Context: an optimization exercise on an open-source flow, tuned for small area and a short achievable clock period. The choices shown serve that exercise and are no tape-out recipe.
RTL that was checked went through simulation tests only; none was proved equivalent to the original.
Not every run is shown, and edits may drop behaviour that the tests do not exercise.
No functional check of the RTL was part of run 11.

Fig. 1: run 1, where the registers sit
The bar under the picture is 100 um long. Other sequential cells in the stronger grey, the rest of the logic in the fainter grey.
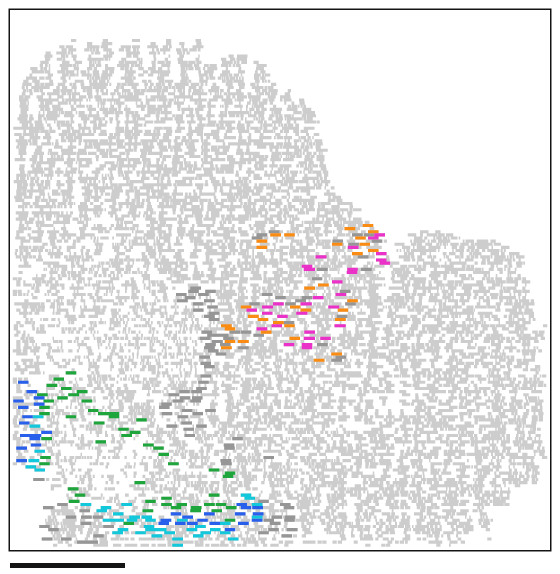
Fig. 2: run 1, the metal 3 layer
The bar under the picture is 100 um long.
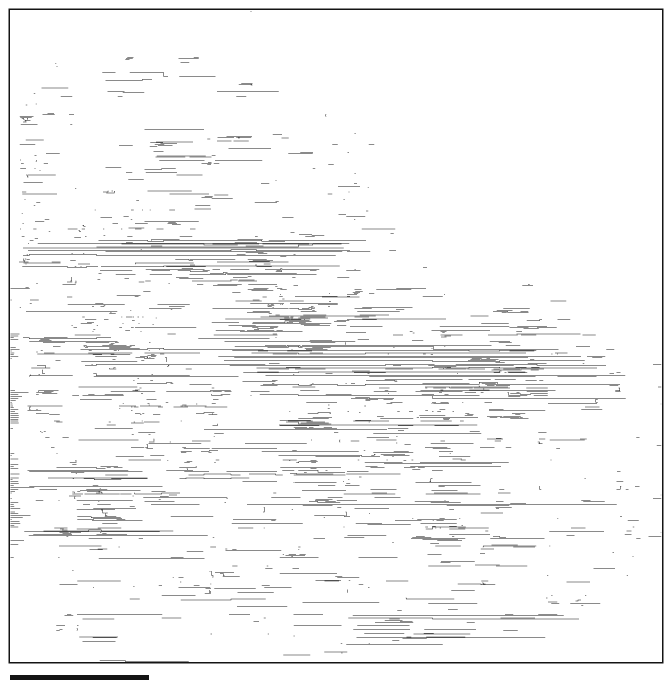
Fig. 3: run 1, clock nets
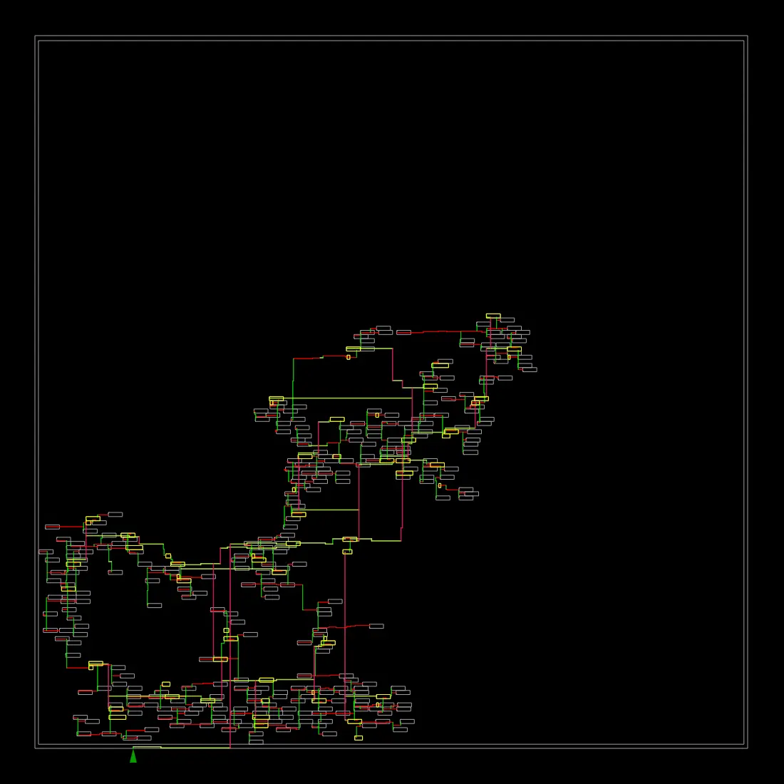
Fig. 4: run 1, a small window of the routed layout
The bar under the picture is 10 um long. Region (102, 336) to (132, 366) um. Cells in grey, sequential cells in the stronger grey; small squares are vias.
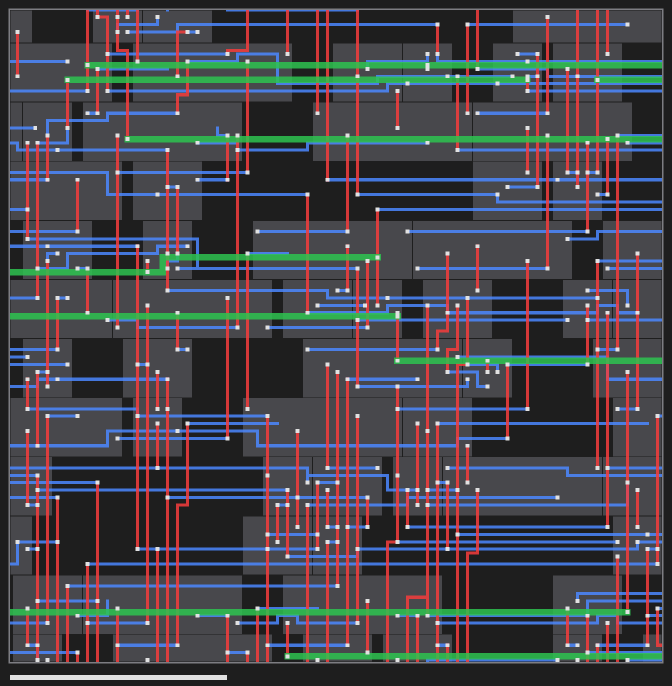
[flow/design.v]
`timescale 1ns / 1ps
module mul_calc #
(
    parameter ENRGY_DATA_WIDTH = 40,
    parameter AXI_DATA_WIDTH = 32
)
(
    input                       aclk,
    input                       aresetn,
    input wire signed [31:0]    Thresh,
    input wire signed [31:0]    Ratio,
    input wire [24:0]           num_fft_pts,
    input [ENRGY_DATA_WIDTH-1 : 0]  energy,
    input                           e_ready,
    output [AXI_DATA_WIDTH-1:0]     m_axis_a_tdata,
    input                           m_axis_a_tready,
    output reg                      m_axis_a_tvalid,
    output reg [AXI_DATA_WIDTH-1:0] m_axis_b_tdata,
    input                           m_axis_b_tready,
    output reg                      m_axis_b_tvalid
);
localparam K = 16;
function [2:0] qds;
    input [2:0] di;
    input [6:0] y;
    reg signed [6:0] m_n1, m_0, m_1, m_2;
    reg signed [6:0] ys;
    begin
        case (di)
            3'd0: begin m_n1 = -13; m_0 = -4; m_1 = 4; m_2 = 12; end
            3'd1: begin m_n1 = -15; m_0 = -6; m_1 = 4; m_2 = 14; end
            3'd2: begin m_n1 = -16; m_0 = -6; m_1 = 4; m_2 = 15; end
            3'd3: begin m_n1 = -18; m_0 = -6; m_1 = 4; m_2 = 16; end
            3'd4: begin m_n1 = -20; m_0 = -6; m_1 = 6; m_2 = 18; end
            3'd5: begin m_n1 = -20; m_0 = -6; m_1 = 6; m_2 = 20; end
            3'd6: begin m_n1 = -22; m_0 = -6; m_1 = 8; m_2 = 20; end
            default: begin m_n1 = -24; m_0 = -8; m_1 = 8; m_2 = 24; end
        endcase
        ys = y;
        if (ys >= m_2)       qds = 3'b110;
        else if (ys >= m_1)  qds = 3'b101;
        else if (ys >= m_0)  qds = 3'b000;
        else if (ys >= m_n1) qds = 3'b001;
        else                 qds = 3'b010;
    end
endfunction
function [68:0] srt_stage;    
    input [32:0] ps;
    input [32:0] pc;
    input [1:0]  xb;
    input [30:0] dl;
    reg [32:0] vs, vc, m, a, cy;
    reg [2:0] q;
    begin
        vs = {ps[30:0], xb};
        vc = {pc[30:0], 2'b00};
        q = qds(dl[30:28], ps[32:26] + pc[32:26]);
        m = ({33{q[0]}} & {2'b01, dl}) | ({33{q[1]}} & {1'b1, dl, 1'b0});
        a = m ^ {33{q[2]}};
        cy = (vs & vc) | (vs & a) | (vc & a);
        srt_stage = {q, vs ^ vc ^ a, cy[31:0], q[2]};
    end
endfunction
reg        state;           
reg [11:0] counter;
reg        done;
reg [ENRGY_DATA_WIDTH-1:0] data_reg;
reg [51:0] data_sum;
wire [51:0] sum_all = data_sum + data_reg;
wire [11:0] counter_inc = counter + 12'd1;
wire last = (counter_inc == num_fft_pts[11:0]);
wire [52:0] dsub = {1'b0, sum_all} - {21'd0, Thresh};
wire [63:0] dvd = {{12{dsub[52]}}, dsub[51:0]};
wire [31:0] r0 = Ratio;
wire z16 = ~|r0[31:16];
wire [31:0] r1 = z16 ? {r0[15:0], 16'd0} : r0;
wire z8 = ~|r1[31:24];
wire [31:0] r2 = z8 ? {r1[23:0], 8'd0} : r1;
wire z4 = ~|r2[31:28];
wire [31:0] r3 = z4 ? {r2[27:0], 4'd0} : r2;
wire z2 = ~|r3[31:30];
wire [31:0] r4 = z2 ? {r3[29:0], 2'd0} : r3;
wire z1 = ~r4[31];
wire [31:0] rn = z1 ? {r4[30:0], 1'd0} : r4;
wire [95:0] x0 = {32'd0, dvd};
wire [95:0] x1 = z16 ? {x0[79:0], 16'd0} : x0;
wire [95:0] x2 = z8  ? {x1[87:0], 8'd0}  : x1;
wire [95:0] x3 = z4  ? {x2[91:0], 4'd0}  : x2;
wire [95:0] x4 = z2  ? {x3[93:0], 2'd0}  : x3;
wire [95:0] xn = z1  ? {x4[94:0], 1'd0}  : x4;
wire [32:0] fps [33:K];
wire [32:0] fpc [33:K];
wire [2:0]  fq  [32:K];
assign fps[33] = {3'd0, xn[95:66]};
assign fpc[33] = 33'd0;
genvar gi;
generate
    for (gi = 32; gi >= K; gi = gi - 1) begin : front
        assign {fq[gi], fps[gi], fpc[gi]} =
            srt_stage(fps[gi+1], fpc[gi+1], xn[2*gi+1:2*gi], rn[30:0]);
    end
endgenerate
reg [31:0] fqp, fqn;
integer fi;
always @* begin
    fqp = 32'd0;
    fqn = 32'd0;
    for (fi = K; fi < 16; fi = fi + 1) begin
        if (fq[fi][2]) fqp[2*fi +: 2] = fq[fi][1:0];
        else           fqn[2*fi +: 2] = fq[fi][1:0];
    end
end
reg [32:0] ps_r, pc_r;
reg [30:0] dl_r;
reg [2*K-1:0] xl_r;
reg [31:0] t_r;
reg [31:0] qp_r, qn_r;
always @(posedge aclk or negedge aresetn) begin
    if (!aresetn) begin
        state <= 1'b0;
        done <= 1'b0;
        counter <= 12'd0;
        data_sum <= 52'd0;
        data_reg <= {ENRGY_DATA_WIDTH{1'b0}};
        m_axis_b_tdata <= {AXI_DATA_WIDTH{1'b0}};
        ps_r <= 33'd0;
        pc_r <= 33'd0;
        dl_r <= 31'd0;
        xl_r <= {2*K{1'b0}};
        t_r <= 32'd0;
        qp_r <= 32'd0;
        qn_r <= 32'd0;
    end else begin
        if (!state) begin
            done <= 1'b0;
            if (e_ready) begin
                state <= 1'b1;
                data_reg <= energy;
            end
        end else begin
            state <= 1'b0;
            if (last) begin
                counter <= 12'd0;
                data_sum <= 52'd0;
                done <= 1'b1;
                m_axis_b_tdata <= sum_all[31:0];
                ps_r <= fps[K];
                pc_r <= fpc[K];
                dl_r <= rn[30:0];
                xl_r <= xn[2*K-1:0];
                t_r <= Thresh;
                qp_r <= fqp;
                qn_r <= fqn;
            end else begin
                data_sum <= sum_all;
                counter <= counter_inc;
            end
        end
    end
end
wire [32:0] bps [K:0];
wire [32:0] bpc [K:0];
wire [2:0]  bq  [K-1:0];
assign bps[K] = ps_r;
assign bpc[K] = pc_r;
generate
    for (gi = K-1; gi >= 0; gi = gi - 1) begin : back
        assign {bq[gi], bps[gi], bpc[gi]} =
            srt_stage(bps[gi+1], bpc[gi+1], xl_r[2*gi+1:2*gi], dl_r);
    end
endgenerate
reg [31:0] qp, qn;
integer bi;
always @* begin
    qp = qp_r;
    qn = qn_r;
    for (bi = 0; bi < K; bi = bi + 1) begin
        if (bq[bi][2]) qp[2*bi +: 2] = bq[bi][1:0];
        else           qn[2*bi +: 2] = bq[bi][1:0];
    end
end
wire [32:0] rem = bps[0] + bpc[0];
wire rneg = rem[32];
wire [31:0] nqn = ~qn;
wire [31:0] cs_s = qp ^ nqn ^ t_r;
wire [31:0] cs_c = (qp & nqn) | (qp & t_r) | (nqn & t_r);
assign m_axis_a_tdata = cs_s + {cs_c[30:0], ~rneg};
reg state_wait;
always @(posedge aclk or negedge aresetn) begin
    if (!aresetn) begin
        state_wait <= 1'b0;
        m_axis_a_tvalid <= 1'b0;
        m_axis_b_tvalid <= 1'b0;
    end else begin
        if (!state_wait) begin
            m_axis_a_tvalid <= 1'b0;
            m_axis_b_tvalid <= 1'b0;
            if (done) begin
                if (m_axis_a_tready & m_axis_b_tready) begin
                    m_axis_a_tvalid <= 1'b1;
                    m_axis_b_tvalid <= 1'b1;
                end else begin
                    state_wait <= 1'b1;
                end
            end
        end else begin
            if (m_axis_a_tready & m_axis_b_tready) begin
                m_axis_a_tvalid <= 1'b1;
                m_axis_b_tvalid <= 1'b1;
                state_wait <= 1'b0;
            end
        end
    end
end
endmodule
[flow/run.sh]
#!/bin/bash
# synth_recipe.tcl (not shown) runs the flow's synth.tcl, then flattens the netlist and writes it again
# the make line also repeats each setting of config.mk as NAME=value (left out here)
make -C /OpenROAD-flow-scripts/flow DESIGN_CONFIG=/design/flow/config.mk WORK_HOME=/design/flow/orfs CLKGATE_MAP_FILE= SYNTH_SCRIPT=/design/flow/synth_recipe.tcl finish
[flow/config.mk]
export PLATFORM = sky130hd
export DESIGN_NAME = mul_calc
export DESIGN_NICKNAME = mul_calc
export VERILOG_FILES = /design/flow/design.v
export SDC_FILE = /design/flow/constraint.sdc
export NUM_CORES = 4
export LEC_CHECK = 0
export CAP_MARGIN = 20
export CORE_MARGIN = 2
export CORE_UTILIZATION = 40
export SLEW_MARGIN = 20
[flow/constraint.sdc]
create_clock -name core_clock -period 450.0 [get_ports {aclk}]
set_input_delay 90.0000 -clock core_clock [delete_from_list [all_inputs] [get_ports {aclk}]]
set_output_delay 90.0000 -clock core_clock [all_outputs]
set_load 0.01 [all_outputs]
==> impl_metrics.tcl, run 1 <==
set metrics [dict create \
    final_cell_mix "xnor2_1, inv_1, fa_1" \
    synth_compound_area_share_pct 20.22 \
    hp-start "data_sum[39]$_DFFE_PN0P_" \
    skew_ns 0.05593 \
    grt_pass1_vias 75130 \
    multi_input_area_share_pct 78.44 \
    fmaxAchievable_mhz 5.867 \
    yosysTopAreaCell "fa_1" \
    routed.top_layer "met5" \
    place_ws_ns 280.32 \
    cap_violations 0 \
    overflow 0 \
    grt-busiest-layer "met2" \
    outcome "timing/DRC/antenna clean" \
    cp_top_family "adder cells" \
    cts_buffer_depth 3 \
    cp-end-kind "primary output" \
    ctsHoldBuffers 0 \
    synth_top_family_by_area "adder cells" \
    min_path_type "flip-flop to flip-flop" \
    antenna_found_initial 7 \
    r2r-end "ps_r[16]$_DFFE_PN0P_" \
    inverters 1108 \
    setup_ws_ns 279.55 \
    synth_top_cell_area_share_pct 23.09 \
    syn_area_per_cell_sq_um 8.644 \
    finalHoldViolCount 0 \
    grt_max_degree 187 \
    design_area_sq_um 92350 \
    ctsResizeCount 0 \
    dpl_cell_area_sq_um 91070 \
    cp_common_cell "inv_1" \
    required_ns 360.00 \
    ys.flop_type "dfrtp_1" \
    final_common_cell "xnor2_1" \
    critPathMaxStageDelay_ns 0.95 \
    rr_startpoint "data_reg[0]$_DFFE_PN0P_" \
    hpwl_mm 221.1 \
    dr.pass1.iters 8 \
    clkCellAreaFrac_pct 1.336 \
    wl_met1_mm 122.1 \
    ant_nets 0 \
    postSynth.asyncResetShare_pct 100.0 \
    ctsHtreeMaxLevel 2 \
    setup_tns_ns 0 \
    grt_pass1_wl_mm 448.1 \
    synth_edf_count 0 \
    ys_ff_latch 301 \
    layout-drive-gt1-share_pct 6.370 \
    synth_xor_area_share_pct 14.32 \
    routed_wl_mm 287.8 \
    syn_area_sq_um 86270 \
    yosysMostFrequentCell "xnor2_1" \
    hold_end "data_sum[39]$_DFFE_PN0P_" \
    finalWorstPathRequiredPeriod_ns 170.45 \
    dominant_cells "multi-input gates" \
    rsz0062_at_grt "false" \
    synthDistinctLibCells 111 \
    wl_met3_mm 21.25 \
    yosys.area_share.simple_pct 8.731 \
    stdcell_count 12570 \
    fp.coreArea_sq_um 214400 \
    area_delta_synth_final_pct 7.038 \
    rows 170 \
    use_met1_pct 33.75 \
    netlist_top_cells_count "xnor2_1, inv_1, fa_1" \
    regArea_sq_um 7543 \
    detail_route.iter0.violations 5724 \
    largest_reg_flops 52 \
    finalMaxSlewViolations 0 \
    dieWidth_um 468.4 \
    syn_inst 9981 \
    grt_util_all_layers_pct 25.90 \
    crit_type "flip-flop to primary output" \
    drc 0 \
    tapCellCount 2838 \
    worstPathArrival_ns 80.45 \
    synthTopCellsByArea "fa_1, ha_1, xnor2_1" \
]
Back to the opening pictures, Fig. 1:
Green marks data_sum, flops 52, where south-west. Magenta marks dl_r, flops 31, where centre. Blue marks m_axis_b_tdata, flops 32. Orange marks ps_r, flops 33, where centre. Cyan marks data_reg, flops 40.
utilization after layout: 43.07%
Seq area share: 8.169%

Back to the opening pictures, Fig. 2:
The longest straight run is 265 um. The layer holds 7.4% of the routed length. 708 nets have wire on it. The wires run mostly horizontal. The layer carries 21.3 mm of wire.
routed via count: 73100
met3 Track Usage GR: 4.771%

Back to the opening pictures, Fig. 3:
FFs & Latches: 301
# clock sinks: 301
worst skew pair latency: 0.59 ns

Back to the opening pictures, Fig. 4:
Blue marks met1. Red marks met2. Green marks met3.
Sequential cells in the window: 0. 49 logic cells have their middle in the window. Most frequent: xnor2_1 (17), fa_1 (17), o22ai_1 (15).

Fig. 5: run 1, cell classes on the final placement
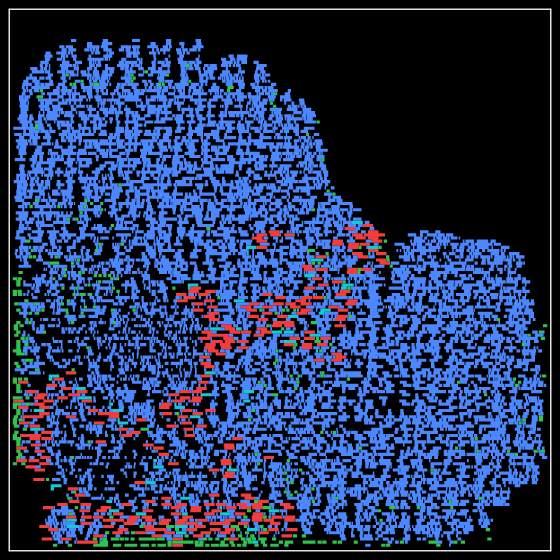

--- run 2 (diff from run 1) ---
--- a/flow/design.v
+++ b/flow/design.v
@@ -64,12 +64,21 @@
 reg        state;           
 reg [11:0] counter;
 reg        done;
-reg [ENRGY_DATA_WIDTH-1:0] data_reg;
-reg [51:0] data_sum;
-wire [51:0] sum_all = data_sum + data_reg;
+reg [51:0] data_sum;        
+wire [52:0] acc_c;
+wire [51:0] acc_b = {12'd0, energy};
+assign acc_c[0] = 1'b0;
+genvar gi;
+generate
+    for (gi = 0; gi < 52; gi = gi + 1) begin : acc
+        assign acc_c[gi+1] = (data_sum[gi] & acc_b[gi]) | (data_sum[gi] & acc_c[gi]) |
+                             (acc_b[gi] & acc_c[gi]);
+    end
+endgenerate
+wire [51:0] sum_in = data_sum ^ acc_b ^ acc_c[51:0];
 wire [11:0] counter_inc = counter + 12'd1;
 wire last = (counter_inc == num_fft_pts[11:0]);
-wire [52:0] dsub = {1'b0, sum_all} - {21'd0, Thresh};
+wire [52:0] dsub = {1'b0, data_sum} - {21'd0, Thresh};
 wire [63:0] dvd = {{12{dsub[52]}}, dsub[51:0]};
 wire [31:0] r0 = Ratio;
 wire z16 = ~|r0[31:16];
@@ -93,7 +102,6 @@
 wire [2:0]  fq  [32:K];
 assign fps[33] = {3'd0, xn[95:66]};
 assign fpc[33] = 33'd0;
-genvar gi;
 generate
     for (gi = 32; gi >= K; gi = gi - 1) begin : front
         assign {fq[gi], fps[gi], fpc[gi]} =
@@ -121,7 +129,6 @@
         done <= 1'b0;
         counter <= 12'd0;
         data_sum <= 52'd0;
-        data_reg <= {ENRGY_DATA_WIDTH{1'b0}};
         m_axis_b_tdata <= {AXI_DATA_WIDTH{1'b0}};
         ps_r <= 33'd0;
         pc_r <= 33'd0;
@@ -135,7 +142,7 @@
             done <= 1'b0;
             if (e_ready) begin
                 state <= 1'b1;
-                data_reg <= energy;
+                data_sum <= sum_in;
             end
         end else begin
             state <= 1'b0;
@@ -143,7 +150,7 @@
                 counter <= 12'd0;
                 data_sum <= 52'd0;
                 done <= 1'b1;
-                m_axis_b_tdata <= sum_all[31:0];
+                m_axis_b_tdata <= data_sum[31:0];
                 ps_r <= fps[K];
                 pc_r <= fpc[K];
                 dl_r <= rn[30:0];
@@ -152,7 +159,6 @@
                 qp_r <= fqp;
                 qn_r <= fqn;
             end else begin
-                data_sum <= sum_all;
                 counter <= counter_inc;
             end
         end
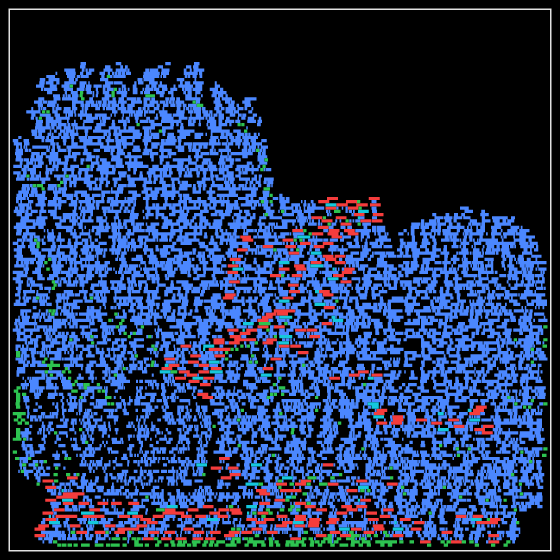
Fig. 6. Cell classes on the final placement (run 2).
Red marks flip-flops, cells 261. Green marks other buffers and delay cells, cells 395. Cyan marks clock drivers and dummy loads, cells 61. Blue marks all other logic, cells 8611.
Layout Cell Area excl Fill: 88620 sq um
row cnt: 166

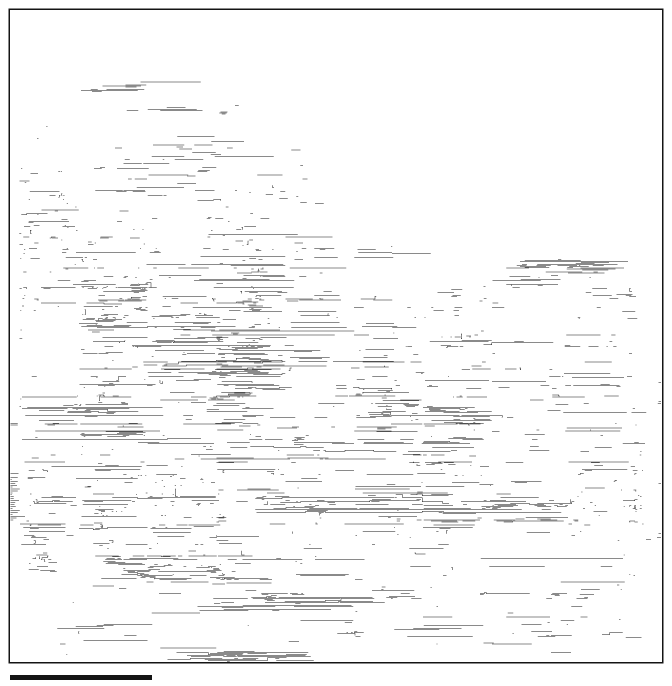
Fig. 7. The metal 3 layer (run 2).
The bar under the picture is 100 um long.
687 nets have wire on it. The layer holds 6.1% of the routed length. The longest straight run is 187 um.
met3 Track Usage GR: 2.722%
final WL: 283.7 mm
routed via count: 70490

==> impl_metrics.tcl, run 2 <==
set metrics [dict create \
    place_congestion 0.9757 \
    crit_type "flip-flop to primary output" \
    cts_sinks 261 \
    n_all_buffers 395 \
    rr_startpoint "data_sum[0]$_DFFE_PN0P_" \
    ant_nets 0 \
    cp_top_family "adder cells" \
    grt-busiest-layer "met2" \
    synth_mux_area_share_pct 2.549 \
    timing.hold.ws_ns 0.4802 \
    worstHoldPathCells 2 \
    top_register "data_sum" \
    hold_end "m_axis_b_tdata[11]$_DFFE_PN0P_" \
    clk_latency_ns 0.59 \
    synthDistinctLibCells 99 \
    io_buffers 186 \
    synth_nets 11600 \
    fp.dieH_um 457.5 \
    syn_area_sq_um 82280 \
    layout-drive-gt1-share_pct 5.360 \
    cp-end-kind "primary output" \
    drc 0 \
    multi_input_area_share_pct 78.53 \
    required_ns 360.00 \
    seq_share_pct 7.376 \
    overflow 0 \
    dieWidth_um 457.5 \
    crit_end "m_axis_a_tdata[31]" \
    fp.coreArea_sq_um 204600 \
    cp-start-kind "flip-flop" \
    multi_input_area_sq_um 69600 \
    grt_util_all_layers_pct 26.67 \
    routed.top_layer "met5" \
    synth_xor_area_share_pct 14.40 \
    finalHoldViolCount 0 \
    ys_ff_latch 261 \
    ctsResizeCount 0 \
    postSynth.asyncResetShare_pct 100.0 \
    fmaxAchievable_mhz 5.906 \
    io_pins 200 \
    final_cell_mix "xnor2_1, inv_1, fa_1" \
    finalMaxSlewViolations 0 \
    slew_headroom_pct 25.53 \
    critPathMaxStageDelay_ns 0.86 \
    synth_compound_area_share_pct 19.87 \
    cp.depth 288 \
    yosysTopAreaCell "fa_1" \
    syn_inst 9523 \
    yosysMostFrequentCell "xnor2_1" \
    cap_violations 0 \
    tapCellCount 2688 \
    postCtsSetupRepairBufs 0 \
    synthTopCellsByArea "fa_1, ha_1, xnor2_1" \
    dp_cells 11950 \
    dieArea_sq_um 209300 \
    r2r-end "ps_r[5]$_DFFE_PN0P_" \
    ctsHtreeMaxLevel 2 \
    stdcell_count 12020 \
    worstPathArrival_ns 79.31 \
    worst-path-max-fanout 41 \
    cp_common_cell "inv_1" \
    seq_area_frac_synth_pct 7.938 \
    finalSetupViolCount 0 \
    area_delta_synth_final_pct 7.702 \
    hp-start "m_axis_b_tdata[11]$_DFFE_PN0P_" \
    wl_per_cell_um 23.60 \
    setup_tns_ns 0 \
    synth_top_cell_area_share_pct 25.13 \
    use_met2_pct 44.43 \
    fillers 20080 \
    grt_max_degree 159 \
    clkCellAreaFrac_pct 1.379 \
    setup_ws_ns 280.69 \
    clkTransAtPathRegs_ns 0.06 \
    dpl_cell_area_sq_um 87350 \
    detail_route.iter0.violations 5745 \
    tightest_slew_ns 1.109 \
    synth_top_family_by_area "adder cells" \
    wl_met3_mm 17.42 \
    clockRootBuffer "clkbuf_16" \
    grt_pass1_vias 72540 \
    wl_met1_mm 117.6 \
    netlist_top_cells_count "xnor2_1, inv_1, fa_1" \
    ctsHoldBuffers 0 \
    inverters 1177 \
    antenna_found_initial 21 \
    n_antenna_cell 6 \
    ys.flop_type "dfrtp_1" \
    grt_pass1_wl_mm 439.0 \
    largest_reg_flops 52 \
    dominant_cells "multi-input gates" \
    finalWorstPathRequiredPeriod_ns 169.31 \
    syn_area_per_cell_sq_um 8.640 \
    use_met1_pct 34.58 \
    cts_buffer_depth 3 \
    min_path_type "flip-flop to flip-flop" \
    rsz0062_at_grt "false" \
    outcome "timing/DRC/antenna clean" \
    hpwl_mm 217.7 \
    place_ws_ns 281.49 \
    yosys.area_share.simple_pct 7.891 \
    synth_edf_count 0 \
    dr.pass1.iters 6 \
    final_common_cell "xnor2_1" \
]
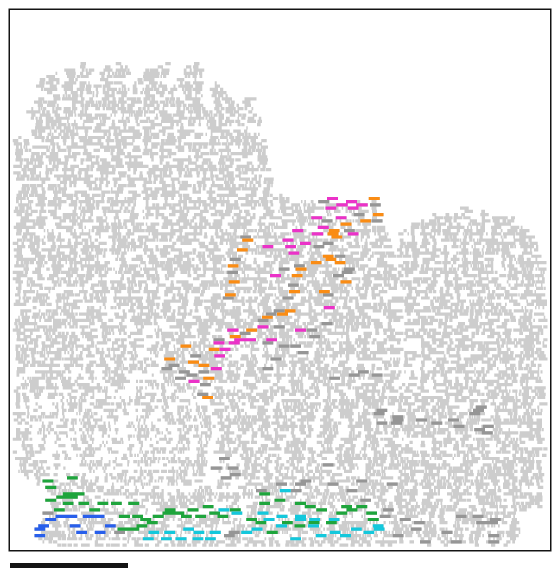
Fig. 8. Where the registers sit (run 2).
The bar under the picture is 100 um long. Other sequential cells in the stronger grey, the rest of the logic in the fainter grey.
Magenta marks dl_r, flops 31, where centre. Green marks data_sum, flops 52. Orange marks ps_r, flops 33, where centre. Blue marks counter, flops 12, where south-west. Cyan marks m_axis_b_tdata, flops 32, where south.
Another 101 sequential cells are not coloured.
utilization after layout: 43.32%
sequential cell area: 6536 sq um

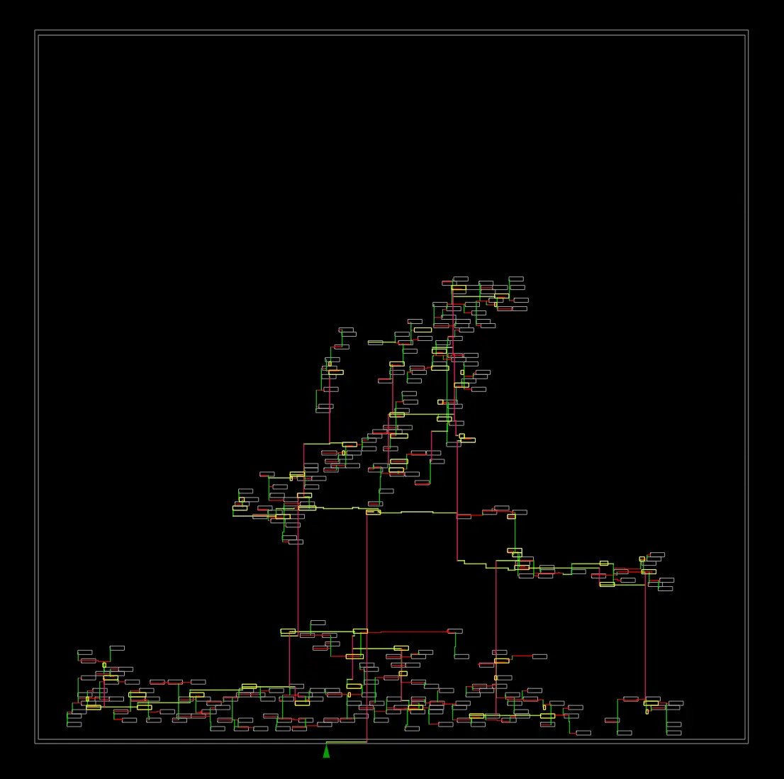
Fig. 9. Clock nets (run 2).
Clock Buffer Count: 47
FFs & Latches: 261
Fin Clk Skew: 0.04606 ns

Fig. 10: run 2, a small window of the routed layout
The bar under the picture is 10 um long. Region (99, 328) to (129, 358) um. Cells in grey, sequential cells in the stronger grey; small squares are vias.
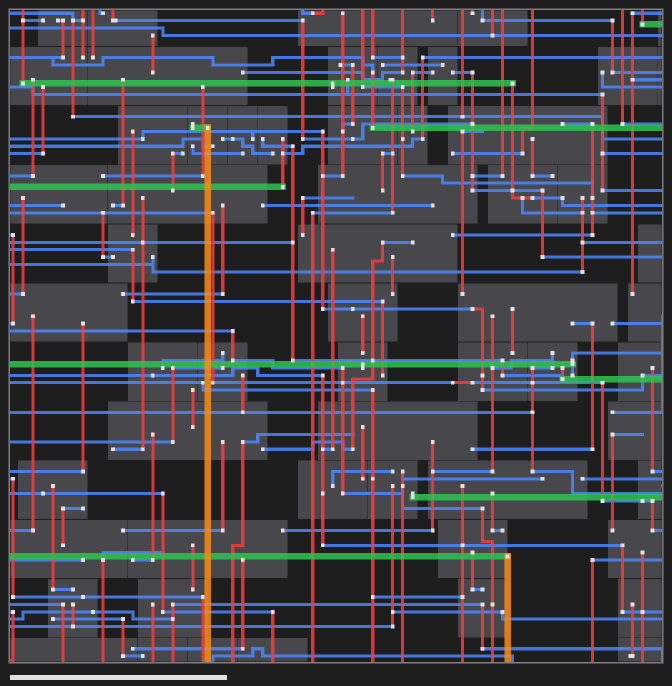

--- run 3 (diff from run 2) ---
--- a/flow/config.mk
+++ b/flow/config.mk
@@ -5,6 +5,7 @@
 export SDC_FILE = /design/flow/constraint.sdc
 export NUM_CORES = 4
 export LEC_CHECK = 0
+export ABC_AREA = 1
 export CAP_MARGIN = 20
 export CORE_MARGIN = 2
 export CORE_UTILIZATION = 40
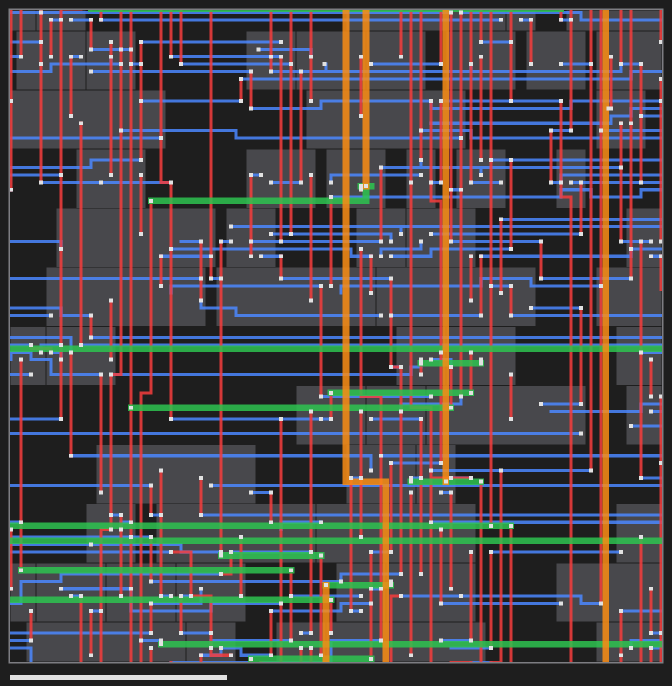
Fig. 11. A small window of the routed layout (run 3).
The bar under the picture is 10 um long. Region (100, 330) to (130, 360) um. Cells in grey, sequential cells in the stronger grey; small squares are vias.
Blue marks met1. Orange marks met4. Green marks met3. Red marks met2.
51 logic cells have their middle in the window. Sequential cells in the window: 0. Most frequent: xor2_1 (15), o22ai_1 (14), fa_1 (13).

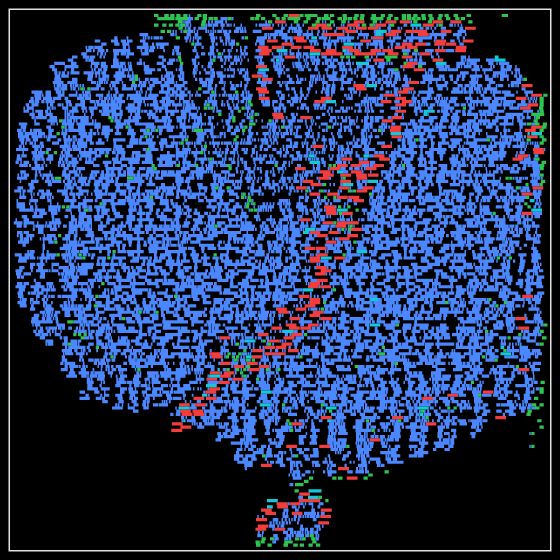
Fig. 12. Cell classes on the final placement (run 3).
Green marks other buffers and delay cells, cells 399. Blue marks all other logic, cells 9680. Cyan marks clock drivers and dummy loads, cells 59. Red marks flip-flops, cells 261.
row cnt: 167
Core Area: 207100 sq um

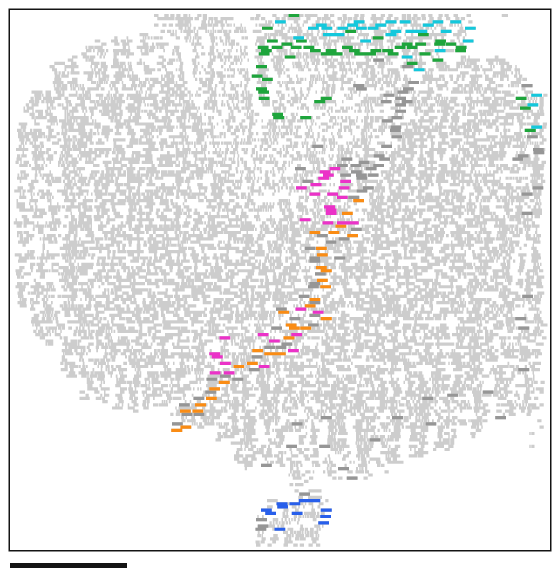
Fig. 13. Where the registers sit (run 3).
The bar under the picture is 100 um long. Other sequential cells in the stronger grey, the rest of the logic in the fainter grey.
Magenta marks dl_r, flops 31. Blue marks counter, flops 12, where south. Green marks data_sum, flops 52. Orange marks ps_r, flops 33. Cyan marks m_axis_b_tdata, flops 32.
Another 101 sequential cells are not coloured.
sequential cell area: 6531 sq um
Seq area share: 7.315%
utilization after layout: 43.12%

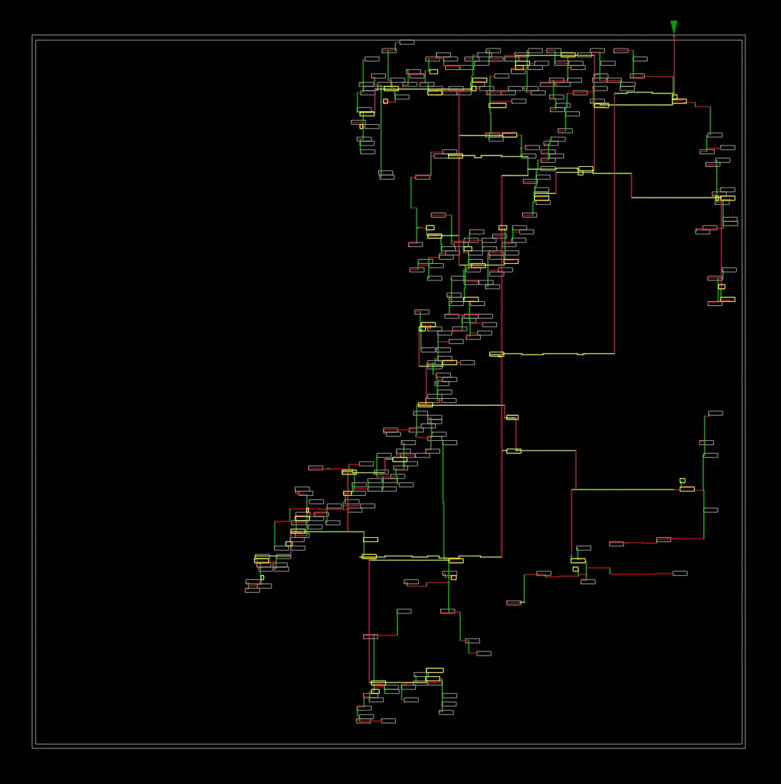
Fig. 14. Clock nets (run 3).
Fin Clk Skew: 0.02311 ns
Num CTS Buffers: 34

==> impl_metrics.tcl, run 3 <==
set metrics [dict create \
    dp_cells 13130 \
    synthDistinctLibCells 68 \
    clkTransAtPathRegs_ns 0.06 \
    cp_common_cell "inv_1" \
    seq_area_frac_synth_pct 7.843 \
    grt_pass1_vias 73440 \
    dpl_cell_area_sq_um 88050 \
    hpwl_mm 215.4 \
    tapCellCount 2788 \
    fp.dieH_um 460.3 \
    finalMaxSlewViolations 0 \
    drc 0 \
    worst-path-max-fanout 34 \
    slew_headroom_pct 12.88 \
    rsz0062_at_grt "false" \
    grt_pass1_wl_mm 419.1 \
    ys.flop_type "dfrtp_1" \
    finalWorstPathRequiredPeriod_ns 163.66 \
    ant_nets 0 \
    wl_met1_mm 110.0 \
    r2r-end "ps_r[10]$_DFFE_PN0P_" \
    antenna_found_initial 8 \
    postSynth.asyncResetShare_pct 100.0 \
    area_delta_synth_final_pct 7.212 \
    wl_met3_mm 12.90 \
    ctsHtreeMaxLevel 2 \
    yosys.area_share.simple_pct 12.09 \
    layout-drive-gt1-share_pct 4.529 \
    cp-end-kind "primary output" \
    setup_ws_ns 286.34 \
    top_register "data_sum" \
    fillers 20860 \
    grt_max_degree 109 \
    seq_cells 261 \
    ys_ff_latch 261 \
    dieArea_sq_um 211900 \
    crit_type "flip-flop to primary output" \
    clkCellAreaFrac_pct 1.305 \
    routed.top_layer "met5" \
    cts_sinks 261 \
    setup_tns_ns 0 \
    stdcell_count 13210 \
    largest_reg_flops 52 \
    multi_input_area_share_pct 76.29 \
    netlist_top_cells_count "inv_1, nand2_1, xor2_1" \
    design_area_sq_um 89280 \
    rr_startpoint "data_sum[0]$_DFFE_PN0P_" \
    dominant_cells "multi-input gates" \
    synth_mux_area_share_pct 0.5048 \
    synth_nets 12630 \
    required_ns 360.00 \
    n_antenna_cell 18 \
    syn_inst 10550 \
    synth_xor_area_share_pct 13.92 \
    place_ws_ns 287.66 \
    finalSetupViolCount 0 \
    synth_edf_count 0 \
    clk_latency_ns 0.61 \
    final_cell_mix "inv_1, nand2_1, xor2_1" \
    cts_buffer_depth 3 \
    finalHoldViolCount 0 \
    crit_end "m_axis_a_tdata[30]" \
    cp_top_family "adder cells" \
    layout.clock_buffers 43 \
    dieWidth_um 460.3 \
    timing.hold.ws_ns 0.4780 \
    grt_util_all_layers_pct 24.61 \
    syn_area_sq_um 83280 \
    grtUsageMet3_pct 2.252 \
    synth_top_family_by_area "adder cells" \
    tightest_slew_ns 1.298 \
    critPathMaxStageDelay_ns 0.80 \
    worstHoldPathCells 2 \
    io_pins 200 \
    ctsResizeCount 0 \
    vias 72880 \
    hp-start "pc_r[31]$_DFFE_PN0P_" \
    yosysTopAreaCell "fa_1" \
    final_common_cell "inv_1" \
    outcome "timing/DRC/antenna clean" \
    worstPathArrival_ns 73.66 \
    yosysMostFrequentCell "inv_1" \
    min_path_type "flip-flop to flip-flop" \
    overflow 0 \
    routed_wl_mm 264.1 \
]
Fig. 15: run 3, the metal 3 layer
The bar under the picture is 100 um long.
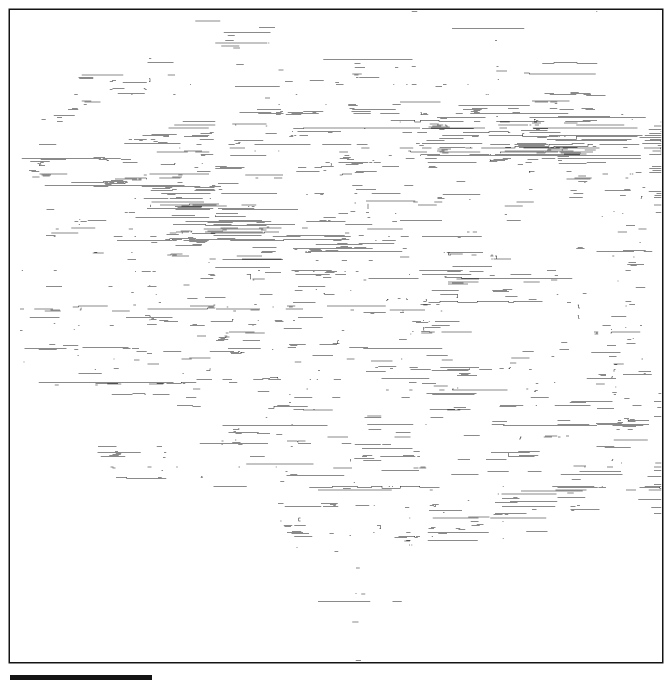

--- run 4 (diff from run 3) ---
==> flow/flow/run.sh (new file) <==
#!/bin/bash
set -euo pipefail
bash standard.sh SETUP_SLACK_MARGIN=292 finish > standard_flow.log 2>&1
==> flow/standard.sh (new file) <==
#!/bin/bash
# synth_recipe.tcl (not shown) runs the flow's synth.tcl, then flattens the netlist and writes it again
# the make line also repeats each setting of config.mk as NAME=value (left out here)
make -C /OpenROAD-flow-scripts/flow DESIGN_CONFIG=/design/flow/config.mk WORK_HOME=/design/flow/orfs CLKGATE_MAP_FILE= SYNTH_SCRIPT=/design/flow/synth_recipe.tcl "${@:-finish}"
removed: flow/run.sh
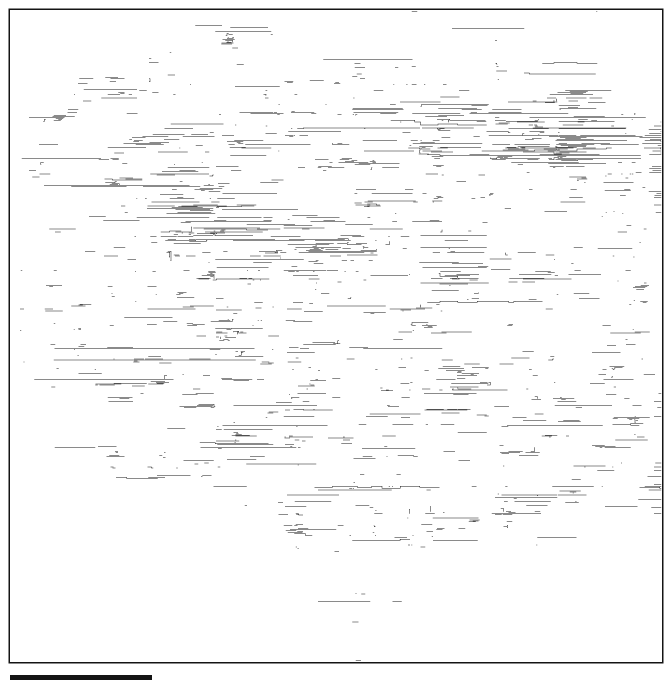
Fig. 16. The metal 3 layer (run 4).
The bar under the picture is 100 um long.
The layer holds 4.9% of the routed length. The wires run mostly horizontal. The layer carries 13300 um of wire. The longest straight run is 142 um. 664 nets have wire on it.
final WL: 270.9 mm
met3 Track Usage GR: 2.262%

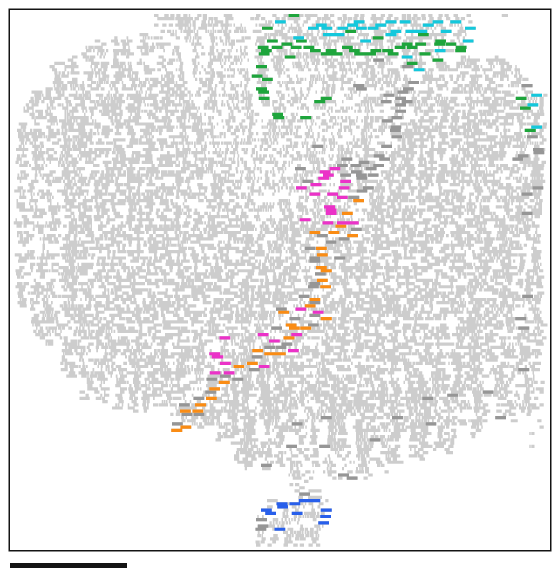
Fig. 17. Where the registers sit (run 4).
The bar under the picture is 100 um long. Other sequential cells in the stronger grey, the rest of the logic in the fainter grey.
Green marks data_sum, flops 52. Orange marks ps_r, flops 33. Cyan marks m_axis_b_tdata, flops 32. Blue marks counter, flops 12, where south. Magenta marks dl_r, flops 31.
sequential cell area: 6533 sq um
Seq area share: 7.150%

==> impl_metrics.tcl, run 4 <==
set metrics [dict create \
    grt_pass1_vias 73550 \
    grt_util_all_layers_pct 24.84 \
    yosysMostFrequentCell "inv_1" \
    netlist_top_cells_count "inv_1, nand2_1, xor2_1" \
    min_path_type "flip-flop to flip-flop" \
    ys.flop_type "dfrtp_1" \
    finalWorstPathRequiredPeriod_ns 154.27 \
    seq_area_frac_synth_pct 7.843 \
    stdcell_count 13270 \
    fillers 20690 \
    hpwl_mm 215.4 \
    detail_route.iter0.violations 5535 \
    synth_xor_area_share_pct 13.92 \
    clkCellAreaFrac_pct 1.275 \
    dominant_cells "multi-input gates" \
    tightest_slew_ns 1.344 \
    grt_max_degree 109 \
    multi_input_area_share_pct 75.68 \
    setup_tns_ns 0 \
    io_pins 200 \
    cp-end-kind "primary output" \
    ctsResizeCount 84 \
    synth_mux_area_share_pct 0.5048 \
    slew_headroom_pct 9.797 \
    final_cell_mix "inv_1, nand2_1, xor2_1" \
    tapCellCount 2788 \
    top_register "data_sum" \
    wl_met1_mm 112.3 \
    largest_reg_flops 52 \
    hp-start "pc_r[31]$_DFFE_PN0P_" \
    dieWidth_um 460.3 \
    syn_area_sq_um 83280 \
    cts_sinks 261 \
    yosys.area_share.simple_pct 12.09 \
    vias 73630 \
    dp_cells 13130 \
    finalHoldViolCount 0 \
    cp_top_family "adder cells" \
    syn_inst 10550 \
    timing.hold.ws_ns 0.4761 \
    area_delta_synth_final_pct 9.716 \
    ys_ff_latch 261 \
    fp.dieH_um 460.3 \
    critPathMaxStageDelay_ns 0.62 \
    layout-drive-gt1-share_pct 6.439 \
    grt_pass1_wl_mm 422.2 \
    finalMaxSlewViolations 0 \
    place_ws_ns 287.66 \
    worstPathArrival_ns 64.27 \
    required_ns 360.00 \
    worstHoldPathCells 2 \
    wl_met3_mm 13.32 \
    cts_buffers 34 \
    drc 0 \
    seq_cells 261 \
    final_common_cell "inv_1" \
    rows 167 \
    hold_end "pc_r[31]$_DFFE_PN0P_" \
    synth_edf_count 0 \
    overflow 0 \
    wl_met2_mm 130.8 \
    outcome "timing/DRC/antenna clean" \
    cts_buffer_depth 3 \
    rsz0062_at_grt "false" \
    antenna_found_initial 8 \
    n_antenna_cell 19 \
    dpl_cell_area_sq_um 88050 \
    postSynth.asyncResetShare_pct 100.0 \
    setup_ws_ns 295.73 \
    cp_common_cell "inv_1" \
    synth_top_family_by_area "adder cells" \
    yosysTopAreaCell "fa_1" \
    clk_latency_ns 0.61 \
    fp.coreArea_sq_um 207100 \
    synth_nets 12630 \
    ctsHtreeMaxLevel 2 \
    rr_startpoint "data_sum[0]$_DFFE_PN0P_" \
    clkTransAtPathRegs_ns 0.06 \
]
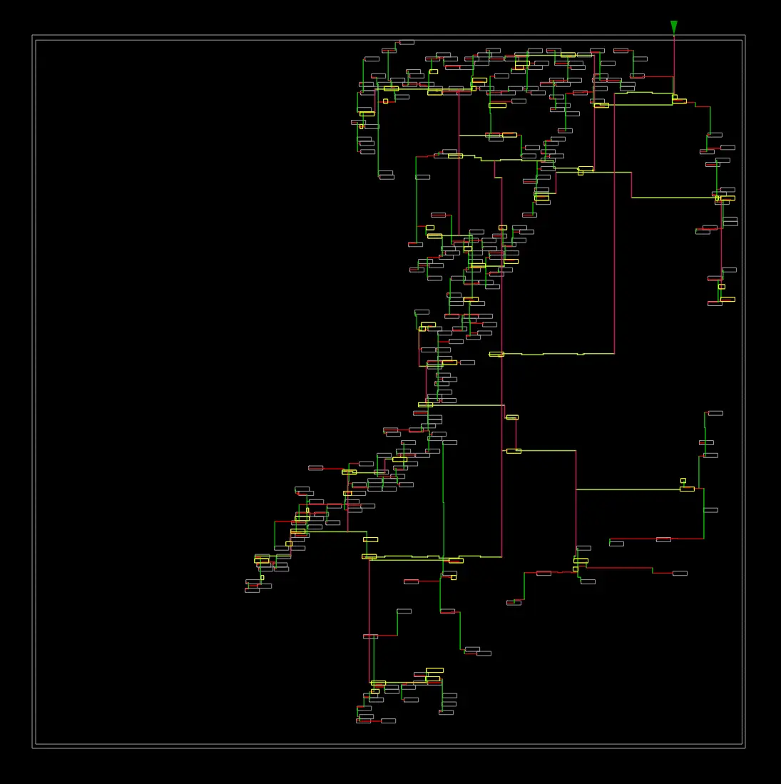
Fig. 18. Clock nets (run 4).
Fin Clk Skew: 0.02548 ns
Clock Buffer Count: 43

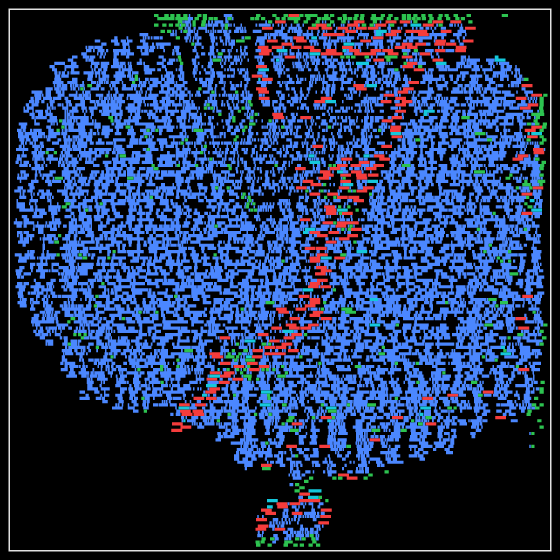
Fig. 19. Cell classes on the final placement (run 4).
Cyan marks clock drivers and dummy loads, cells 59. Red marks flip-flops, cells 261. Blue marks all other logic, cells 9693. Green marks other buffers and delay cells, cells 454.
utilization after layout: 44.12%
Layout Cell Area excl Fill: 91370 sq um

Fig. 20: run 4, a small window of the routed layout
The bar under the picture is 10 um long. Region (100, 330) to (130, 360) um. Cells in grey, sequential cells in the stronger grey; small squares are vias.
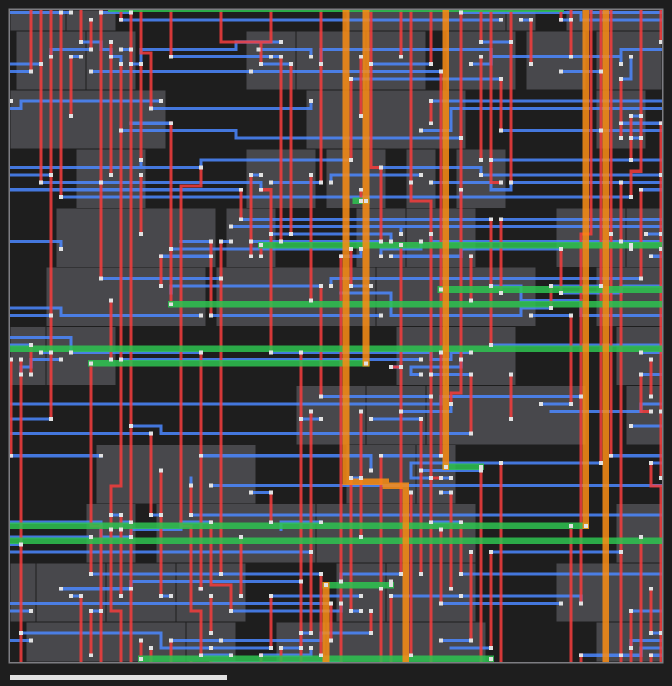

--- run 5 (diff from run 4) ---
--- a/flow/config.mk
+++ b/flow/config.mk
@@ -5,7 +5,6 @@
 export SDC_FILE = /design/flow/constraint.sdc
 export NUM_CORES = 4
 export LEC_CHECK = 0
-export ABC_AREA = 1
 export CAP_MARGIN = 20
 export CORE_MARGIN = 2
 export CORE_UTILIZATION = 40
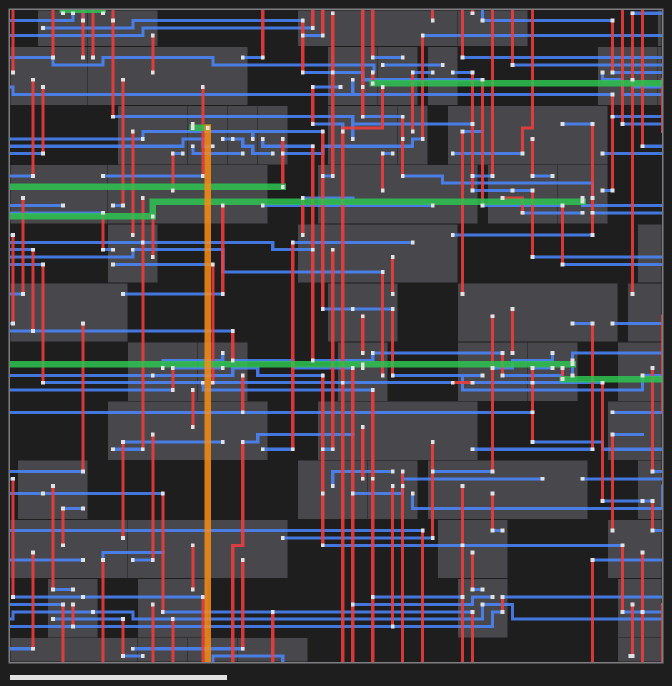
Fig. 21. A small window of the routed layout (run 5).
The bar under the picture is 10 um long. Region (99, 328) to (129, 358) um. Cells in grey, sequential cells in the stronger grey; small squares are vias.
Red marks met2. Blue marks met1. Green marks met3. Orange marks met4.
45 logic cells have their middle in the window. Sequential cells in the window: 0. Most frequent: xnor2_1 (14), fa_1 (14), o22ai_1 (10).

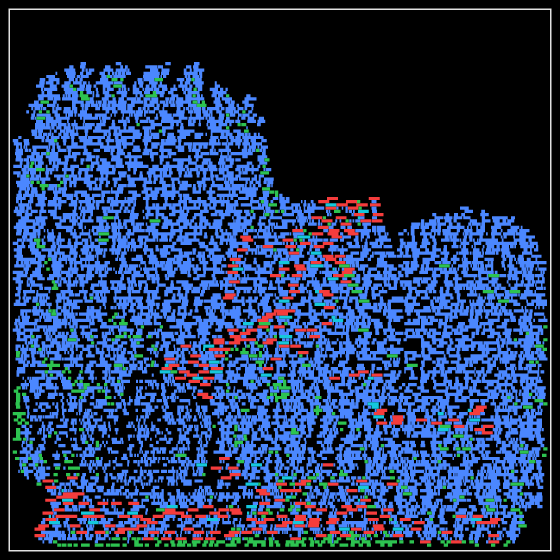
Fig. 22. Cell classes on the final placement (run 5).
Green marks other buffers and delay cells, cells 523. Red marks flip-flops, cells 261. Cyan marks clock drivers and dummy loads, cells 61. Blue marks all other logic, cells 8615.
row cnt: 166
utilization after layout: 45.25%
Layout Cell Area excl Fill: 92570 sq um
Core Area: 204600 sq um
Seq area share: 7.068%

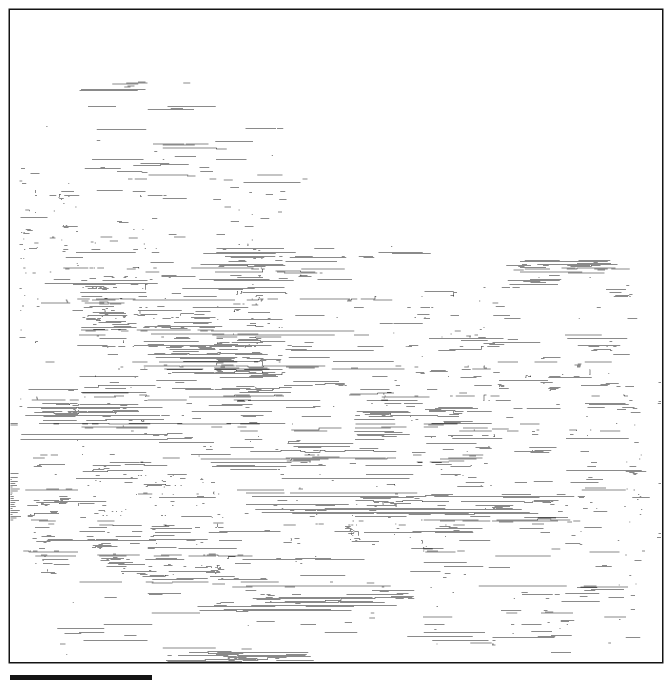
Fig. 23. The metal 3 layer (run 5).
The bar under the picture is 100 um long.
737 nets have wire on it. The layer holds 6.6% of the routed length. The layer carries 19300 um of wire.
routed via count: 71540
final WL: 292.8 mm
met3 Track Usage GR: 2.973%

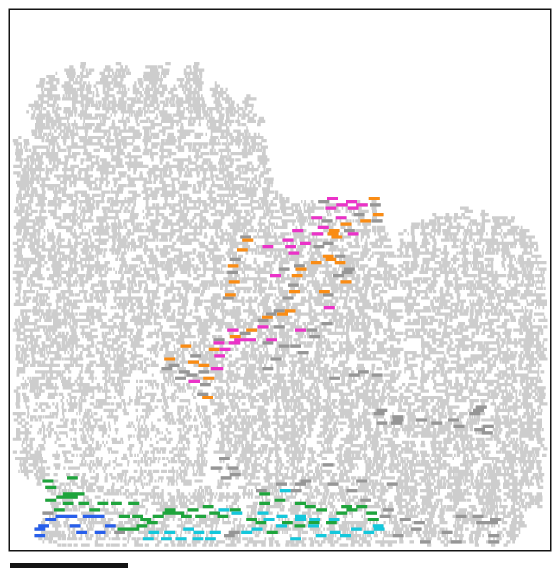
Fig. 24. Where the registers sit (run 5).
The bar under the picture is 100 um long. Other sequential cells in the stronger grey, the rest of the logic in the fainter grey.
Green marks data_sum, flops 52. Magenta marks dl_r, flops 31, where centre. Orange marks ps_r, flops 33, where centre. Cyan marks m_axis_b_tdata, flops 32, where south. Blue marks counter, flops 12, where south-west.
Another 101 sequential cells are not coloured.
sequential cell area: 6543 sq um

==> impl_metrics.tcl, run 5 <==
set metrics [dict create \
    ant_nets 0 \
    synth_xor_area_share_pct 14.40 \
    cp.depth 274 \
    netlist_top_cells_count "xnor2_1, inv_1, fa_1" \
    cap_violations 0 \
    antenna_found_initial 23 \
    hp-start "m_axis_b_tdata[13]$_DFFE_PN0P_" \
    buffer_area_share_pct 5.950 \
    hpwl_mm 217.7 \
    clk_latency_ns 0.58 \
    regToRegSetupSlack_ns 384.66 \
    r2r-end "ps_r[5]$_DFFE_PN0P_" \
    synth_fa_ha_area_share_pct 38.94 \
    synth_top_family_by_area "adder cells" \
    slew_headroom_pct 22.50 \
    largest_reg_flops 52 \
    skew_ns 0.04477 \
    use_met1_pct 34.64 \
    grt_pass1_vias 72880 \
    place_congestion 0.9757 \
    overflow 0 \
    multi_input_area_sq_um 71360 \
    fp.dieH_um 457.5 \
    ys.flop_type "dfrtp_1" \
    drc 0 \
    crit_type "input port to flip-flop" \
    clkTransAtPathRegs_ns 0.06 \
    fillers 19670 \
    fin_crit_sh_pct 34.48 \
    cp-start-kind "input port" \
    detail_route.iter0.violations 5896 \
    clkCellAreaFrac_pct 1.321 \
    finalNetCount 11510 \
    rr_worst_depth 278 \
    inverters 1179 \
    wl_met1_mm 119.2 \
    finalWorstPathRequiredPeriod_ns 155.17 \
    synth_nets 11600 \
    yosysMostFrequentCell "xnor2_1" \
    io_pins 200 \
    rr_startpoint "data_sum[0]$_DFFE_PN0P_" \
    multi_input_area_share_pct 77.09 \
    critPathBufInv 56 \
    place_ws_ns 281.49 \
    min_path_type "flip-flop to flip-flop" \
    worst-path-max-fanout 33 \
    layout.clock_buffers 47 \
    yosys.area_share.simple_pct 7.891 \
    dp_cells 11950 \
    grt_pass1_wl_mm 442.1 \
    syn_area_per_cell_sq_um 8.640 \
    synthDistinctLibCells 99 \
    top_register "data_sum" \
    worstPathArrival_ns 155.62 \
    synth_mux_area_share_pct 2.549 \
    n_antenna_cell 7 \
    ctsResizeCount 224 \
    routed_via_density 5.886 \
    wl_per_cell_um 24.09 \
    area_delta_synth_final_pct 12.50 \
    stdcell_count 12160 \
    grt-busiest-layer "met2" \
    cts_buffer_depth 3 \
    routed.top_layer "met5" \
    fmaxAchievable_mhz 6.445 \
    timing.hold.ws_ns 0.4809 \
    cts_sinks 261 \
    cp_common_cell "inv_1" \
    clockRootBuffer "clkbuf_16" \
    setup_tns_ns 0 \
    layout-drive-gt1-share_pct 9.376 \
    tapCellCount 2688 \
    syn_inst 9523 \
    seq_cells 261 \
    cts_buffers 35 \
    cp_slowest_cell "or4_4" \
    outcome "timing/DRC/antenna clean" \
    seq_area_frac_synth_pct 7.938 \
    cp_top_family "adder cells" \
    synth_compound_area_share_pct 19.87 \
    io_buffers 186 \
    synth_top_cell_area_share_pct 25.13 \
    dr.pass1.iters 7 \
    crit_start "Ratio[17]" \
    critPathMaxStageDelay_ns 0.64 \
    ctsHtreeMaxLevel 2 \
    worstHoldPathCells 2 \
    tritoncts "done" \
    nMultiInputCombCells 7436 \
    crit_end "ps_r[5]$_DFFE_PN0P_" \
    synthTopCellsByArea "fa_1, ha_1, xnor2_1" \
    yosysTopAreaCell "fa_1" \
    final_cell_mix "inv_1, xnor2_1, fa_1" \
    dieWidth_um 457.5 \
    postCtsSetupRepairBufs 14 \
    hold_end "m_axis_b_tdata[13]$_DFFE_PN0P_" \
    n_all_buffers 523 \
    wl_met3_mm 19.29 \
    grt_max_degree 159 \
    synth_edf_count 0 \
    finalSetupViolCount 0 \
    ctsHoldBuffers 0 \
    postSynth.asyncResetShare_pct 100.0 \
    rsz0062_at_grt "false" \
    syn_area_sq_um 82280 \
    dieArea_sq_um 209300 \
    dominant_cells "multi-input gates" \
    finalMaxSlewViolations 0 \
    final_common_cell "inv_1" \
    dpl_cell_area_sq_um 87350 \
    setup_ws_ns 294.83 \
    cp-end-kind "flip-flop" \
    use_met2_pct 44.72 \
    tightest_slew_ns 1.150 \
    wl_met2_mm 136.9 \
    grt_util_all_layers_pct 26.87 \
    ys_ff_latch 261 \
    required_ns 450.45 \
    start_util_pct 40.22 \
    yosysWarnings 1 \
    finalHoldViolCount 0 \
]
Fig. 25: run 5, clock nets
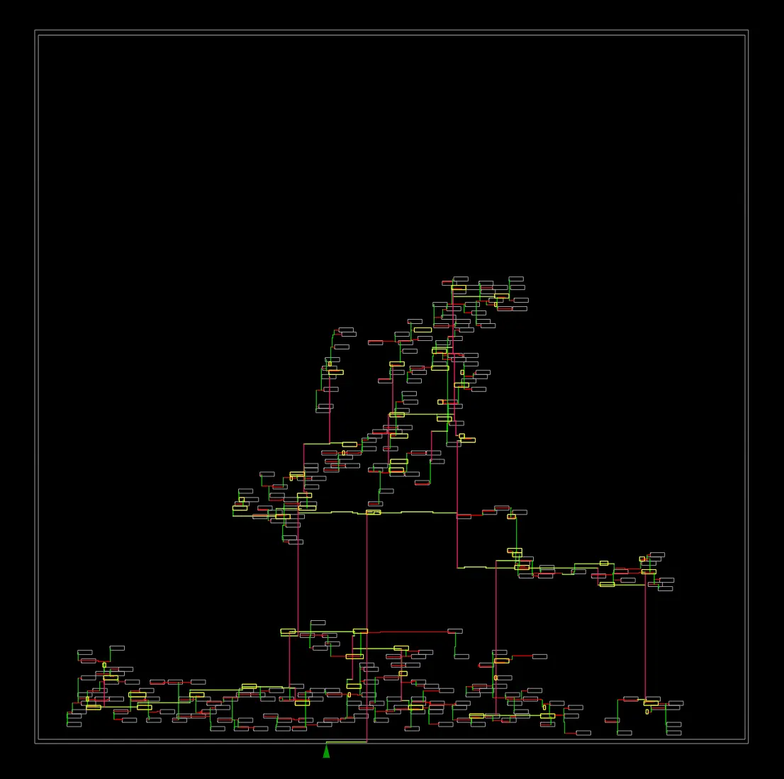

--- run 6 (diff from run 5) ---
==> flow/flow/run.sh (replaced) <==
#!/bin/bash
set -euo pipefail
bash standard.sh SETUP_SLACK_MARGIN=288 finish > standard_flow.log 2>&1
--- a/flow/config.mk
+++ b/flow/config.mk
@@ -5,6 +5,7 @@
 export SDC_FILE = /design/flow/constraint.sdc
 export NUM_CORES = 4
 export LEC_CHECK = 0
+export ABC_AREA = 1
 export CAP_MARGIN = 20
 export CORE_MARGIN = 2
 export CORE_UTILIZATION = 40
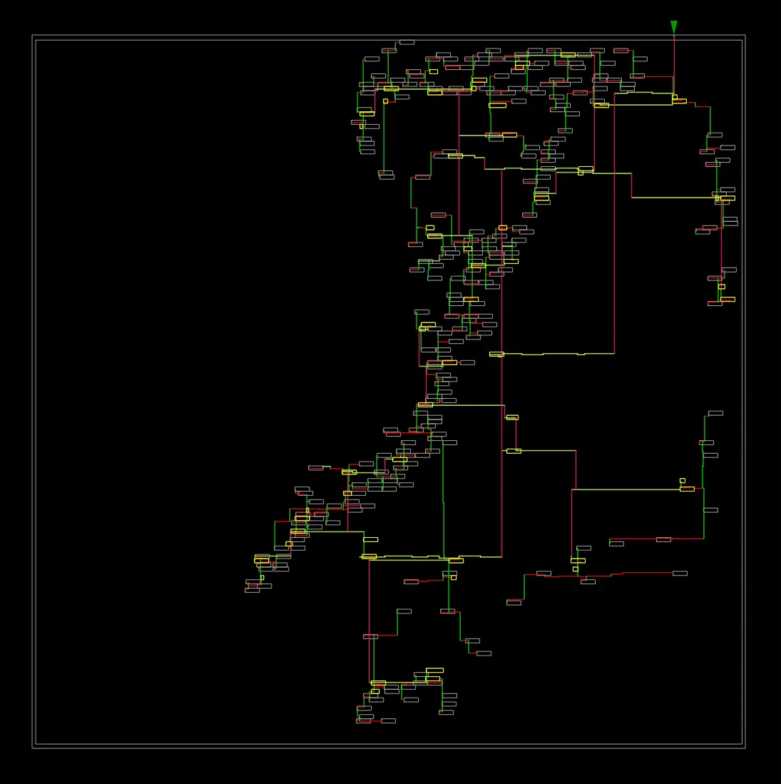
Fig. 26. Clock nets (run 6).
# clock sinks: 261
Fin Clk Skew: 0.02484 ns
worst skew pair latency: 0.61 ns

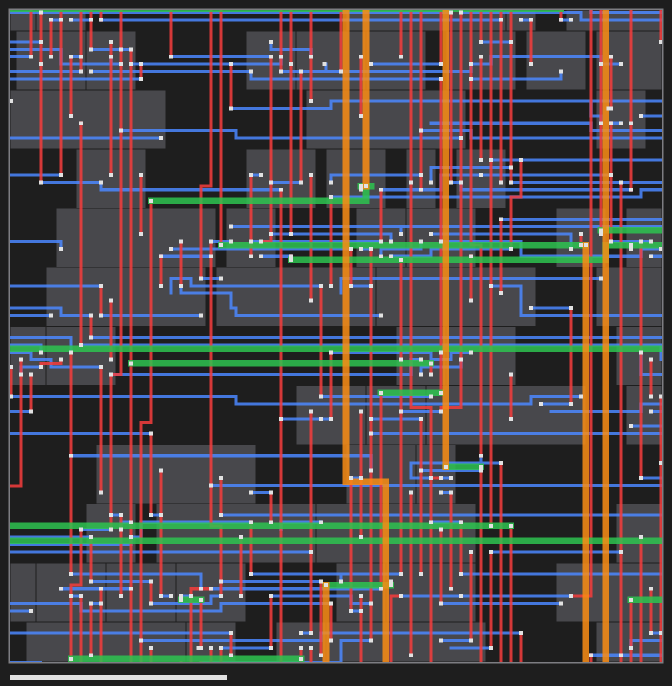
Fig. 27. A small window of the routed layout (run 6).
The bar under the picture is 10 um long. Region (100, 330) to (130, 360) um. Cells in grey, sequential cells in the stronger grey; small squares are vias.
Blue marks met1. Green marks met3. Orange marks met4. Red marks met2.
Sequential cells in the window: 0. Most frequent: xor2_1 (15), o22ai_1 (14), fa_1 (13). 51 logic cells have their middle in the window.

==> impl_metrics.tcl, run 6 <==
set metrics [dict create \
    outcome "timing/DRC/antenna clean" \
    synth_top_cell_area_share_pct 24.83 \
    synth_compound_area_share_pct 16.48 \
    design_area_sq_um 90040 \
    rr_startpoint "data_sum[0]$_DFFE_PN0P_" \
    cp_common_cell "inv_1" \
    hold_end "pc_r[31]$_DFFE_PN0P_" \
    hp-start "pc_r[31]$_DFFE_PN0P_" \
    cp_top_family "adder cells" \
    io_pins 200 \
    regToRegSetupSlack_ns 382.93 \
    netlist_top_cells_count "inv_1, nand2_1, xor2_1" \
    synth_fa_ha_area_share_pct 38.47 \
    antenna_found_initial 8 \
    yosys.area_share.simple_pct 12.09 \
    tapCellCount 2788 \
    wl_per_cell_um 20.16 \
    cp-end-kind "primary output" \
    wl_met2_mm 128.1 \
    top_register "data_sum" \
    routed.top_layer "met5" \
    dp_cells 13130 \
    yosysMostFrequentCell "inv_1" \
    postSynth.asyncResetShare_pct 100.0 \
    synth_top_family_by_area "adder cells" \
    inverters 1728 \
    grt_util_all_layers_pct 24.62 \
    dr.pass1.iters 7 \
    tightest_slew_ns 1.301 \
    dpl_cell_area_sq_um 88050 \
    required_ns 360.00 \
    finalHoldViolCount 0 \
    crit_type "flip-flop to primary output" \
    dieWidth_um 460.3 \
    multi_input_area_share_pct 76.02 \
    start_util_pct 40.22 \
    crit_start "dl_r[30]$_DFFE_PN0P_" \
    critPathBufInv 91 \
    finalNetCount 12490 \
    largest_reg_flops 52 \
    fp.dieH_um 460.3 \
    use_met2_pct 41.74 \
    routed_via_density 5.529 \
    io_buffers 186 \
    layout.clock_buffers 43 \
    place_ws_ns 287.66 \
    overflow 0 \
    synth_xor_area_share_pct 13.92 \
    clockRootBuffer "clkbuf_16" \
    dominant_cells "multi-input gates" \
    fillers 20820 \
    dieArea_sq_um 211900 \
    finalWorstPathRequiredPeriod_ns 157.46 \
    synth_edf_count 0 \
    synthTopCellsByArea "fa_1, ha_1, xor2_1" \
    n_all_buffers 425 \
    fp.coreArea_sq_um 207100 \
    ys_ff_latch 261 \
    slew_headroom_pct 12.70 \
    wl_met3_mm 13.89 \
    place_congestion 0.9091 \
    postCtsSetupRepairBufs 1 \
    cp-start-kind "flip-flop" \
    buffer_area_share_pct 4.213 \
    seq_cells 261 \
    cts_buffer_depth 3 \
    grt_pass1_vias 73440 \
    n_antenna_cell 18 \
    multi_input_area_sq_um 68450 \
    min_path_type "flip-flop to flip-flop" \
    rr_worst_depth 283 \
    grt_pass1_wl_mm 419.2 \
    ys.flop_type "dfrtp_1" \
    synthDistinctLibCells 68 \
    grt_max_degree 109 \
    layout-drive-gt1-share_pct 5.434 \
    detail_route.iter0.violations 5363 \
    routed_wl_mm 267.0 \
    syn_inst 10550 \
    fin_crit_sh_pct 34.99 \
]
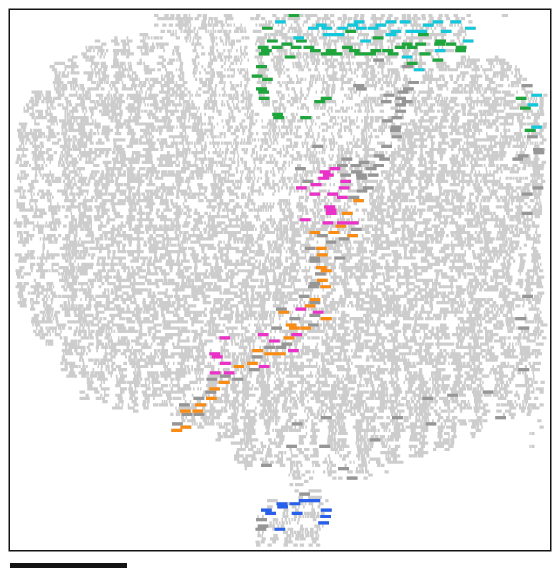
Fig. 28. Where the registers sit (run 6).
The bar under the picture is 100 um long. Other sequential cells in the stronger grey, the rest of the logic in the fainter grey.
Orange marks ps_r, flops 33. Green marks data_sum, flops 52. Cyan marks m_axis_b_tdata, flops 32. Blue marks counter, flops 12, where south. Magenta marks dl_r, flops 31.
sequential cell area: 6531 sq um
utilization after layout: 43.48%
Seq area share: 7.254%

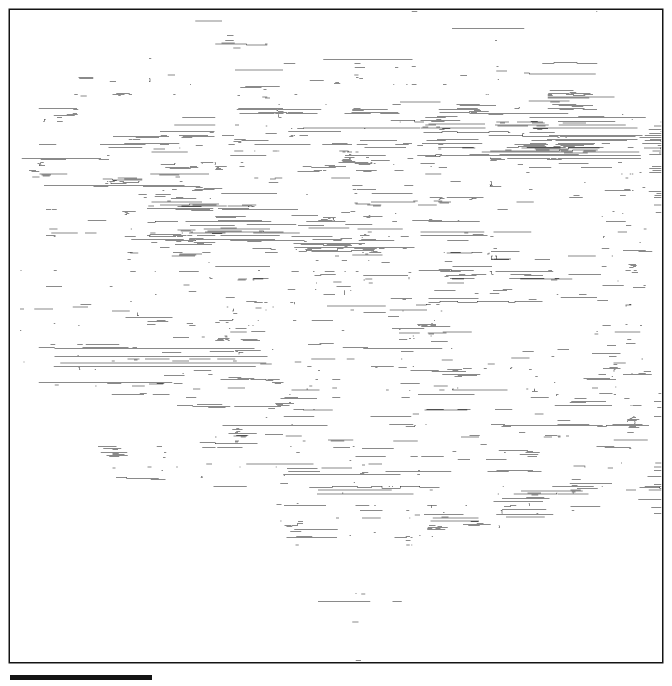
Fig. 29. The metal 3 layer (run 6).
The bar under the picture is 100 um long.
The wires run mostly horizontal. The longest straight run is 150 um. 659 nets have wire on it. The layer carries 13900 um of wire.
routed via count: 73210
met3 Track Usage GR: 2.240%

Fig. 30: run 6, cell classes on the final placement
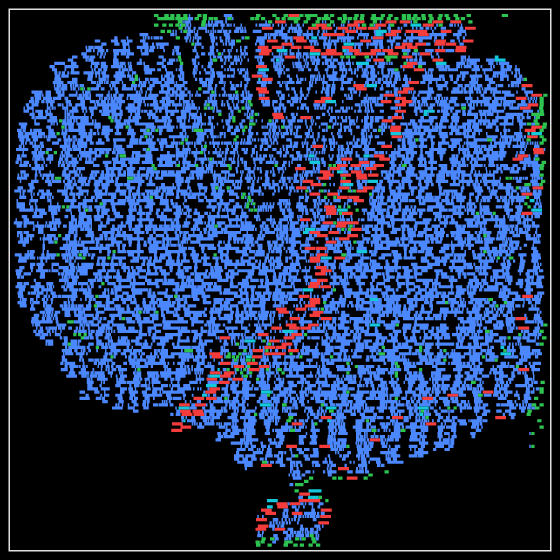

--- run 7 (diff from run 6) ---
==> flow/flow/run.sh (replaced) <==
#!/bin/bash
set -euo pipefail
bash standard.sh SETUP_SLACK_MARGIN=294 finish > standard_flow.log 2>&1
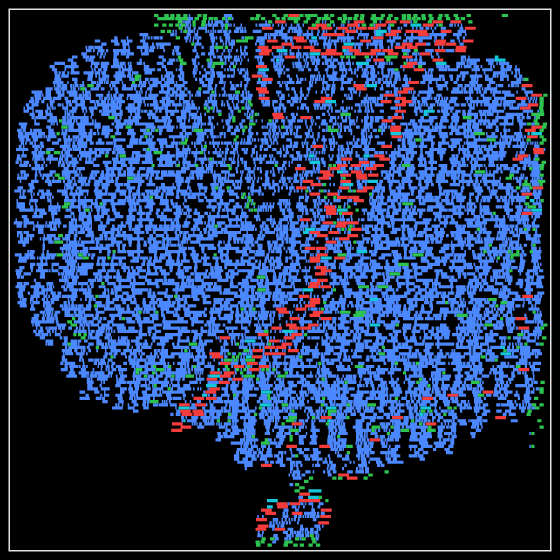
Fig. 31. Cell classes on the final placement (run 7).
Blue marks all other logic, cells 9694. Cyan marks clock drivers and dummy loads, cells 59. Red marks flip-flops, cells 261. Green marks other buffers and delay cells, cells 507.
utilization after layout: 44.80%
Core Area: 207100 sq um
Seq area share: 7.042%
row cnt: 167

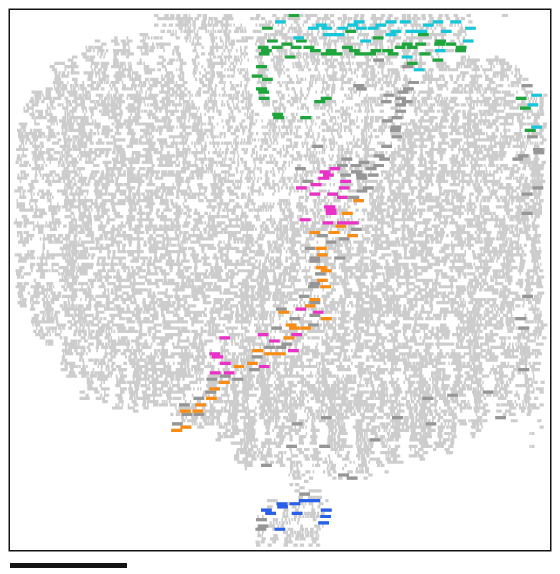
Fig. 32. Where the registers sit (run 7).
The bar under the picture is 100 um long. Other sequential cells in the stronger grey, the rest of the logic in the fainter grey.
Orange marks ps_r, flops 33. Cyan marks m_axis_b_tdata, flops 32. Magenta marks dl_r, flops 31. Blue marks counter, flops 12, where south. Green marks data_sum, flops 52.
Another 101 sequential cells are not coloured.
sequential cell area: 6533 sq um

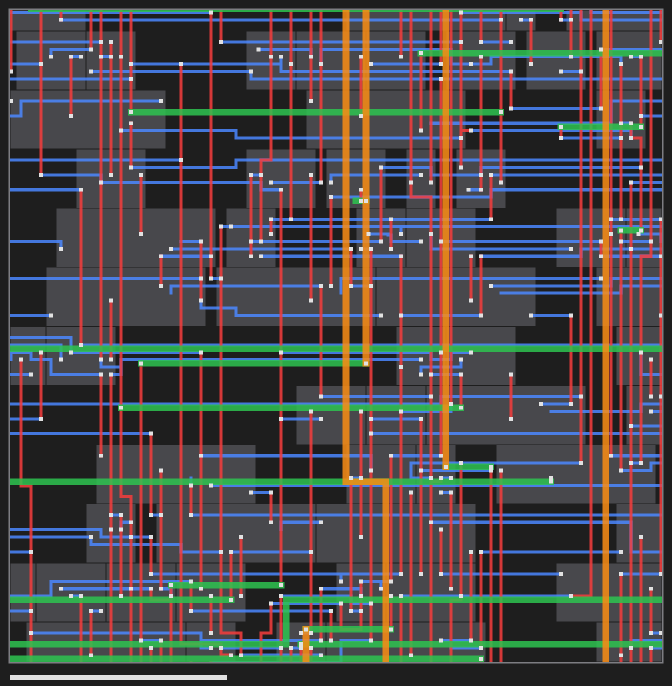
Fig. 33. A small window of the routed layout (run 7).
The bar under the picture is 10 um long. Region (100, 330) to (130, 360) um. Cells in grey, sequential cells in the stronger grey; small squares are vias.
Green marks met3. Red marks met2. Blue marks met1. Orange marks met4.
Most frequent: xor2_1 (15), o22ai_1 (14), fa_1 (13). 52 logic cells have their middle in the window. Sequential cells in the window: 0.

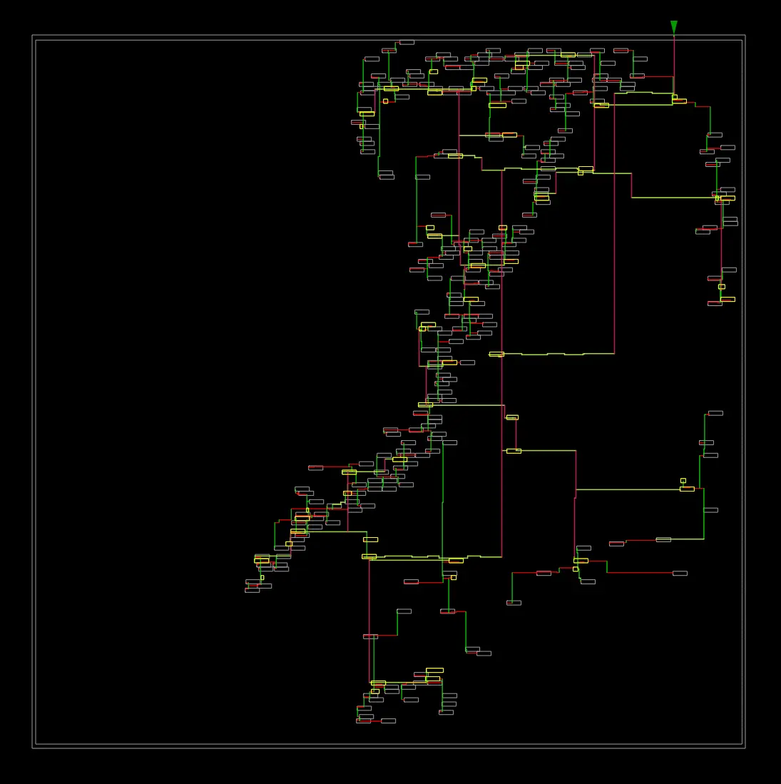
Fig. 34. Clock nets (run 7).
Fin Clk Skew: 0.02655 ns

==> impl_metrics.tcl, run 7 <==
set metrics [dict create \
    antenna_found_initial 9 \
    ys.flop_type "dfrtp_1" \
    dr.pass1.iters 6 \
    wl_met3_mm 13.86 \
    multi_input_area_share_pct 75.06 \
    start_util_pct 40.22 \
    dieWidth_um 460.3 \
    synth_edf_count 0 \
    synth_top_cell_area_share_pct 24.83 \
    ctsHtreeMaxLevel 2 \
    seq_cells 261 \
    required_ns 360.00 \
    ctsHoldBuffers 0 \
    fillers 20530 \
    wl_per_cell_um 20.61 \
    dp_cells 13130 \
    drc 0 \
    ant_nets 0 \
    overflow 0 \
    ys_ff_latch 261 \
    clkTransAtPathRegs_ns 0.06 \
    finalHoldViolCount 0 \
    place_congestion 0.9091 \
    detail_route.iter0.violations 5599 \
    hold_end "pc_r[31]$_DFFE_PN0P_" \
    cts_buffers 34 \
    rr_startpoint "data_sum[0]$_DFFE_PN0P_" \
    routed_via_density 5.558 \
    dieArea_sq_um 211900 \
    worst-path-max-fanout 34 \
    multi_input_area_sq_um 69620 \
    stdcell_count 13330 \
    use_met1_pct 31.82 \
    wl_met1_mm 112.9 \
    clkCellAreaFrac_pct 1.256 \
    cp_common_cell "inv_1" \
    syn_inst 10550 \
    area_delta_synth_final_pct 11.39 \
    tritoncts "done" \
    finalSetupViolCount 0 \
    cts_buffer_depth 3 \
    top_register "data_sum" \
    tightest_slew_ns 1.309 \
    largest_reg_flops 52 \
    cp_top_family "adder cells" \
    synth_top_family_by_area "adder cells" \
    netlist_top_cells_count "inv_1, nand2_1, xor2_1" \
    routed_wl_mm 274.7 \
    grt-busiest-layer "met2" \
    io_buffers 186 \
    yosysWarnings 1 \
    cap_violations 0 \
    finalNetCount 12570 \
    cts_sinks 261 \
    syn_area_sq_um 83280 \
    finalWorstPathRequiredPeriod_ns 152.49 \
    crit_end "m_axis_a_tdata[31]" \
    wl_met2_mm 132.0 \
    final_common_cell "inv_1" \
    nMultiInputCombCells 7966 \
    syn_area_per_cell_sq_um 7.891 \
    worstPathArrival_ns 62.49 \
    fp.dieH_um 460.3 \
    cp_slowest_cell "fa_2" \
    grt_pass1_vias 73730 \
    crit_start "dl_r[30]$_DFFE_PN0P_" \
    fin_crit_sh_pct 33.89 \
    yosys.area_share.simple_pct 12.09 \
    synthTopCellsByArea "fa_1, ha_1, xor2_1" \
    grtUsageMet3_pct 2.268 \
    timing.hold.ws_ns 0.4762 \
    rsz0062_at_grt "false" \
    n_antenna_cell 20 \
    finalMaxSlewViolations 0 \
    grt_max_degree 109 \
    seq_area_frac_synth_pct 7.843 \
    min_path_type "flip-flop to flip-flop" \
    outcome "timing/DRC/antenna clean" \
    worstHoldPathCells 2 \
    synthDistinctLibCells 68 \
    final_cell_mix "inv_1, nand2_1, xor2_1" \
    hpwl_mm 215.4 \
    io_pins 200 \
    setup_ws_ns 297.51 \
    postCtsSetupRepairBufs 24 \
    yosysMostFrequentCell "inv_1" \
    use_met2_pct 42.31 \
    regToRegSetupSlack_ns 387.71 \
    grt_util_all_layers_pct 24.94 \
    layout.clock_buffers 43 \
    buffer_area_share_pct 5.668 \
    yosysTopAreaCell "fa_1" \
    synth_compound_area_share_pct 16.48 \
    place_ws_ns 287.66 \
    critPathMaxStageDelay_ns 0.62 \
    hp-start "pc_r[31]$_DFFE_PN0P_" \
    synth_fa_ha_area_share_pct 38.47 \
    fmaxAchievable_mhz 6.558 \
    clockRootBuffer "clkbuf_16" \
    synth_nets 12630 \
    cp-start-kind "flip-flop" \
    design_area_sq_um 92760 \
    synth_mux_area_share_pct 0.5048 \
    inverters 1728 \
    postSynth.asyncResetShare_pct 100.0 \
    cp-end-kind "primary output" \
    setup_tns_ns 0 \
    n_all_buffers 507 \
    crit_type "flip-flop to primary output" \
    tapCellCount 2788 \
    grt_pass1_wl_mm 423.7 \
    ctsResizeCount 159 \
    cp.depth 335 \
    dpl_cell_area_sq_um 88050 \
    layout-drive-gt1-share_pct 7.385 \
    synth_xor_area_share_pct 13.92 \
    routed.top_layer "met5" \
    critPathBufInv 91 \
    dominant_cells "multi-input gates" \
    vias 74080 \
    slew_headroom_pct 12.16 \
    rr_worst_depth 317 \
    clk_latency_ns 0.61 \
    r2r-end "ps_r[15]$_DFFE_PN0P_" \
]
Fig. 35: run 7, the metal 3 layer
The bar under the picture is 100 um long.
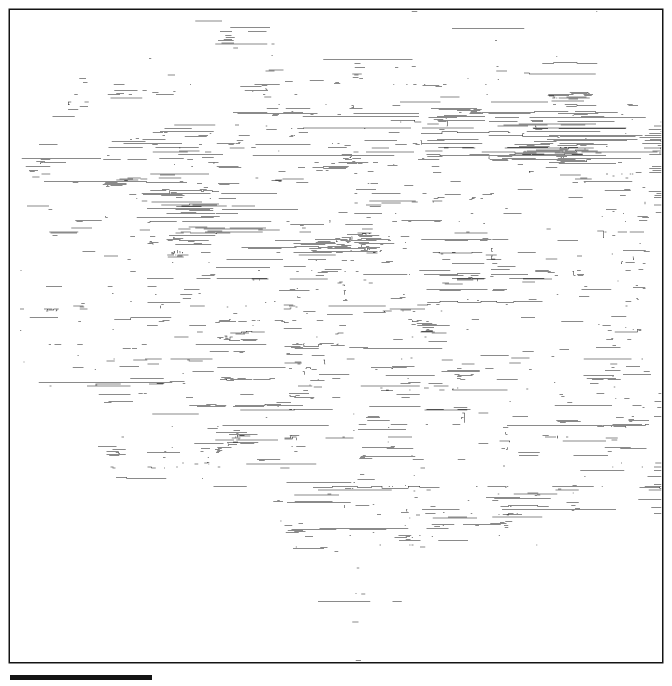

--- run 8 (diff from run 7) ---
==> flow/flow/run.sh (replaced) <==
#!/bin/bash
set -euo pipefail
bash standard.sh SETUP_SLACK_MARGIN=292 SKIP_PIN_SWAP=1 SKIP_GATE_CLONING=1 finish > standard_flow.log 2>&1
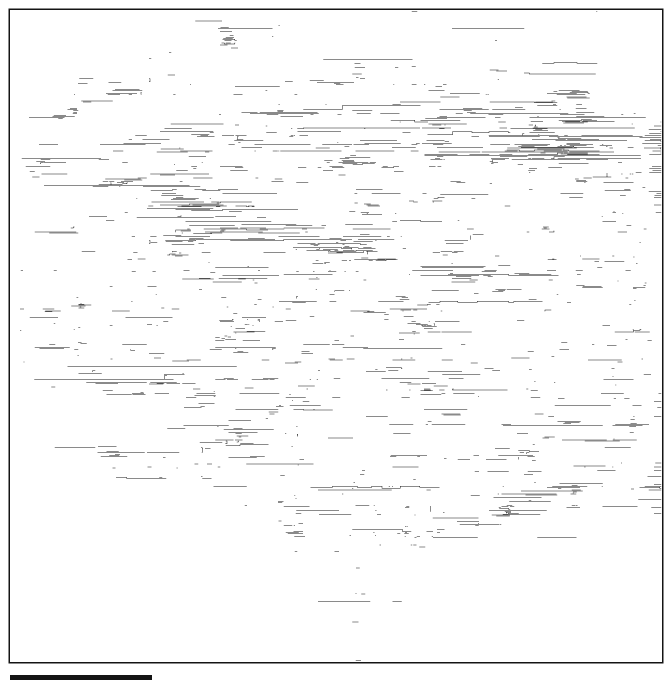
Fig. 36. The metal 3 layer (run 8).
The bar under the picture is 100 um long.
The layer holds 4.7% of the routed length. The longest straight run is 152 um. 635 nets have wire on it. The wires run mostly horizontal.
met3 Track Usage GR: 2.192%
final WL: 267.8 mm
routed via count: 73360

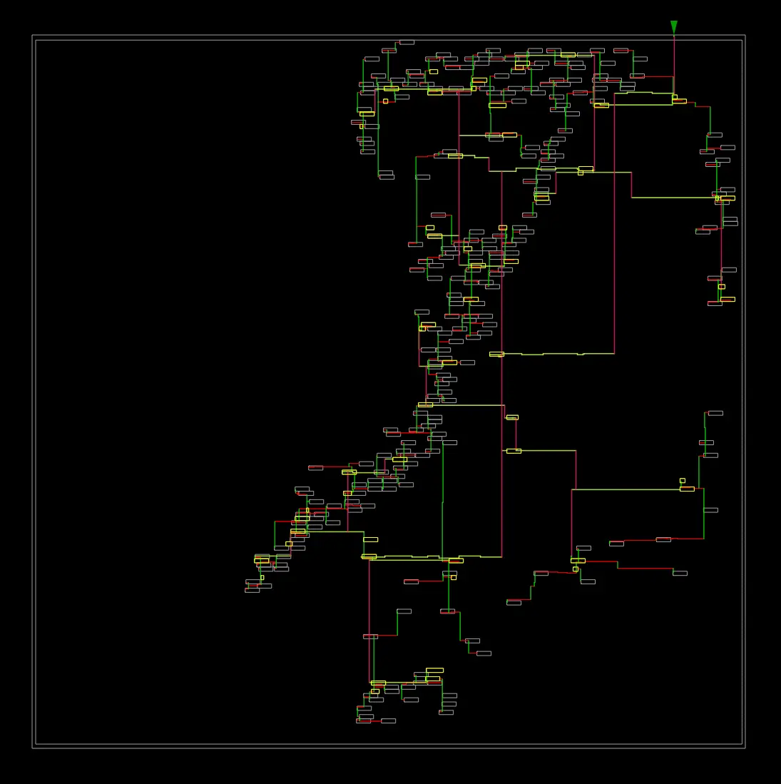
Fig. 37. Clock nets (run 8).
Fin Clk Skew: 0.02541 ns

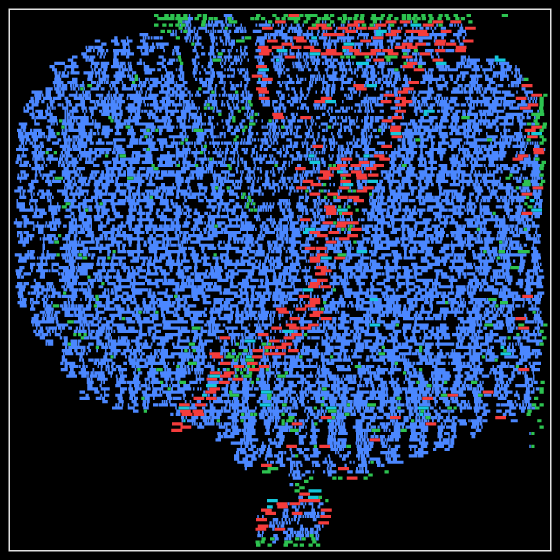
Fig. 38. Cell classes on the final placement (run 8).
Cyan marks clock drivers and dummy loads, cells 59. Red marks flip-flops, cells 261. Blue marks all other logic, cells 9680. Green marks other buffers and delay cells, cells 468.
utilization after layout: 44.03%
Layout Cell Area excl Fill: 91180 sq um
Seq area share: 7.165%

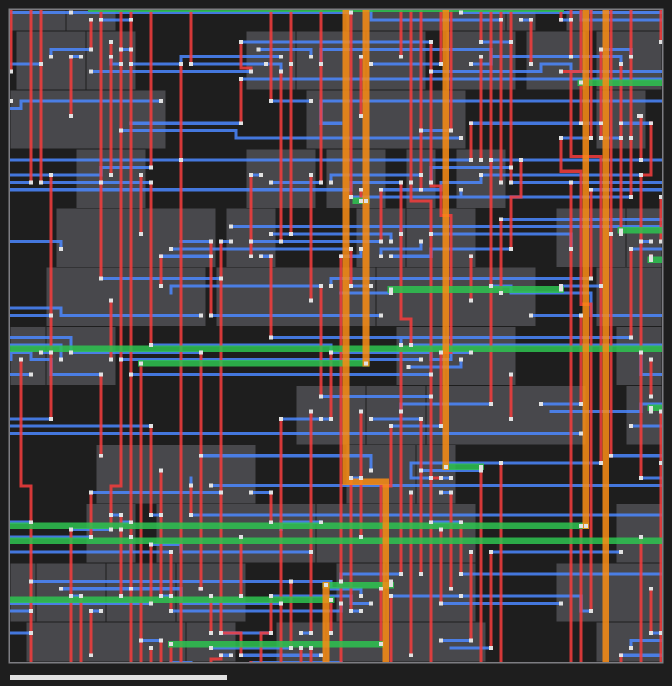
Fig. 39. A small window of the routed layout (run 8).
The bar under the picture is 10 um long. Region (100, 330) to (130, 360) um. Cells in grey, sequential cells in the stronger grey; small squares are vias.
Orange marks met4. Blue marks met1. Green marks met3. Red marks met2.
51 logic cells have their middle in the window. Most frequent: xor2_1 (15), o22ai_1 (14), fa_1 (13). Sequential cells in the window: 0.

==> impl_metrics.tcl, run 8 <==
set metrics [dict create \
    outcome "timing/DRC/antenna clean" \
    dominant_cells "multi-input gates" \
    final_common_cell "inv_1" \
    tightest_slew_ns 1.328 \
    io_buffers 186 \
    cp.depth 331 \
    fp.dieH_um 460.3 \
    dieArea_sq_um 211900 \
    required_ns 360.00 \
    ctsHtreeMaxLevel 2 \
    cap_violations 0 \
    yosys.area_share.simple_pct 12.09 \
    top_register "data_sum" \
    cts_buffers 34 \
    fp.coreArea_sq_um 207100 \
    routed.top_layer "met5" \
    dieWidth_um 460.3 \
    stdcell_count 13270 \
    fin_crit_sh_pct 34.26 \
    regArea_sq_um 6533 \
    largest_reg_flops 52 \
    finalSetupViolCount 0 \
    cts_sinks 261 \
    ant_nets 0 \
    tritoncts "done" \
    clkCellAreaFrac_pct 1.278 \
    critPathMaxStageDelay_ns 0.60 \
    seq_cells 261 \
    grt_max_degree 109 \
    tapCellCount 2788 \
    syn_area_sq_um 83280 \
    area_delta_synth_final_pct 9.485 \
    setup_ws_ns 295.85 \
    synth_top_family_by_area "adder cells" \
    synth_xor_area_share_pct 13.92 \
    final_cell_mix "inv_1, nand2_1, xor2_1" \
    antenna_found_initial 7 \
    setup_tns_ns 0 \
    io_pins 200 \
    fmaxAchievable_mhz 6.487 \
    ys.flop_type "dfrtp_1" \
    grt_pass1_vias 73540 \
    critPathBufInv 92 \
    fillers 20700 \
    layout.clock_buffers 43 \
    multi_input_area_sq_um 68870 \
    clockRootBuffer "clkbuf_16" \
    postCtsSetupRepairBufs 17 \
    timing.hold.ws_ns 0.4750 \
    crit_type "flip-flop to primary output" \
    wl_met2_mm 129.0 \
    dp_cells 13130 \
    synth_compound_area_share_pct 16.48 \
    postSynth.asyncResetShare_pct 100.0 \
    wl_met3_mm 12.57 \
    worstPathArrival_ns 64.15 \
    regToRegSetupSlack_ns 386.37 \
    dr.pass1.iters 8 \
    routed_via_density 5.527 \
    use_met1_pct 31.55 \
]
Fig. 40: run 8, where the registers sit
The bar under the picture is 100 um long. Other sequential cells in the stronger grey, the rest of the logic in the fainter grey.
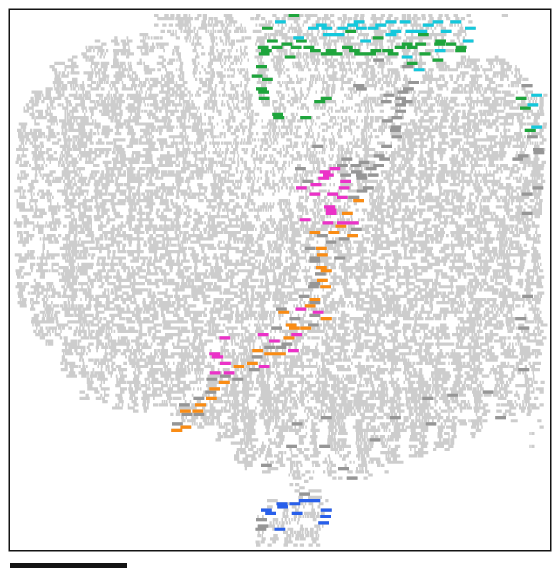

--- run 9 (diff from run 8) ---
--- a/flow/config.mk
+++ b/flow/config.mk
@@ -8,5 +8,6 @@
 export ABC_AREA = 1
 export CAP_MARGIN = 20
 export CORE_MARGIN = 2
-export CORE_UTILIZATION = 40
+export CORE_UTILIZATION = 55
+export PLACE_DENSITY = 0.7
 export SLEW_MARGIN = 20
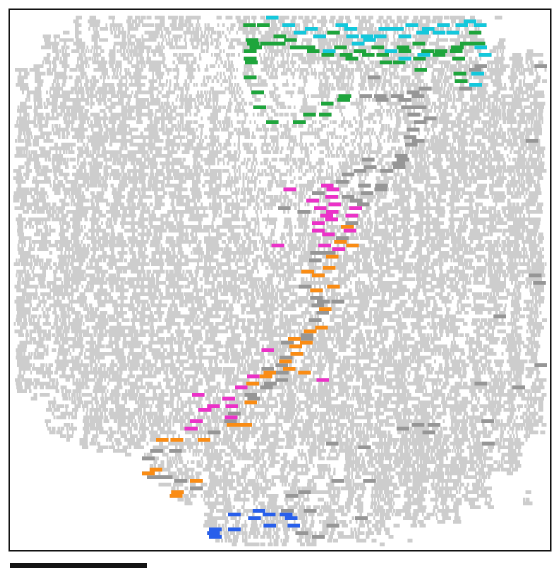
Fig. 41. Where the registers sit (run 9).
The bar under the picture is 100 um long. Other sequential cells in the stronger grey, the rest of the logic in the fainter grey.
Blue marks counter, flops 12, where south. Cyan marks m_axis_b_tdata, flops 32. Green marks data_sum, flops 52. Magenta marks dl_r, flops 31. Orange marks ps_r, flops 33.
Seq area share: 7.243%
utilization after layout: 60.09%

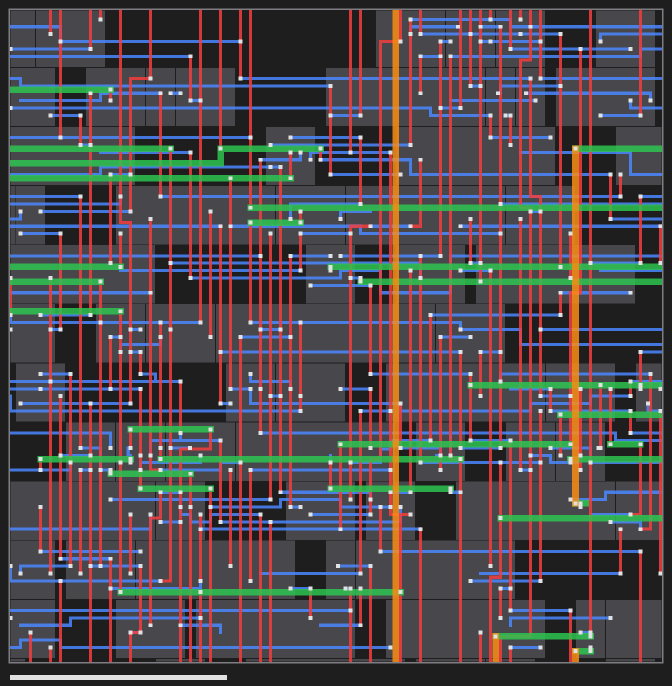
Fig. 42. A small window of the routed layout (run 9).
The bar under the picture is 10 um long. Region (83, 280) to (113, 310) um. Cells in grey, sequential cells in the stronger grey; small squares are vias.
Orange marks met4. Blue marks met1. Green marks met3. Red marks met2.
Sequential cells in the window: 0. Most frequent: o22ai_1 (15), fa_1 (15), xor2_1 (12). 56 logic cells have their middle in the window.

==> impl_metrics.tcl, run 9 <==
set metrics [dict create \
    ys_ff_latch 261 \
    final_cell_mix "inv_1, nand2_1, xor2_1" \
    dieWidth_um 393.1 \
    top_register "data_sum" \
    ctsHtreeMaxLevel 2 \
    hold_end "pc_r[30]$_DFFE_PN0P_" \
    overflow 0 \
    start_util_pct 55.47 \
    dominant_cells "multi-input gates" \
    inverters 1720 \
    wl_met1_mm 102.6 \
    timing.hold.ws_ns 0.4791 \
    grt_pass1_wl_mm 409.7 \
    synthDistinctLibCells 68 \
    syn_area_sq_um 83280 \
    antenna_found_initial 6 \
    clkTransAtPathRegs_ns 0.07 \
    worst-path-max-fanout 34 \
    use_met1_pct 41.82 \
    ys.flop_type "dfrtp_1" \
    crit_start "ps_r[26]$_DFFE_PN0P_" \
    clockRootBuffer "clkbuf_16" \
    synth_mux_area_share_pct 0.5048 \
    dp_cells 12340 \
    yosysWarnings 1 \
    grt_pass1_vias 73990 \
    clk_latency_ns 0.60 \
    ant_nets 0 \
    fmaxAchievable_mhz 6.476 \
    dieArea_sq_um 154500 \
    hp-start "pc_r[30]$_DFFE_PN0P_" \
    place_congestion 0.9458 \
    regArea_sq_um 6534 \
    postSynth.asyncResetShare_pct 100.0 \
    dpl_cell_area_sq_um 86970 \
    synth_xor_area_share_pct 13.92 \
    synth_top_family_by_area "adder cells" \
    io_pins 200 \
    cp_top_family "adder cells" \
    regToRegSetupSlack_ns 386.48 \
    min_path_type "flip-flop to flip-flop" \
    fp.dieH_um 393.1 \
    use_met2_pct 55.20 \
    synth_top_cell_area_share_pct 24.83 \
    setup_tns_ns 0 \
    buffer_area_share_pct 5.040 \
    yosysMostFrequentCell "inv_1" \
    cts_buffers 34 \
    yosysTopAreaCell "fa_1" \
    required_ns 360.00 \
    finalMaxSlewViolations 0 \
    n_antenna_cell 15 \
    place_ws_ns 286.97 \
    fillers 13560 \
    layout-drive-gt1-share_pct 6.286 \
    layout.clock_buffers 44 \
    nMultiInputCombCells 7960 \
    ctsHoldBuffers 0 \
    finalNetCount 12520 \
    grt-busiest-layer "met2" \
    finalWorstPathRequiredPeriod_ns 154.41 \
    n_all_buffers 466 \
    cp_common_cell "inv_1" \
    multi_input_area_sq_um 68890 \
    r2r-end "ps_r[3]$_DFFE_PN0P_" \
    hpwl_mm 205.5 \
    skew_ns 0.03535 \
    wl_met3_mm 14.98 \
    tightest_slew_ns 1.119 \
    setup_ws_ns 295.59 \
    syn_inst 10550 \
    drc 0 \
    outcome "timing/DRC/antenna clean" \
    finalHoldViolCount 0 \
    cp-end-kind "primary output" \
    wl_met2_mm 122.6 \
    io_buffers 186 \
    seq_area_frac_synth_pct 7.843 \
    critPathBufInv 96 \
    routed_via_density 5.929 \
    rr_worst_depth 314 \
    cap_violations 0 \
    finalSetupViolCount 0 \
    grt_max_degree 159 \
    yosys.area_share.simple_pct 12.09 \
    stdcell_count 12500 \
    dr.pass1.iters 6 \
    wl_per_cell_um 20.71 \
    seq_cells 261 \
    cts_buffer_depth 3 \
    area_delta_synth_final_pct 8.325 \
    ctsResizeCount 77 \
    synth_nets 12630 \
    rr_startpoint "data_sum[0]$_DFFE_PN0P_" \
    clkCellAreaFrac_pct 1.227 \
    netlist_top_cells_count "inv_1, nand2_1, xor2_1" \
    tritoncts "done" \
    rsz0062_at_grt "false" \
    multi_input_area_share_pct 76.37 \
    crit_type "flip-flop to primary output" \
    slew_headroom_pct 24.97 \
    critPathMaxStageDelay_ns 0.66 \
    routed.top_layer "met4" \
    postCtsSetupRepairBufs 30 \
    fin_crit_sh_pct 34.31 \
    tapCellCount 2016 \
    synthTopCellsByArea "fa_1, ha_1, xor2_1" \
    synth_fa_ha_area_share_pct 38.47 \
    cp_slowest_cell "fa_1" \
    synth_compound_area_share_pct 16.48 \
    final_common_cell "inv_1" \
    detail_route.iter0.violations 5920 \
    worstHoldPathCells 2 \
    cp-start-kind "flip-flop" \
    largest_reg_flops 52 \
    worstPathArrival_ns 64.41 \
    cts_sinks 261 \
    grt_util_all_layers_pct 33.16 \
    syn_area_per_cell_sq_um 7.891 \
    crit_end "m_axis_a_tdata[31]" \
    synth_edf_count 0 \
    cp.depth 337 \
]
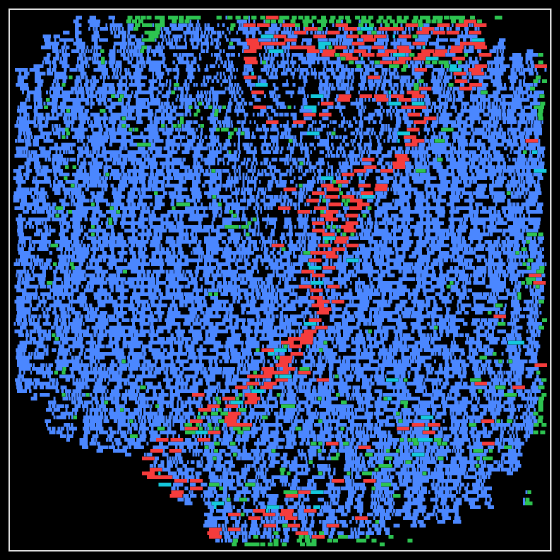
Fig. 43. Cell classes on the final placement (run 9).
Blue marks all other logic, cells 9680. Red marks flip-flops, cells 261. Green marks other buffers and delay cells, cells 466. Cyan marks clock drivers and dummy loads, cells 61.
row cnt: 142
Layout Cell Area excl Fill: 90210 sq um
Core Area: 150100 sq um

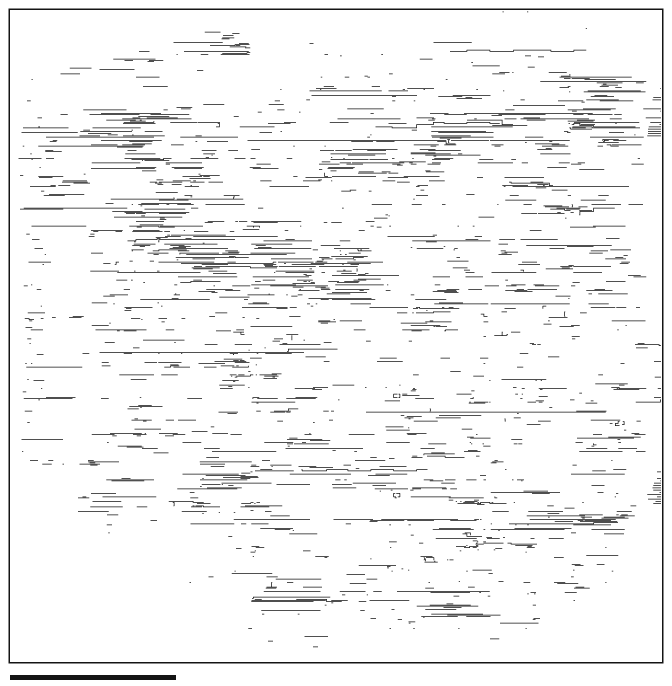
Fig. 44. The metal 3 layer (run 9).
The bar under the picture is 100 um long.
The layer carries 15000 um of wire. The wires run mostly horizontal.
routed via count: 74110
met3 Track Usage GR: 3.044%
final WL: 258.8 mm

Fig. 45: run 9, clock nets
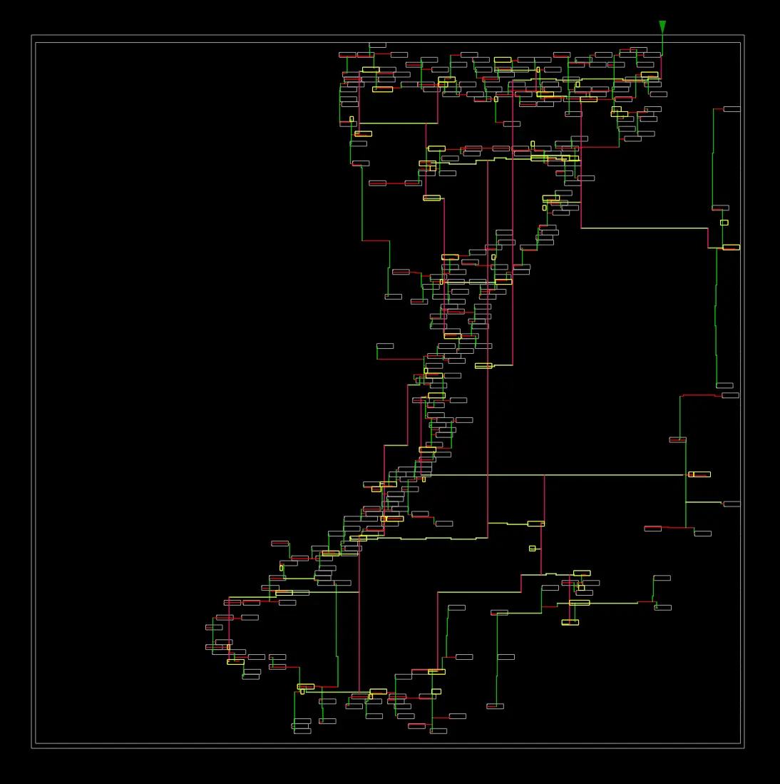

--- run 10 (diff from run 9) ---
==> flow/flow/run.sh (replaced) <==
#!/bin/bash
set -euo pipefail
bash standard.sh SETUP_SLACK_MARGIN=290 SKIP_PIN_SWAP=1 SKIP_GATE_CLONING=1 finish > standard_flow.log 2>&1
--- a/flow/config.mk
+++ b/flow/config.mk
@@ -8,6 +8,5 @@
 export ABC_AREA = 1
 export CAP_MARGIN = 20
 export CORE_MARGIN = 2
-export CORE_UTILIZATION = 55
-export PLACE_DENSITY = 0.7
+export CORE_UTILIZATION = 40
 export SLEW_MARGIN = 20
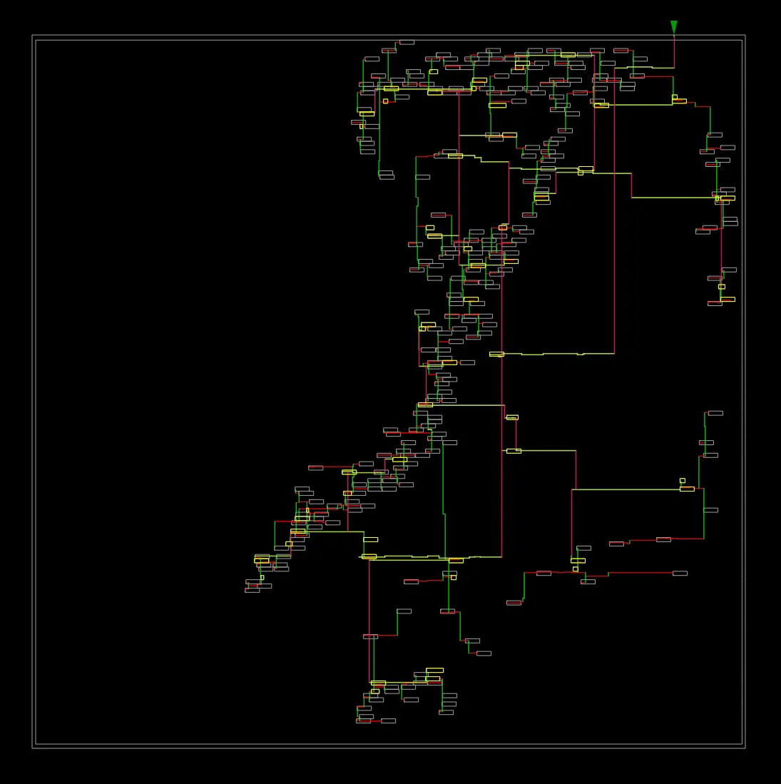
Fig. 46. Clock nets (run 10).
Fin Clk Skew: 0.02414 ns

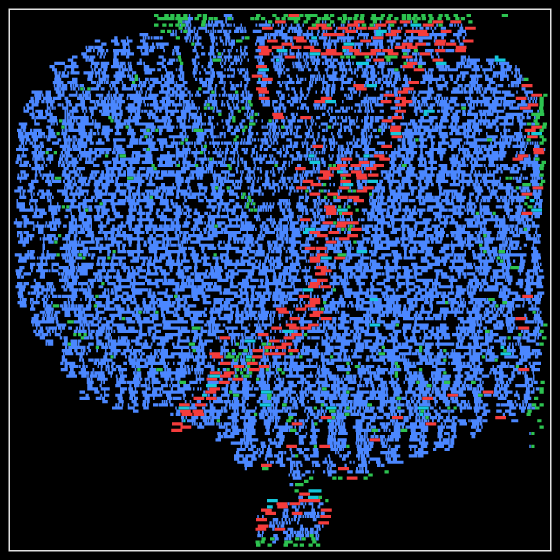
Fig. 47. Cell classes on the final placement (run 10).
Red marks flip-flops, cells 261. Cyan marks clock drivers and dummy loads, cells 59. Blue marks all other logic, cells 9680. Green marks other buffers and delay cells, cells 450.
Seq area share: 7.216%
utilization after layout: 43.72%
Layout Cell Area excl Fill: 90530 sq um

==> impl_metrics.tcl, run 10 <==
set metrics [dict create \
    dieArea_sq_um 211900 \
    hpwl_mm 215.4 \
    synth_top_family_by_area "adder cells" \
    cp_slowest_cell "fa_1" \
    fp.dieH_um 460.3 \
    ys.flop_type "dfrtp_1" \
    crit_end "m_axis_a_tdata[31]" \
    grt_util_all_layers_pct 24.73 \
    setup_tns_ns 0 \
    r2r-end "ps_r[15]$_DFFE_PN0P_" \
    rsz0062_at_grt "false" \
    buffer_area_share_pct 4.583 \
    regArea_sq_um 6533 \
    use_met1_pct 31.48 \
    cts_sinks 261 \
    worstPathArrival_ns 65.87 \
    clk_latency_ns 0.61 \
    cts_buffer_depth 3 \
    rr_worst_depth 302 \
    critPathBufInv 91 \
    wl_per_cell_um 20.13 \
    grt-busiest-layer "met2" \
    hold_end "pc_r[31]$_DFFE_PN0P_" \
    crit_start "dl_r[30]$_DFFE_PN0P_" \
    io_pins 200 \
    cts_buffers 34 \
    overflow 0 \
    final_common_cell "inv_1" \
    synth_fa_ha_area_share_pct 38.47 \
    tritoncts "done" \
    final_cell_mix "inv_1, nand2_1, xor2_1" \
    finalNetCount 12500 \
    fp.coreArea_sq_um 207100 \
    syn_area_per_cell_sq_um 7.891 \
    multi_input_area_sq_um 68610 \
    antenna_found_initial 8 \
    yosysWarnings 1 \
    seq_area_frac_synth_pct 7.843 \
    synthTopCellsByArea "fa_1, ha_1, xor2_1" \
    grt_pass1_vias 73470 \
    critPathMaxStageDelay_ns 0.60 \
    nMultiInputCombCells 7960 \
    synth_top_cell_area_share_pct 24.83 \
    place_ws_ns 287.66 \
    postSynth.asyncResetShare_pct 100.0 \
    clkCellAreaFrac_pct 1.287 \
    cp_top_family "adder cells" \
    cap_violations 0 \
    syn_inst 10550 \
    seq_cells 261 \
    worst-path-max-fanout 34 \
    cp-end-kind "primary output" \
    fmaxAchievable_mhz 6.416 \
    synthDistinctLibCells 68 \
    wl_met2_mm 128.3 \
    synth_xor_area_share_pct 13.92 \
    dr.pass1.iters 8 \
    top_register "data_sum" \
    outcome "timing/DRC/antenna clean" \
    routed_via_density 5.529 \
    largest_reg_flops 52 \
    routed.top_layer "met5" \
    finalHoldViolCount 0 \
    yosysTopAreaCell "fa_1" \
    tightest_slew_ns 1.340 \
    finalMaxSlewViolations 0 \
    grt_pass1_wl_mm 420.6 \
    netlist_top_cells_count "inv_1, nand2_1, xor2_1" \
    fin_crit_sh_pct 34.64 \
    wl_met3_mm 12.78 \
    synth_mux_area_share_pct 0.5048 \
    place_congestion 0.9091 \
    rr_startpoint "data_sum[0]$_DFFE_PN0P_" \
    use_met2_pct 41.91 \
    synth_edf_count 0 \
    synth_nets 12630 \
    finalWorstPathRequiredPeriod_ns 155.87 \
    setup_ws_ns 294.14 \
    synth_compound_area_share_pct 16.48 \
    dieWidth_um 460.3 \
    tapCellCount 2788 \
    crit_type "flip-flop to primary output" \
    layout.clock_buffers 43 \
    postCtsSetupRepairBufs 10 \
    wl_met1_mm 111.0 \
    ctsHtreeMaxLevel 2 \
    ys_ff_latch 261 \
    clockRootBuffer "clkbuf_16" \
    multi_input_area_share_pct 75.78 \
]
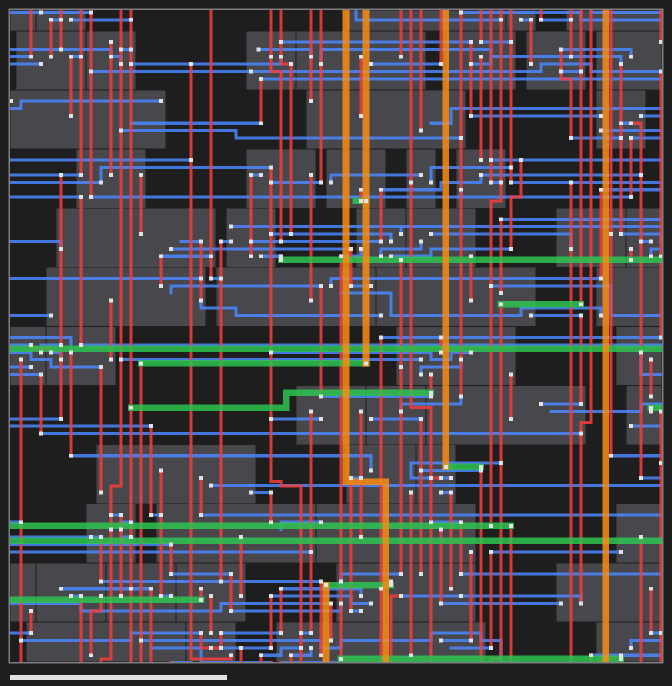
Fig. 48. A small window of the routed layout (run 10).
The bar under the picture is 10 um long. Region (100, 330) to (130, 360) um. Cells in grey, sequential cells in the stronger grey; small squares are vias.
Green marks met3. Red marks met2. Blue marks met1. Orange marks met4.
Most frequent: xor2_1 (15), o22ai_1 (14), fa_1 (13). 51 logic cells have their middle in the window. Sequential cells in the window: 0.

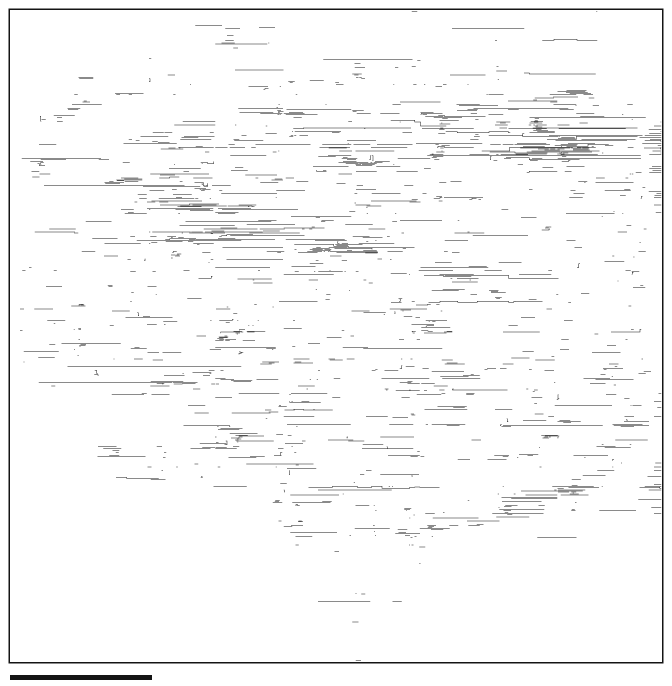
Fig. 49. The metal 3 layer (run 10).
The bar under the picture is 100 um long.
The layer carries 12800 um of wire. 664 nets have wire on it. The layer holds 4.8% of the routed length. The wires run mostly horizontal. The longest straight run is 150 um.
met3 Track Usage GR: 2.243%
routed via count: 73290
final WL: 266.8 mm

Fig. 50: run 10, where the registers sit
The bar under the picture is 100 um long. Other sequential cells in the stronger grey, the rest of the logic in the fainter grey.
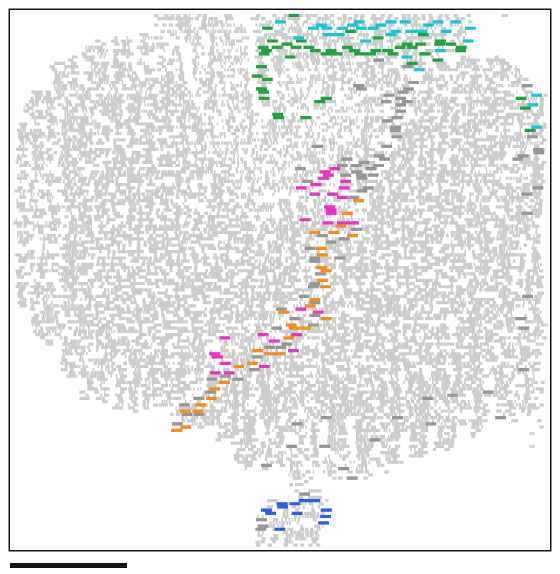

--- run 11 (diff from run 10) ---
==> flow/design.v (replaced) <==
`timescale 1ns / 1ps
module mul_calc #
(
    parameter ENRGY_DATA_WIDTH = 40,
    parameter AXI_DATA_WIDTH = 32
)
(
    input                       aclk,
    input                       aresetn,
    input wire signed [31:0]    Thresh,
    input wire signed [31:0]    Ratio,
    input wire [24:0]           num_fft_pts,
    input [ENRGY_DATA_WIDTH-1 : 0]  energy,
    input                           e_ready,
    output reg [AXI_DATA_WIDTH-1:0] m_axis_a_tdata,
    input                           m_axis_a_tready,
    output reg                      m_axis_a_tvalid,
    output reg [AXI_DATA_WIDTH-1:0] m_axis_b_tdata,
    input                           m_axis_b_tready,
    output reg                      m_axis_b_tvalid
);
reg [7:0] state;
reg [7:0] state_wait;
reg [31:0] counter;
reg done;
reg [ENRGY_DATA_WIDTH-1 : 0] data_reg;
reg [63:0] data_sum;
localparam IDLE = 8'd0;
localparam SUM = 8'd1;
localparam D_READY = 8'd0;
localparam WAIT_READY = 8'd1;
integer i;
always  @ (posedge  aclk or negedge  aresetn)
begin
   if(!aresetn)
   begin
    state <= IDLE;
    done <= 1'b0;
    counter <= 32'd0;
    data_sum <= 64'd0;
    data_reg <= {ENRGY_DATA_WIDTH{1'b0}};
    m_axis_a_tdata <= {AXI_DATA_WIDTH{1'b0}};
    m_axis_b_tdata <= {AXI_DATA_WIDTH{1'b0}};
   end
   else begin
    case(state)
        IDLE:
            begin
                done <= 0;
                if(e_ready)
                begin
                    state <= SUM;
                    data_reg <= energy;
                end
                else begin
                    data_reg <= data_reg;
                    state <= IDLE;
                end
            end 
        SUM:
            begin
                state <= IDLE;
                if(counter >= (num_fft_pts-1))
                begin
                    counter <= 0;
                    m_axis_a_tdata <= (((data_sum+data_reg)-Thresh)/Ratio)+Thresh;
                    m_axis_b_tdata <= (data_sum+data_reg);
                    done <= 1;
                    data_sum <= 64'd0;
                end
                else begin
                    data_sum <= data_sum + data_reg;
                    counter = counter + 1;
                end
            end
        default:
        begin
            state <= IDLE;
        end
    endcase
   end
end
always  @ (posedge  aclk or negedge  aresetn)
begin
   if(!aresetn)
   begin
	state_wait <= D_READY;
	m_axis_a_tvalid <= 1'b0;
	m_axis_b_tvalid <= 1'b0;
   end
   else begin
	case(state_wait)
		D_READY:
		begin
			m_axis_a_tvalid <= 1'b0;
			m_axis_b_tvalid <= 1'b0;
			if(done)
			begin 
				if(m_axis_a_tready & m_axis_b_tready)
				begin
					m_axis_a_tvalid <= 1'b1;
					m_axis_b_tvalid <= 1'b1;
					state_wait <= D_READY;
				end
				else begin
					state_wait <= WAIT_READY;
				end
			end
			else begin 
				state_wait <= D_READY; 
			end
		end
		WAIT_READY:
		begin
			if(m_axis_a_tready & m_axis_b_tready)
			begin
				m_axis_a_tvalid <= 1'b1;
				m_axis_b_tvalid <= 1'b1;
				state_wait <= D_READY;
			end
			else begin
				state_wait <= WAIT_READY;
			end
		end
		default:
		begin
		  state_wait <= D_READY;
          m_axis_a_tvalid <= 1'b0;
          m_axis_b_tvalid <= 1'b0;
		end
	endcase
   end
end
endmodule
==> flow/run.sh (new file) <==
#!/bin/bash
# synth_recipe.tcl (not shown) runs the flow's synth.tcl, then flattens the netlist and writes it again
# the make line also repeats each setting of config.mk as NAME=value (left out here)
make -C /OpenROAD-flow-scripts/flow DESIGN_CONFIG=/design/flow/config.mk WORK_HOME=/design/flow/orfs CLKGATE_MAP_FILE= SYNTH_SCRIPT=/design/flow/synth_recipe.tcl finish
--- a/flow/config.mk
+++ b/flow/config.mk
@@ -5,7 +5,6 @@
 export SDC_FILE = /design/flow/constraint.sdc
 export NUM_CORES = 4
 export LEC_CHECK = 0
-export ABC_AREA = 1
 export CAP_MARGIN = 20
 export CORE_MARGIN = 2
 export CORE_UTILIZATION = 40
removed: flow/flow/run.sh
removed: flow/standard.sh
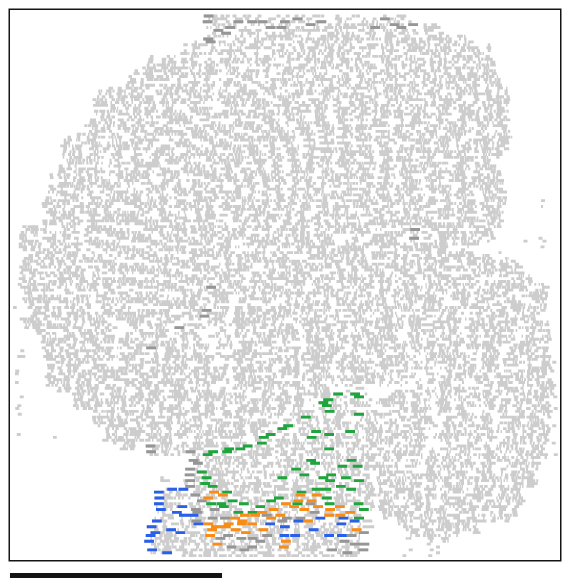
Fig. 51. Where the registers sit (run 11).
The bar under the picture is 200 um long. Other sequential cells in the stronger grey, the rest of the logic in the fainter grey.
Green marks data_sum, flops 64, where south. Blue marks counter, flops 32. Orange marks data_reg, flops 40, where south.
Seq area share: 4.524%
sequential cell area: 5106 sq um
utilization after layout: 42.95%

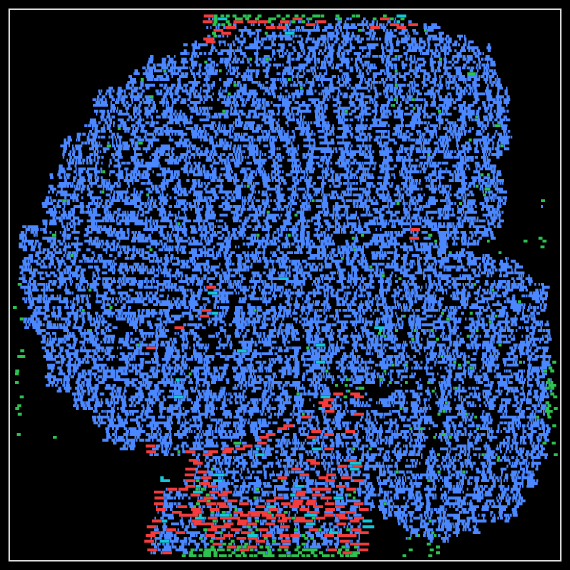
Fig. 52. Cell classes on the final placement (run 11).
Red marks flip-flops, cells 204. Cyan marks clock drivers and dummy loads, cells 48. Blue marks all other logic, cells 14542. Green marks other buffers and delay cells, cells 365.
row cnt: 188
Layout Cell Area excl Fill: 112900 sq um
Core Area: 262700 sq um

==> impl_metrics.tcl, run 11 <==
set metrics [dict create \
    setup_ws_ns 28.67 \
    netlist_top_cells_count "nor2_1, ha_1, a21oi_1" \
    rr_worst_depth 1614 \
    synth_xor_area_share_pct 9.339 \
    worstPathArrival_ns 92.34 \
    crit_type "input port to asynchronous set/reset pin" \
    clockRootBuffer "clkbuf_16" \
    final_common_cell "nor2_1" \
    fp.dieH_um 518.3 \
    use_met2_pct 42.75 \
    routed_wl_mm 387.9 \
    overflow 0 \
    finalWorstPathRequiredPeriod_ns 421.33 \
    synth_edf_count 0 \
    rr_startpoint "data_reg[4]$_DFFE_PN0P_" \
    yosysWarnings 1 \
    antenna_found_initial 11 \
    synthDistinctLibCells 149 \
    multi_input_area_share_pct 85.86 \
    yosysTopAreaCell "ha_1" \
    outcome "timing/DRC/antenna clean" \
    setup_tns_ns 0 \
    use_met1_pct 38.31 \
    wl_per_cell_um 20.77 \
    seq_cells 204 \
    finalMaxSlewViolations 0 \
    grt-busiest-layer "met2" \
    largest_reg_flops 64 \
    synth_compound_area_share_pct 30.31 \
    cp_top_family "buffers and inverters" \
    synthTopCellsByArea "ha_1, a21oi_1, nor2_1" \
    syn_inst 15220 \
]
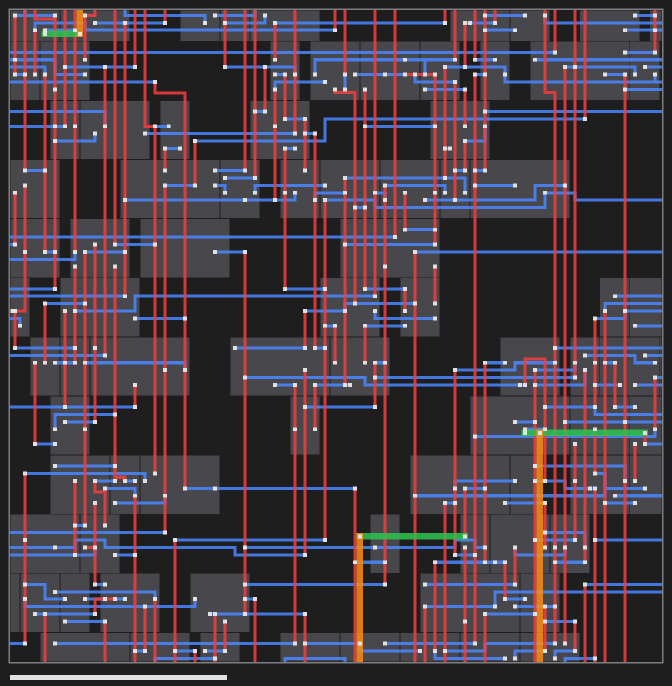
Fig. 53. A small window of the routed layout (run 11).
The bar under the picture is 10 um long. Region (115, 374) to (145, 404) um. Cells in grey, sequential cells in the stronger grey; small squares are vias.
Red marks met2. Orange marks met4. Green marks met3. Blue marks met1.
79 logic cells have their middle in the window. Sequential cells in the window: 0. Most frequent: o21a_1 (13), nor3_1 (11).

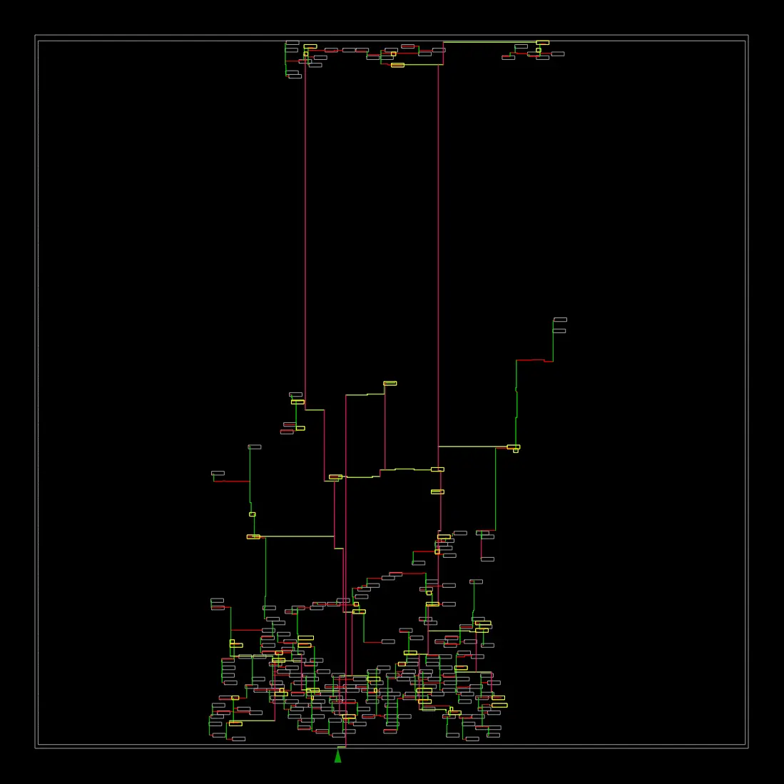
Fig. 54. Clock nets (run 11).
# clock sinks: 204
Clock Buffer Count: 31
worst skew pair latency: 0.65 ns
Num CTS Buffers: 26

## separate check: timing with driven ports
Ports are ideal in the flow. The routed layouts listed here were re-timed in OpenROAD. Step 1 sets driving cells, clkbuf_16 on the clock port and buf_2 on the other inputs (assumed; they add their load-dependent delay and slew). Step 2 also shifts input and output timing later by t, the mid clock arrival at the registers, as if the neighbouring blocks saw the same clock. Slacks: ideal ports / drivers / drivers and shift; pairs: ideal ports / drivers.
| run | t (ns) | slack for setup (ns) | latest minus earliest clock arrival (ns) | worst register clock-pin slew, ns | worst data-port slew with drivers (ns) |
|---|---|---|---|---|---|
| run 1 | 0.620 | 279.554 / 279.494 / 280.114 | 0.056 / 0.056 | 0.07 / 0.07 | 0.16 |
| run 2 | 0.619 | 280.694 / 280.639 / 281.258 | 0.051 / 0.051 | 0.07 / 0.07 | 0.16 |
| run 3 | 0.676 | 286.344 / 286.267 / 286.894 | 0.026 / 0.025 | 0.07 / 0.07 | 0.06 |
| run 4 | 0.674 | 295.731 / 295.654 / 295.844 | 0.025 / 0.026 | 0.07 / 0.07 | 0.06 |
| run 5 | 0.621 | 294.829 / 294.805 / 294.184 | 0.051 / 0.052 | 0.07 / 0.07 | 0.15 |
| run 6 | 0.676 | 292.537 / 292.460 / 291.967 | 0.027 / 0.027 | 0.07 / 0.07 | 0.06 |
| run 7 | 0.676 | 297.510 / 297.433 / 297.486 | 0.027 / 0.027 | 0.07 / 0.07 | 0.06 |
| run 8 | 0.675 | 295.846 / 295.770 / 296.098 | 0.026 / 0.026 | 0.07 / 0.07 | 0.06 |
| run 9 | 0.661 | 295.590 / 295.517 / 295.924 | 0.048 / 0.047 | 0.07 / 0.07 | 0.08 |
| run 10 | 0.676 | 294.135 / 294.057 / 293.978 | 0.025 / 0.025 | 0.07 / 0.07 | 0.06 |
| run 11 | 0.712 | 28.673 / 28.714 / 28.002 | 0.024 / 0.024 | 0.08 / 0.08 | 0.16 |
After both steps setup and hold are still met in every run listed. For run 11, which loses most, drivers alone change the setup slack by +0.041 ns; drivers and shift together by -0.671 ns.
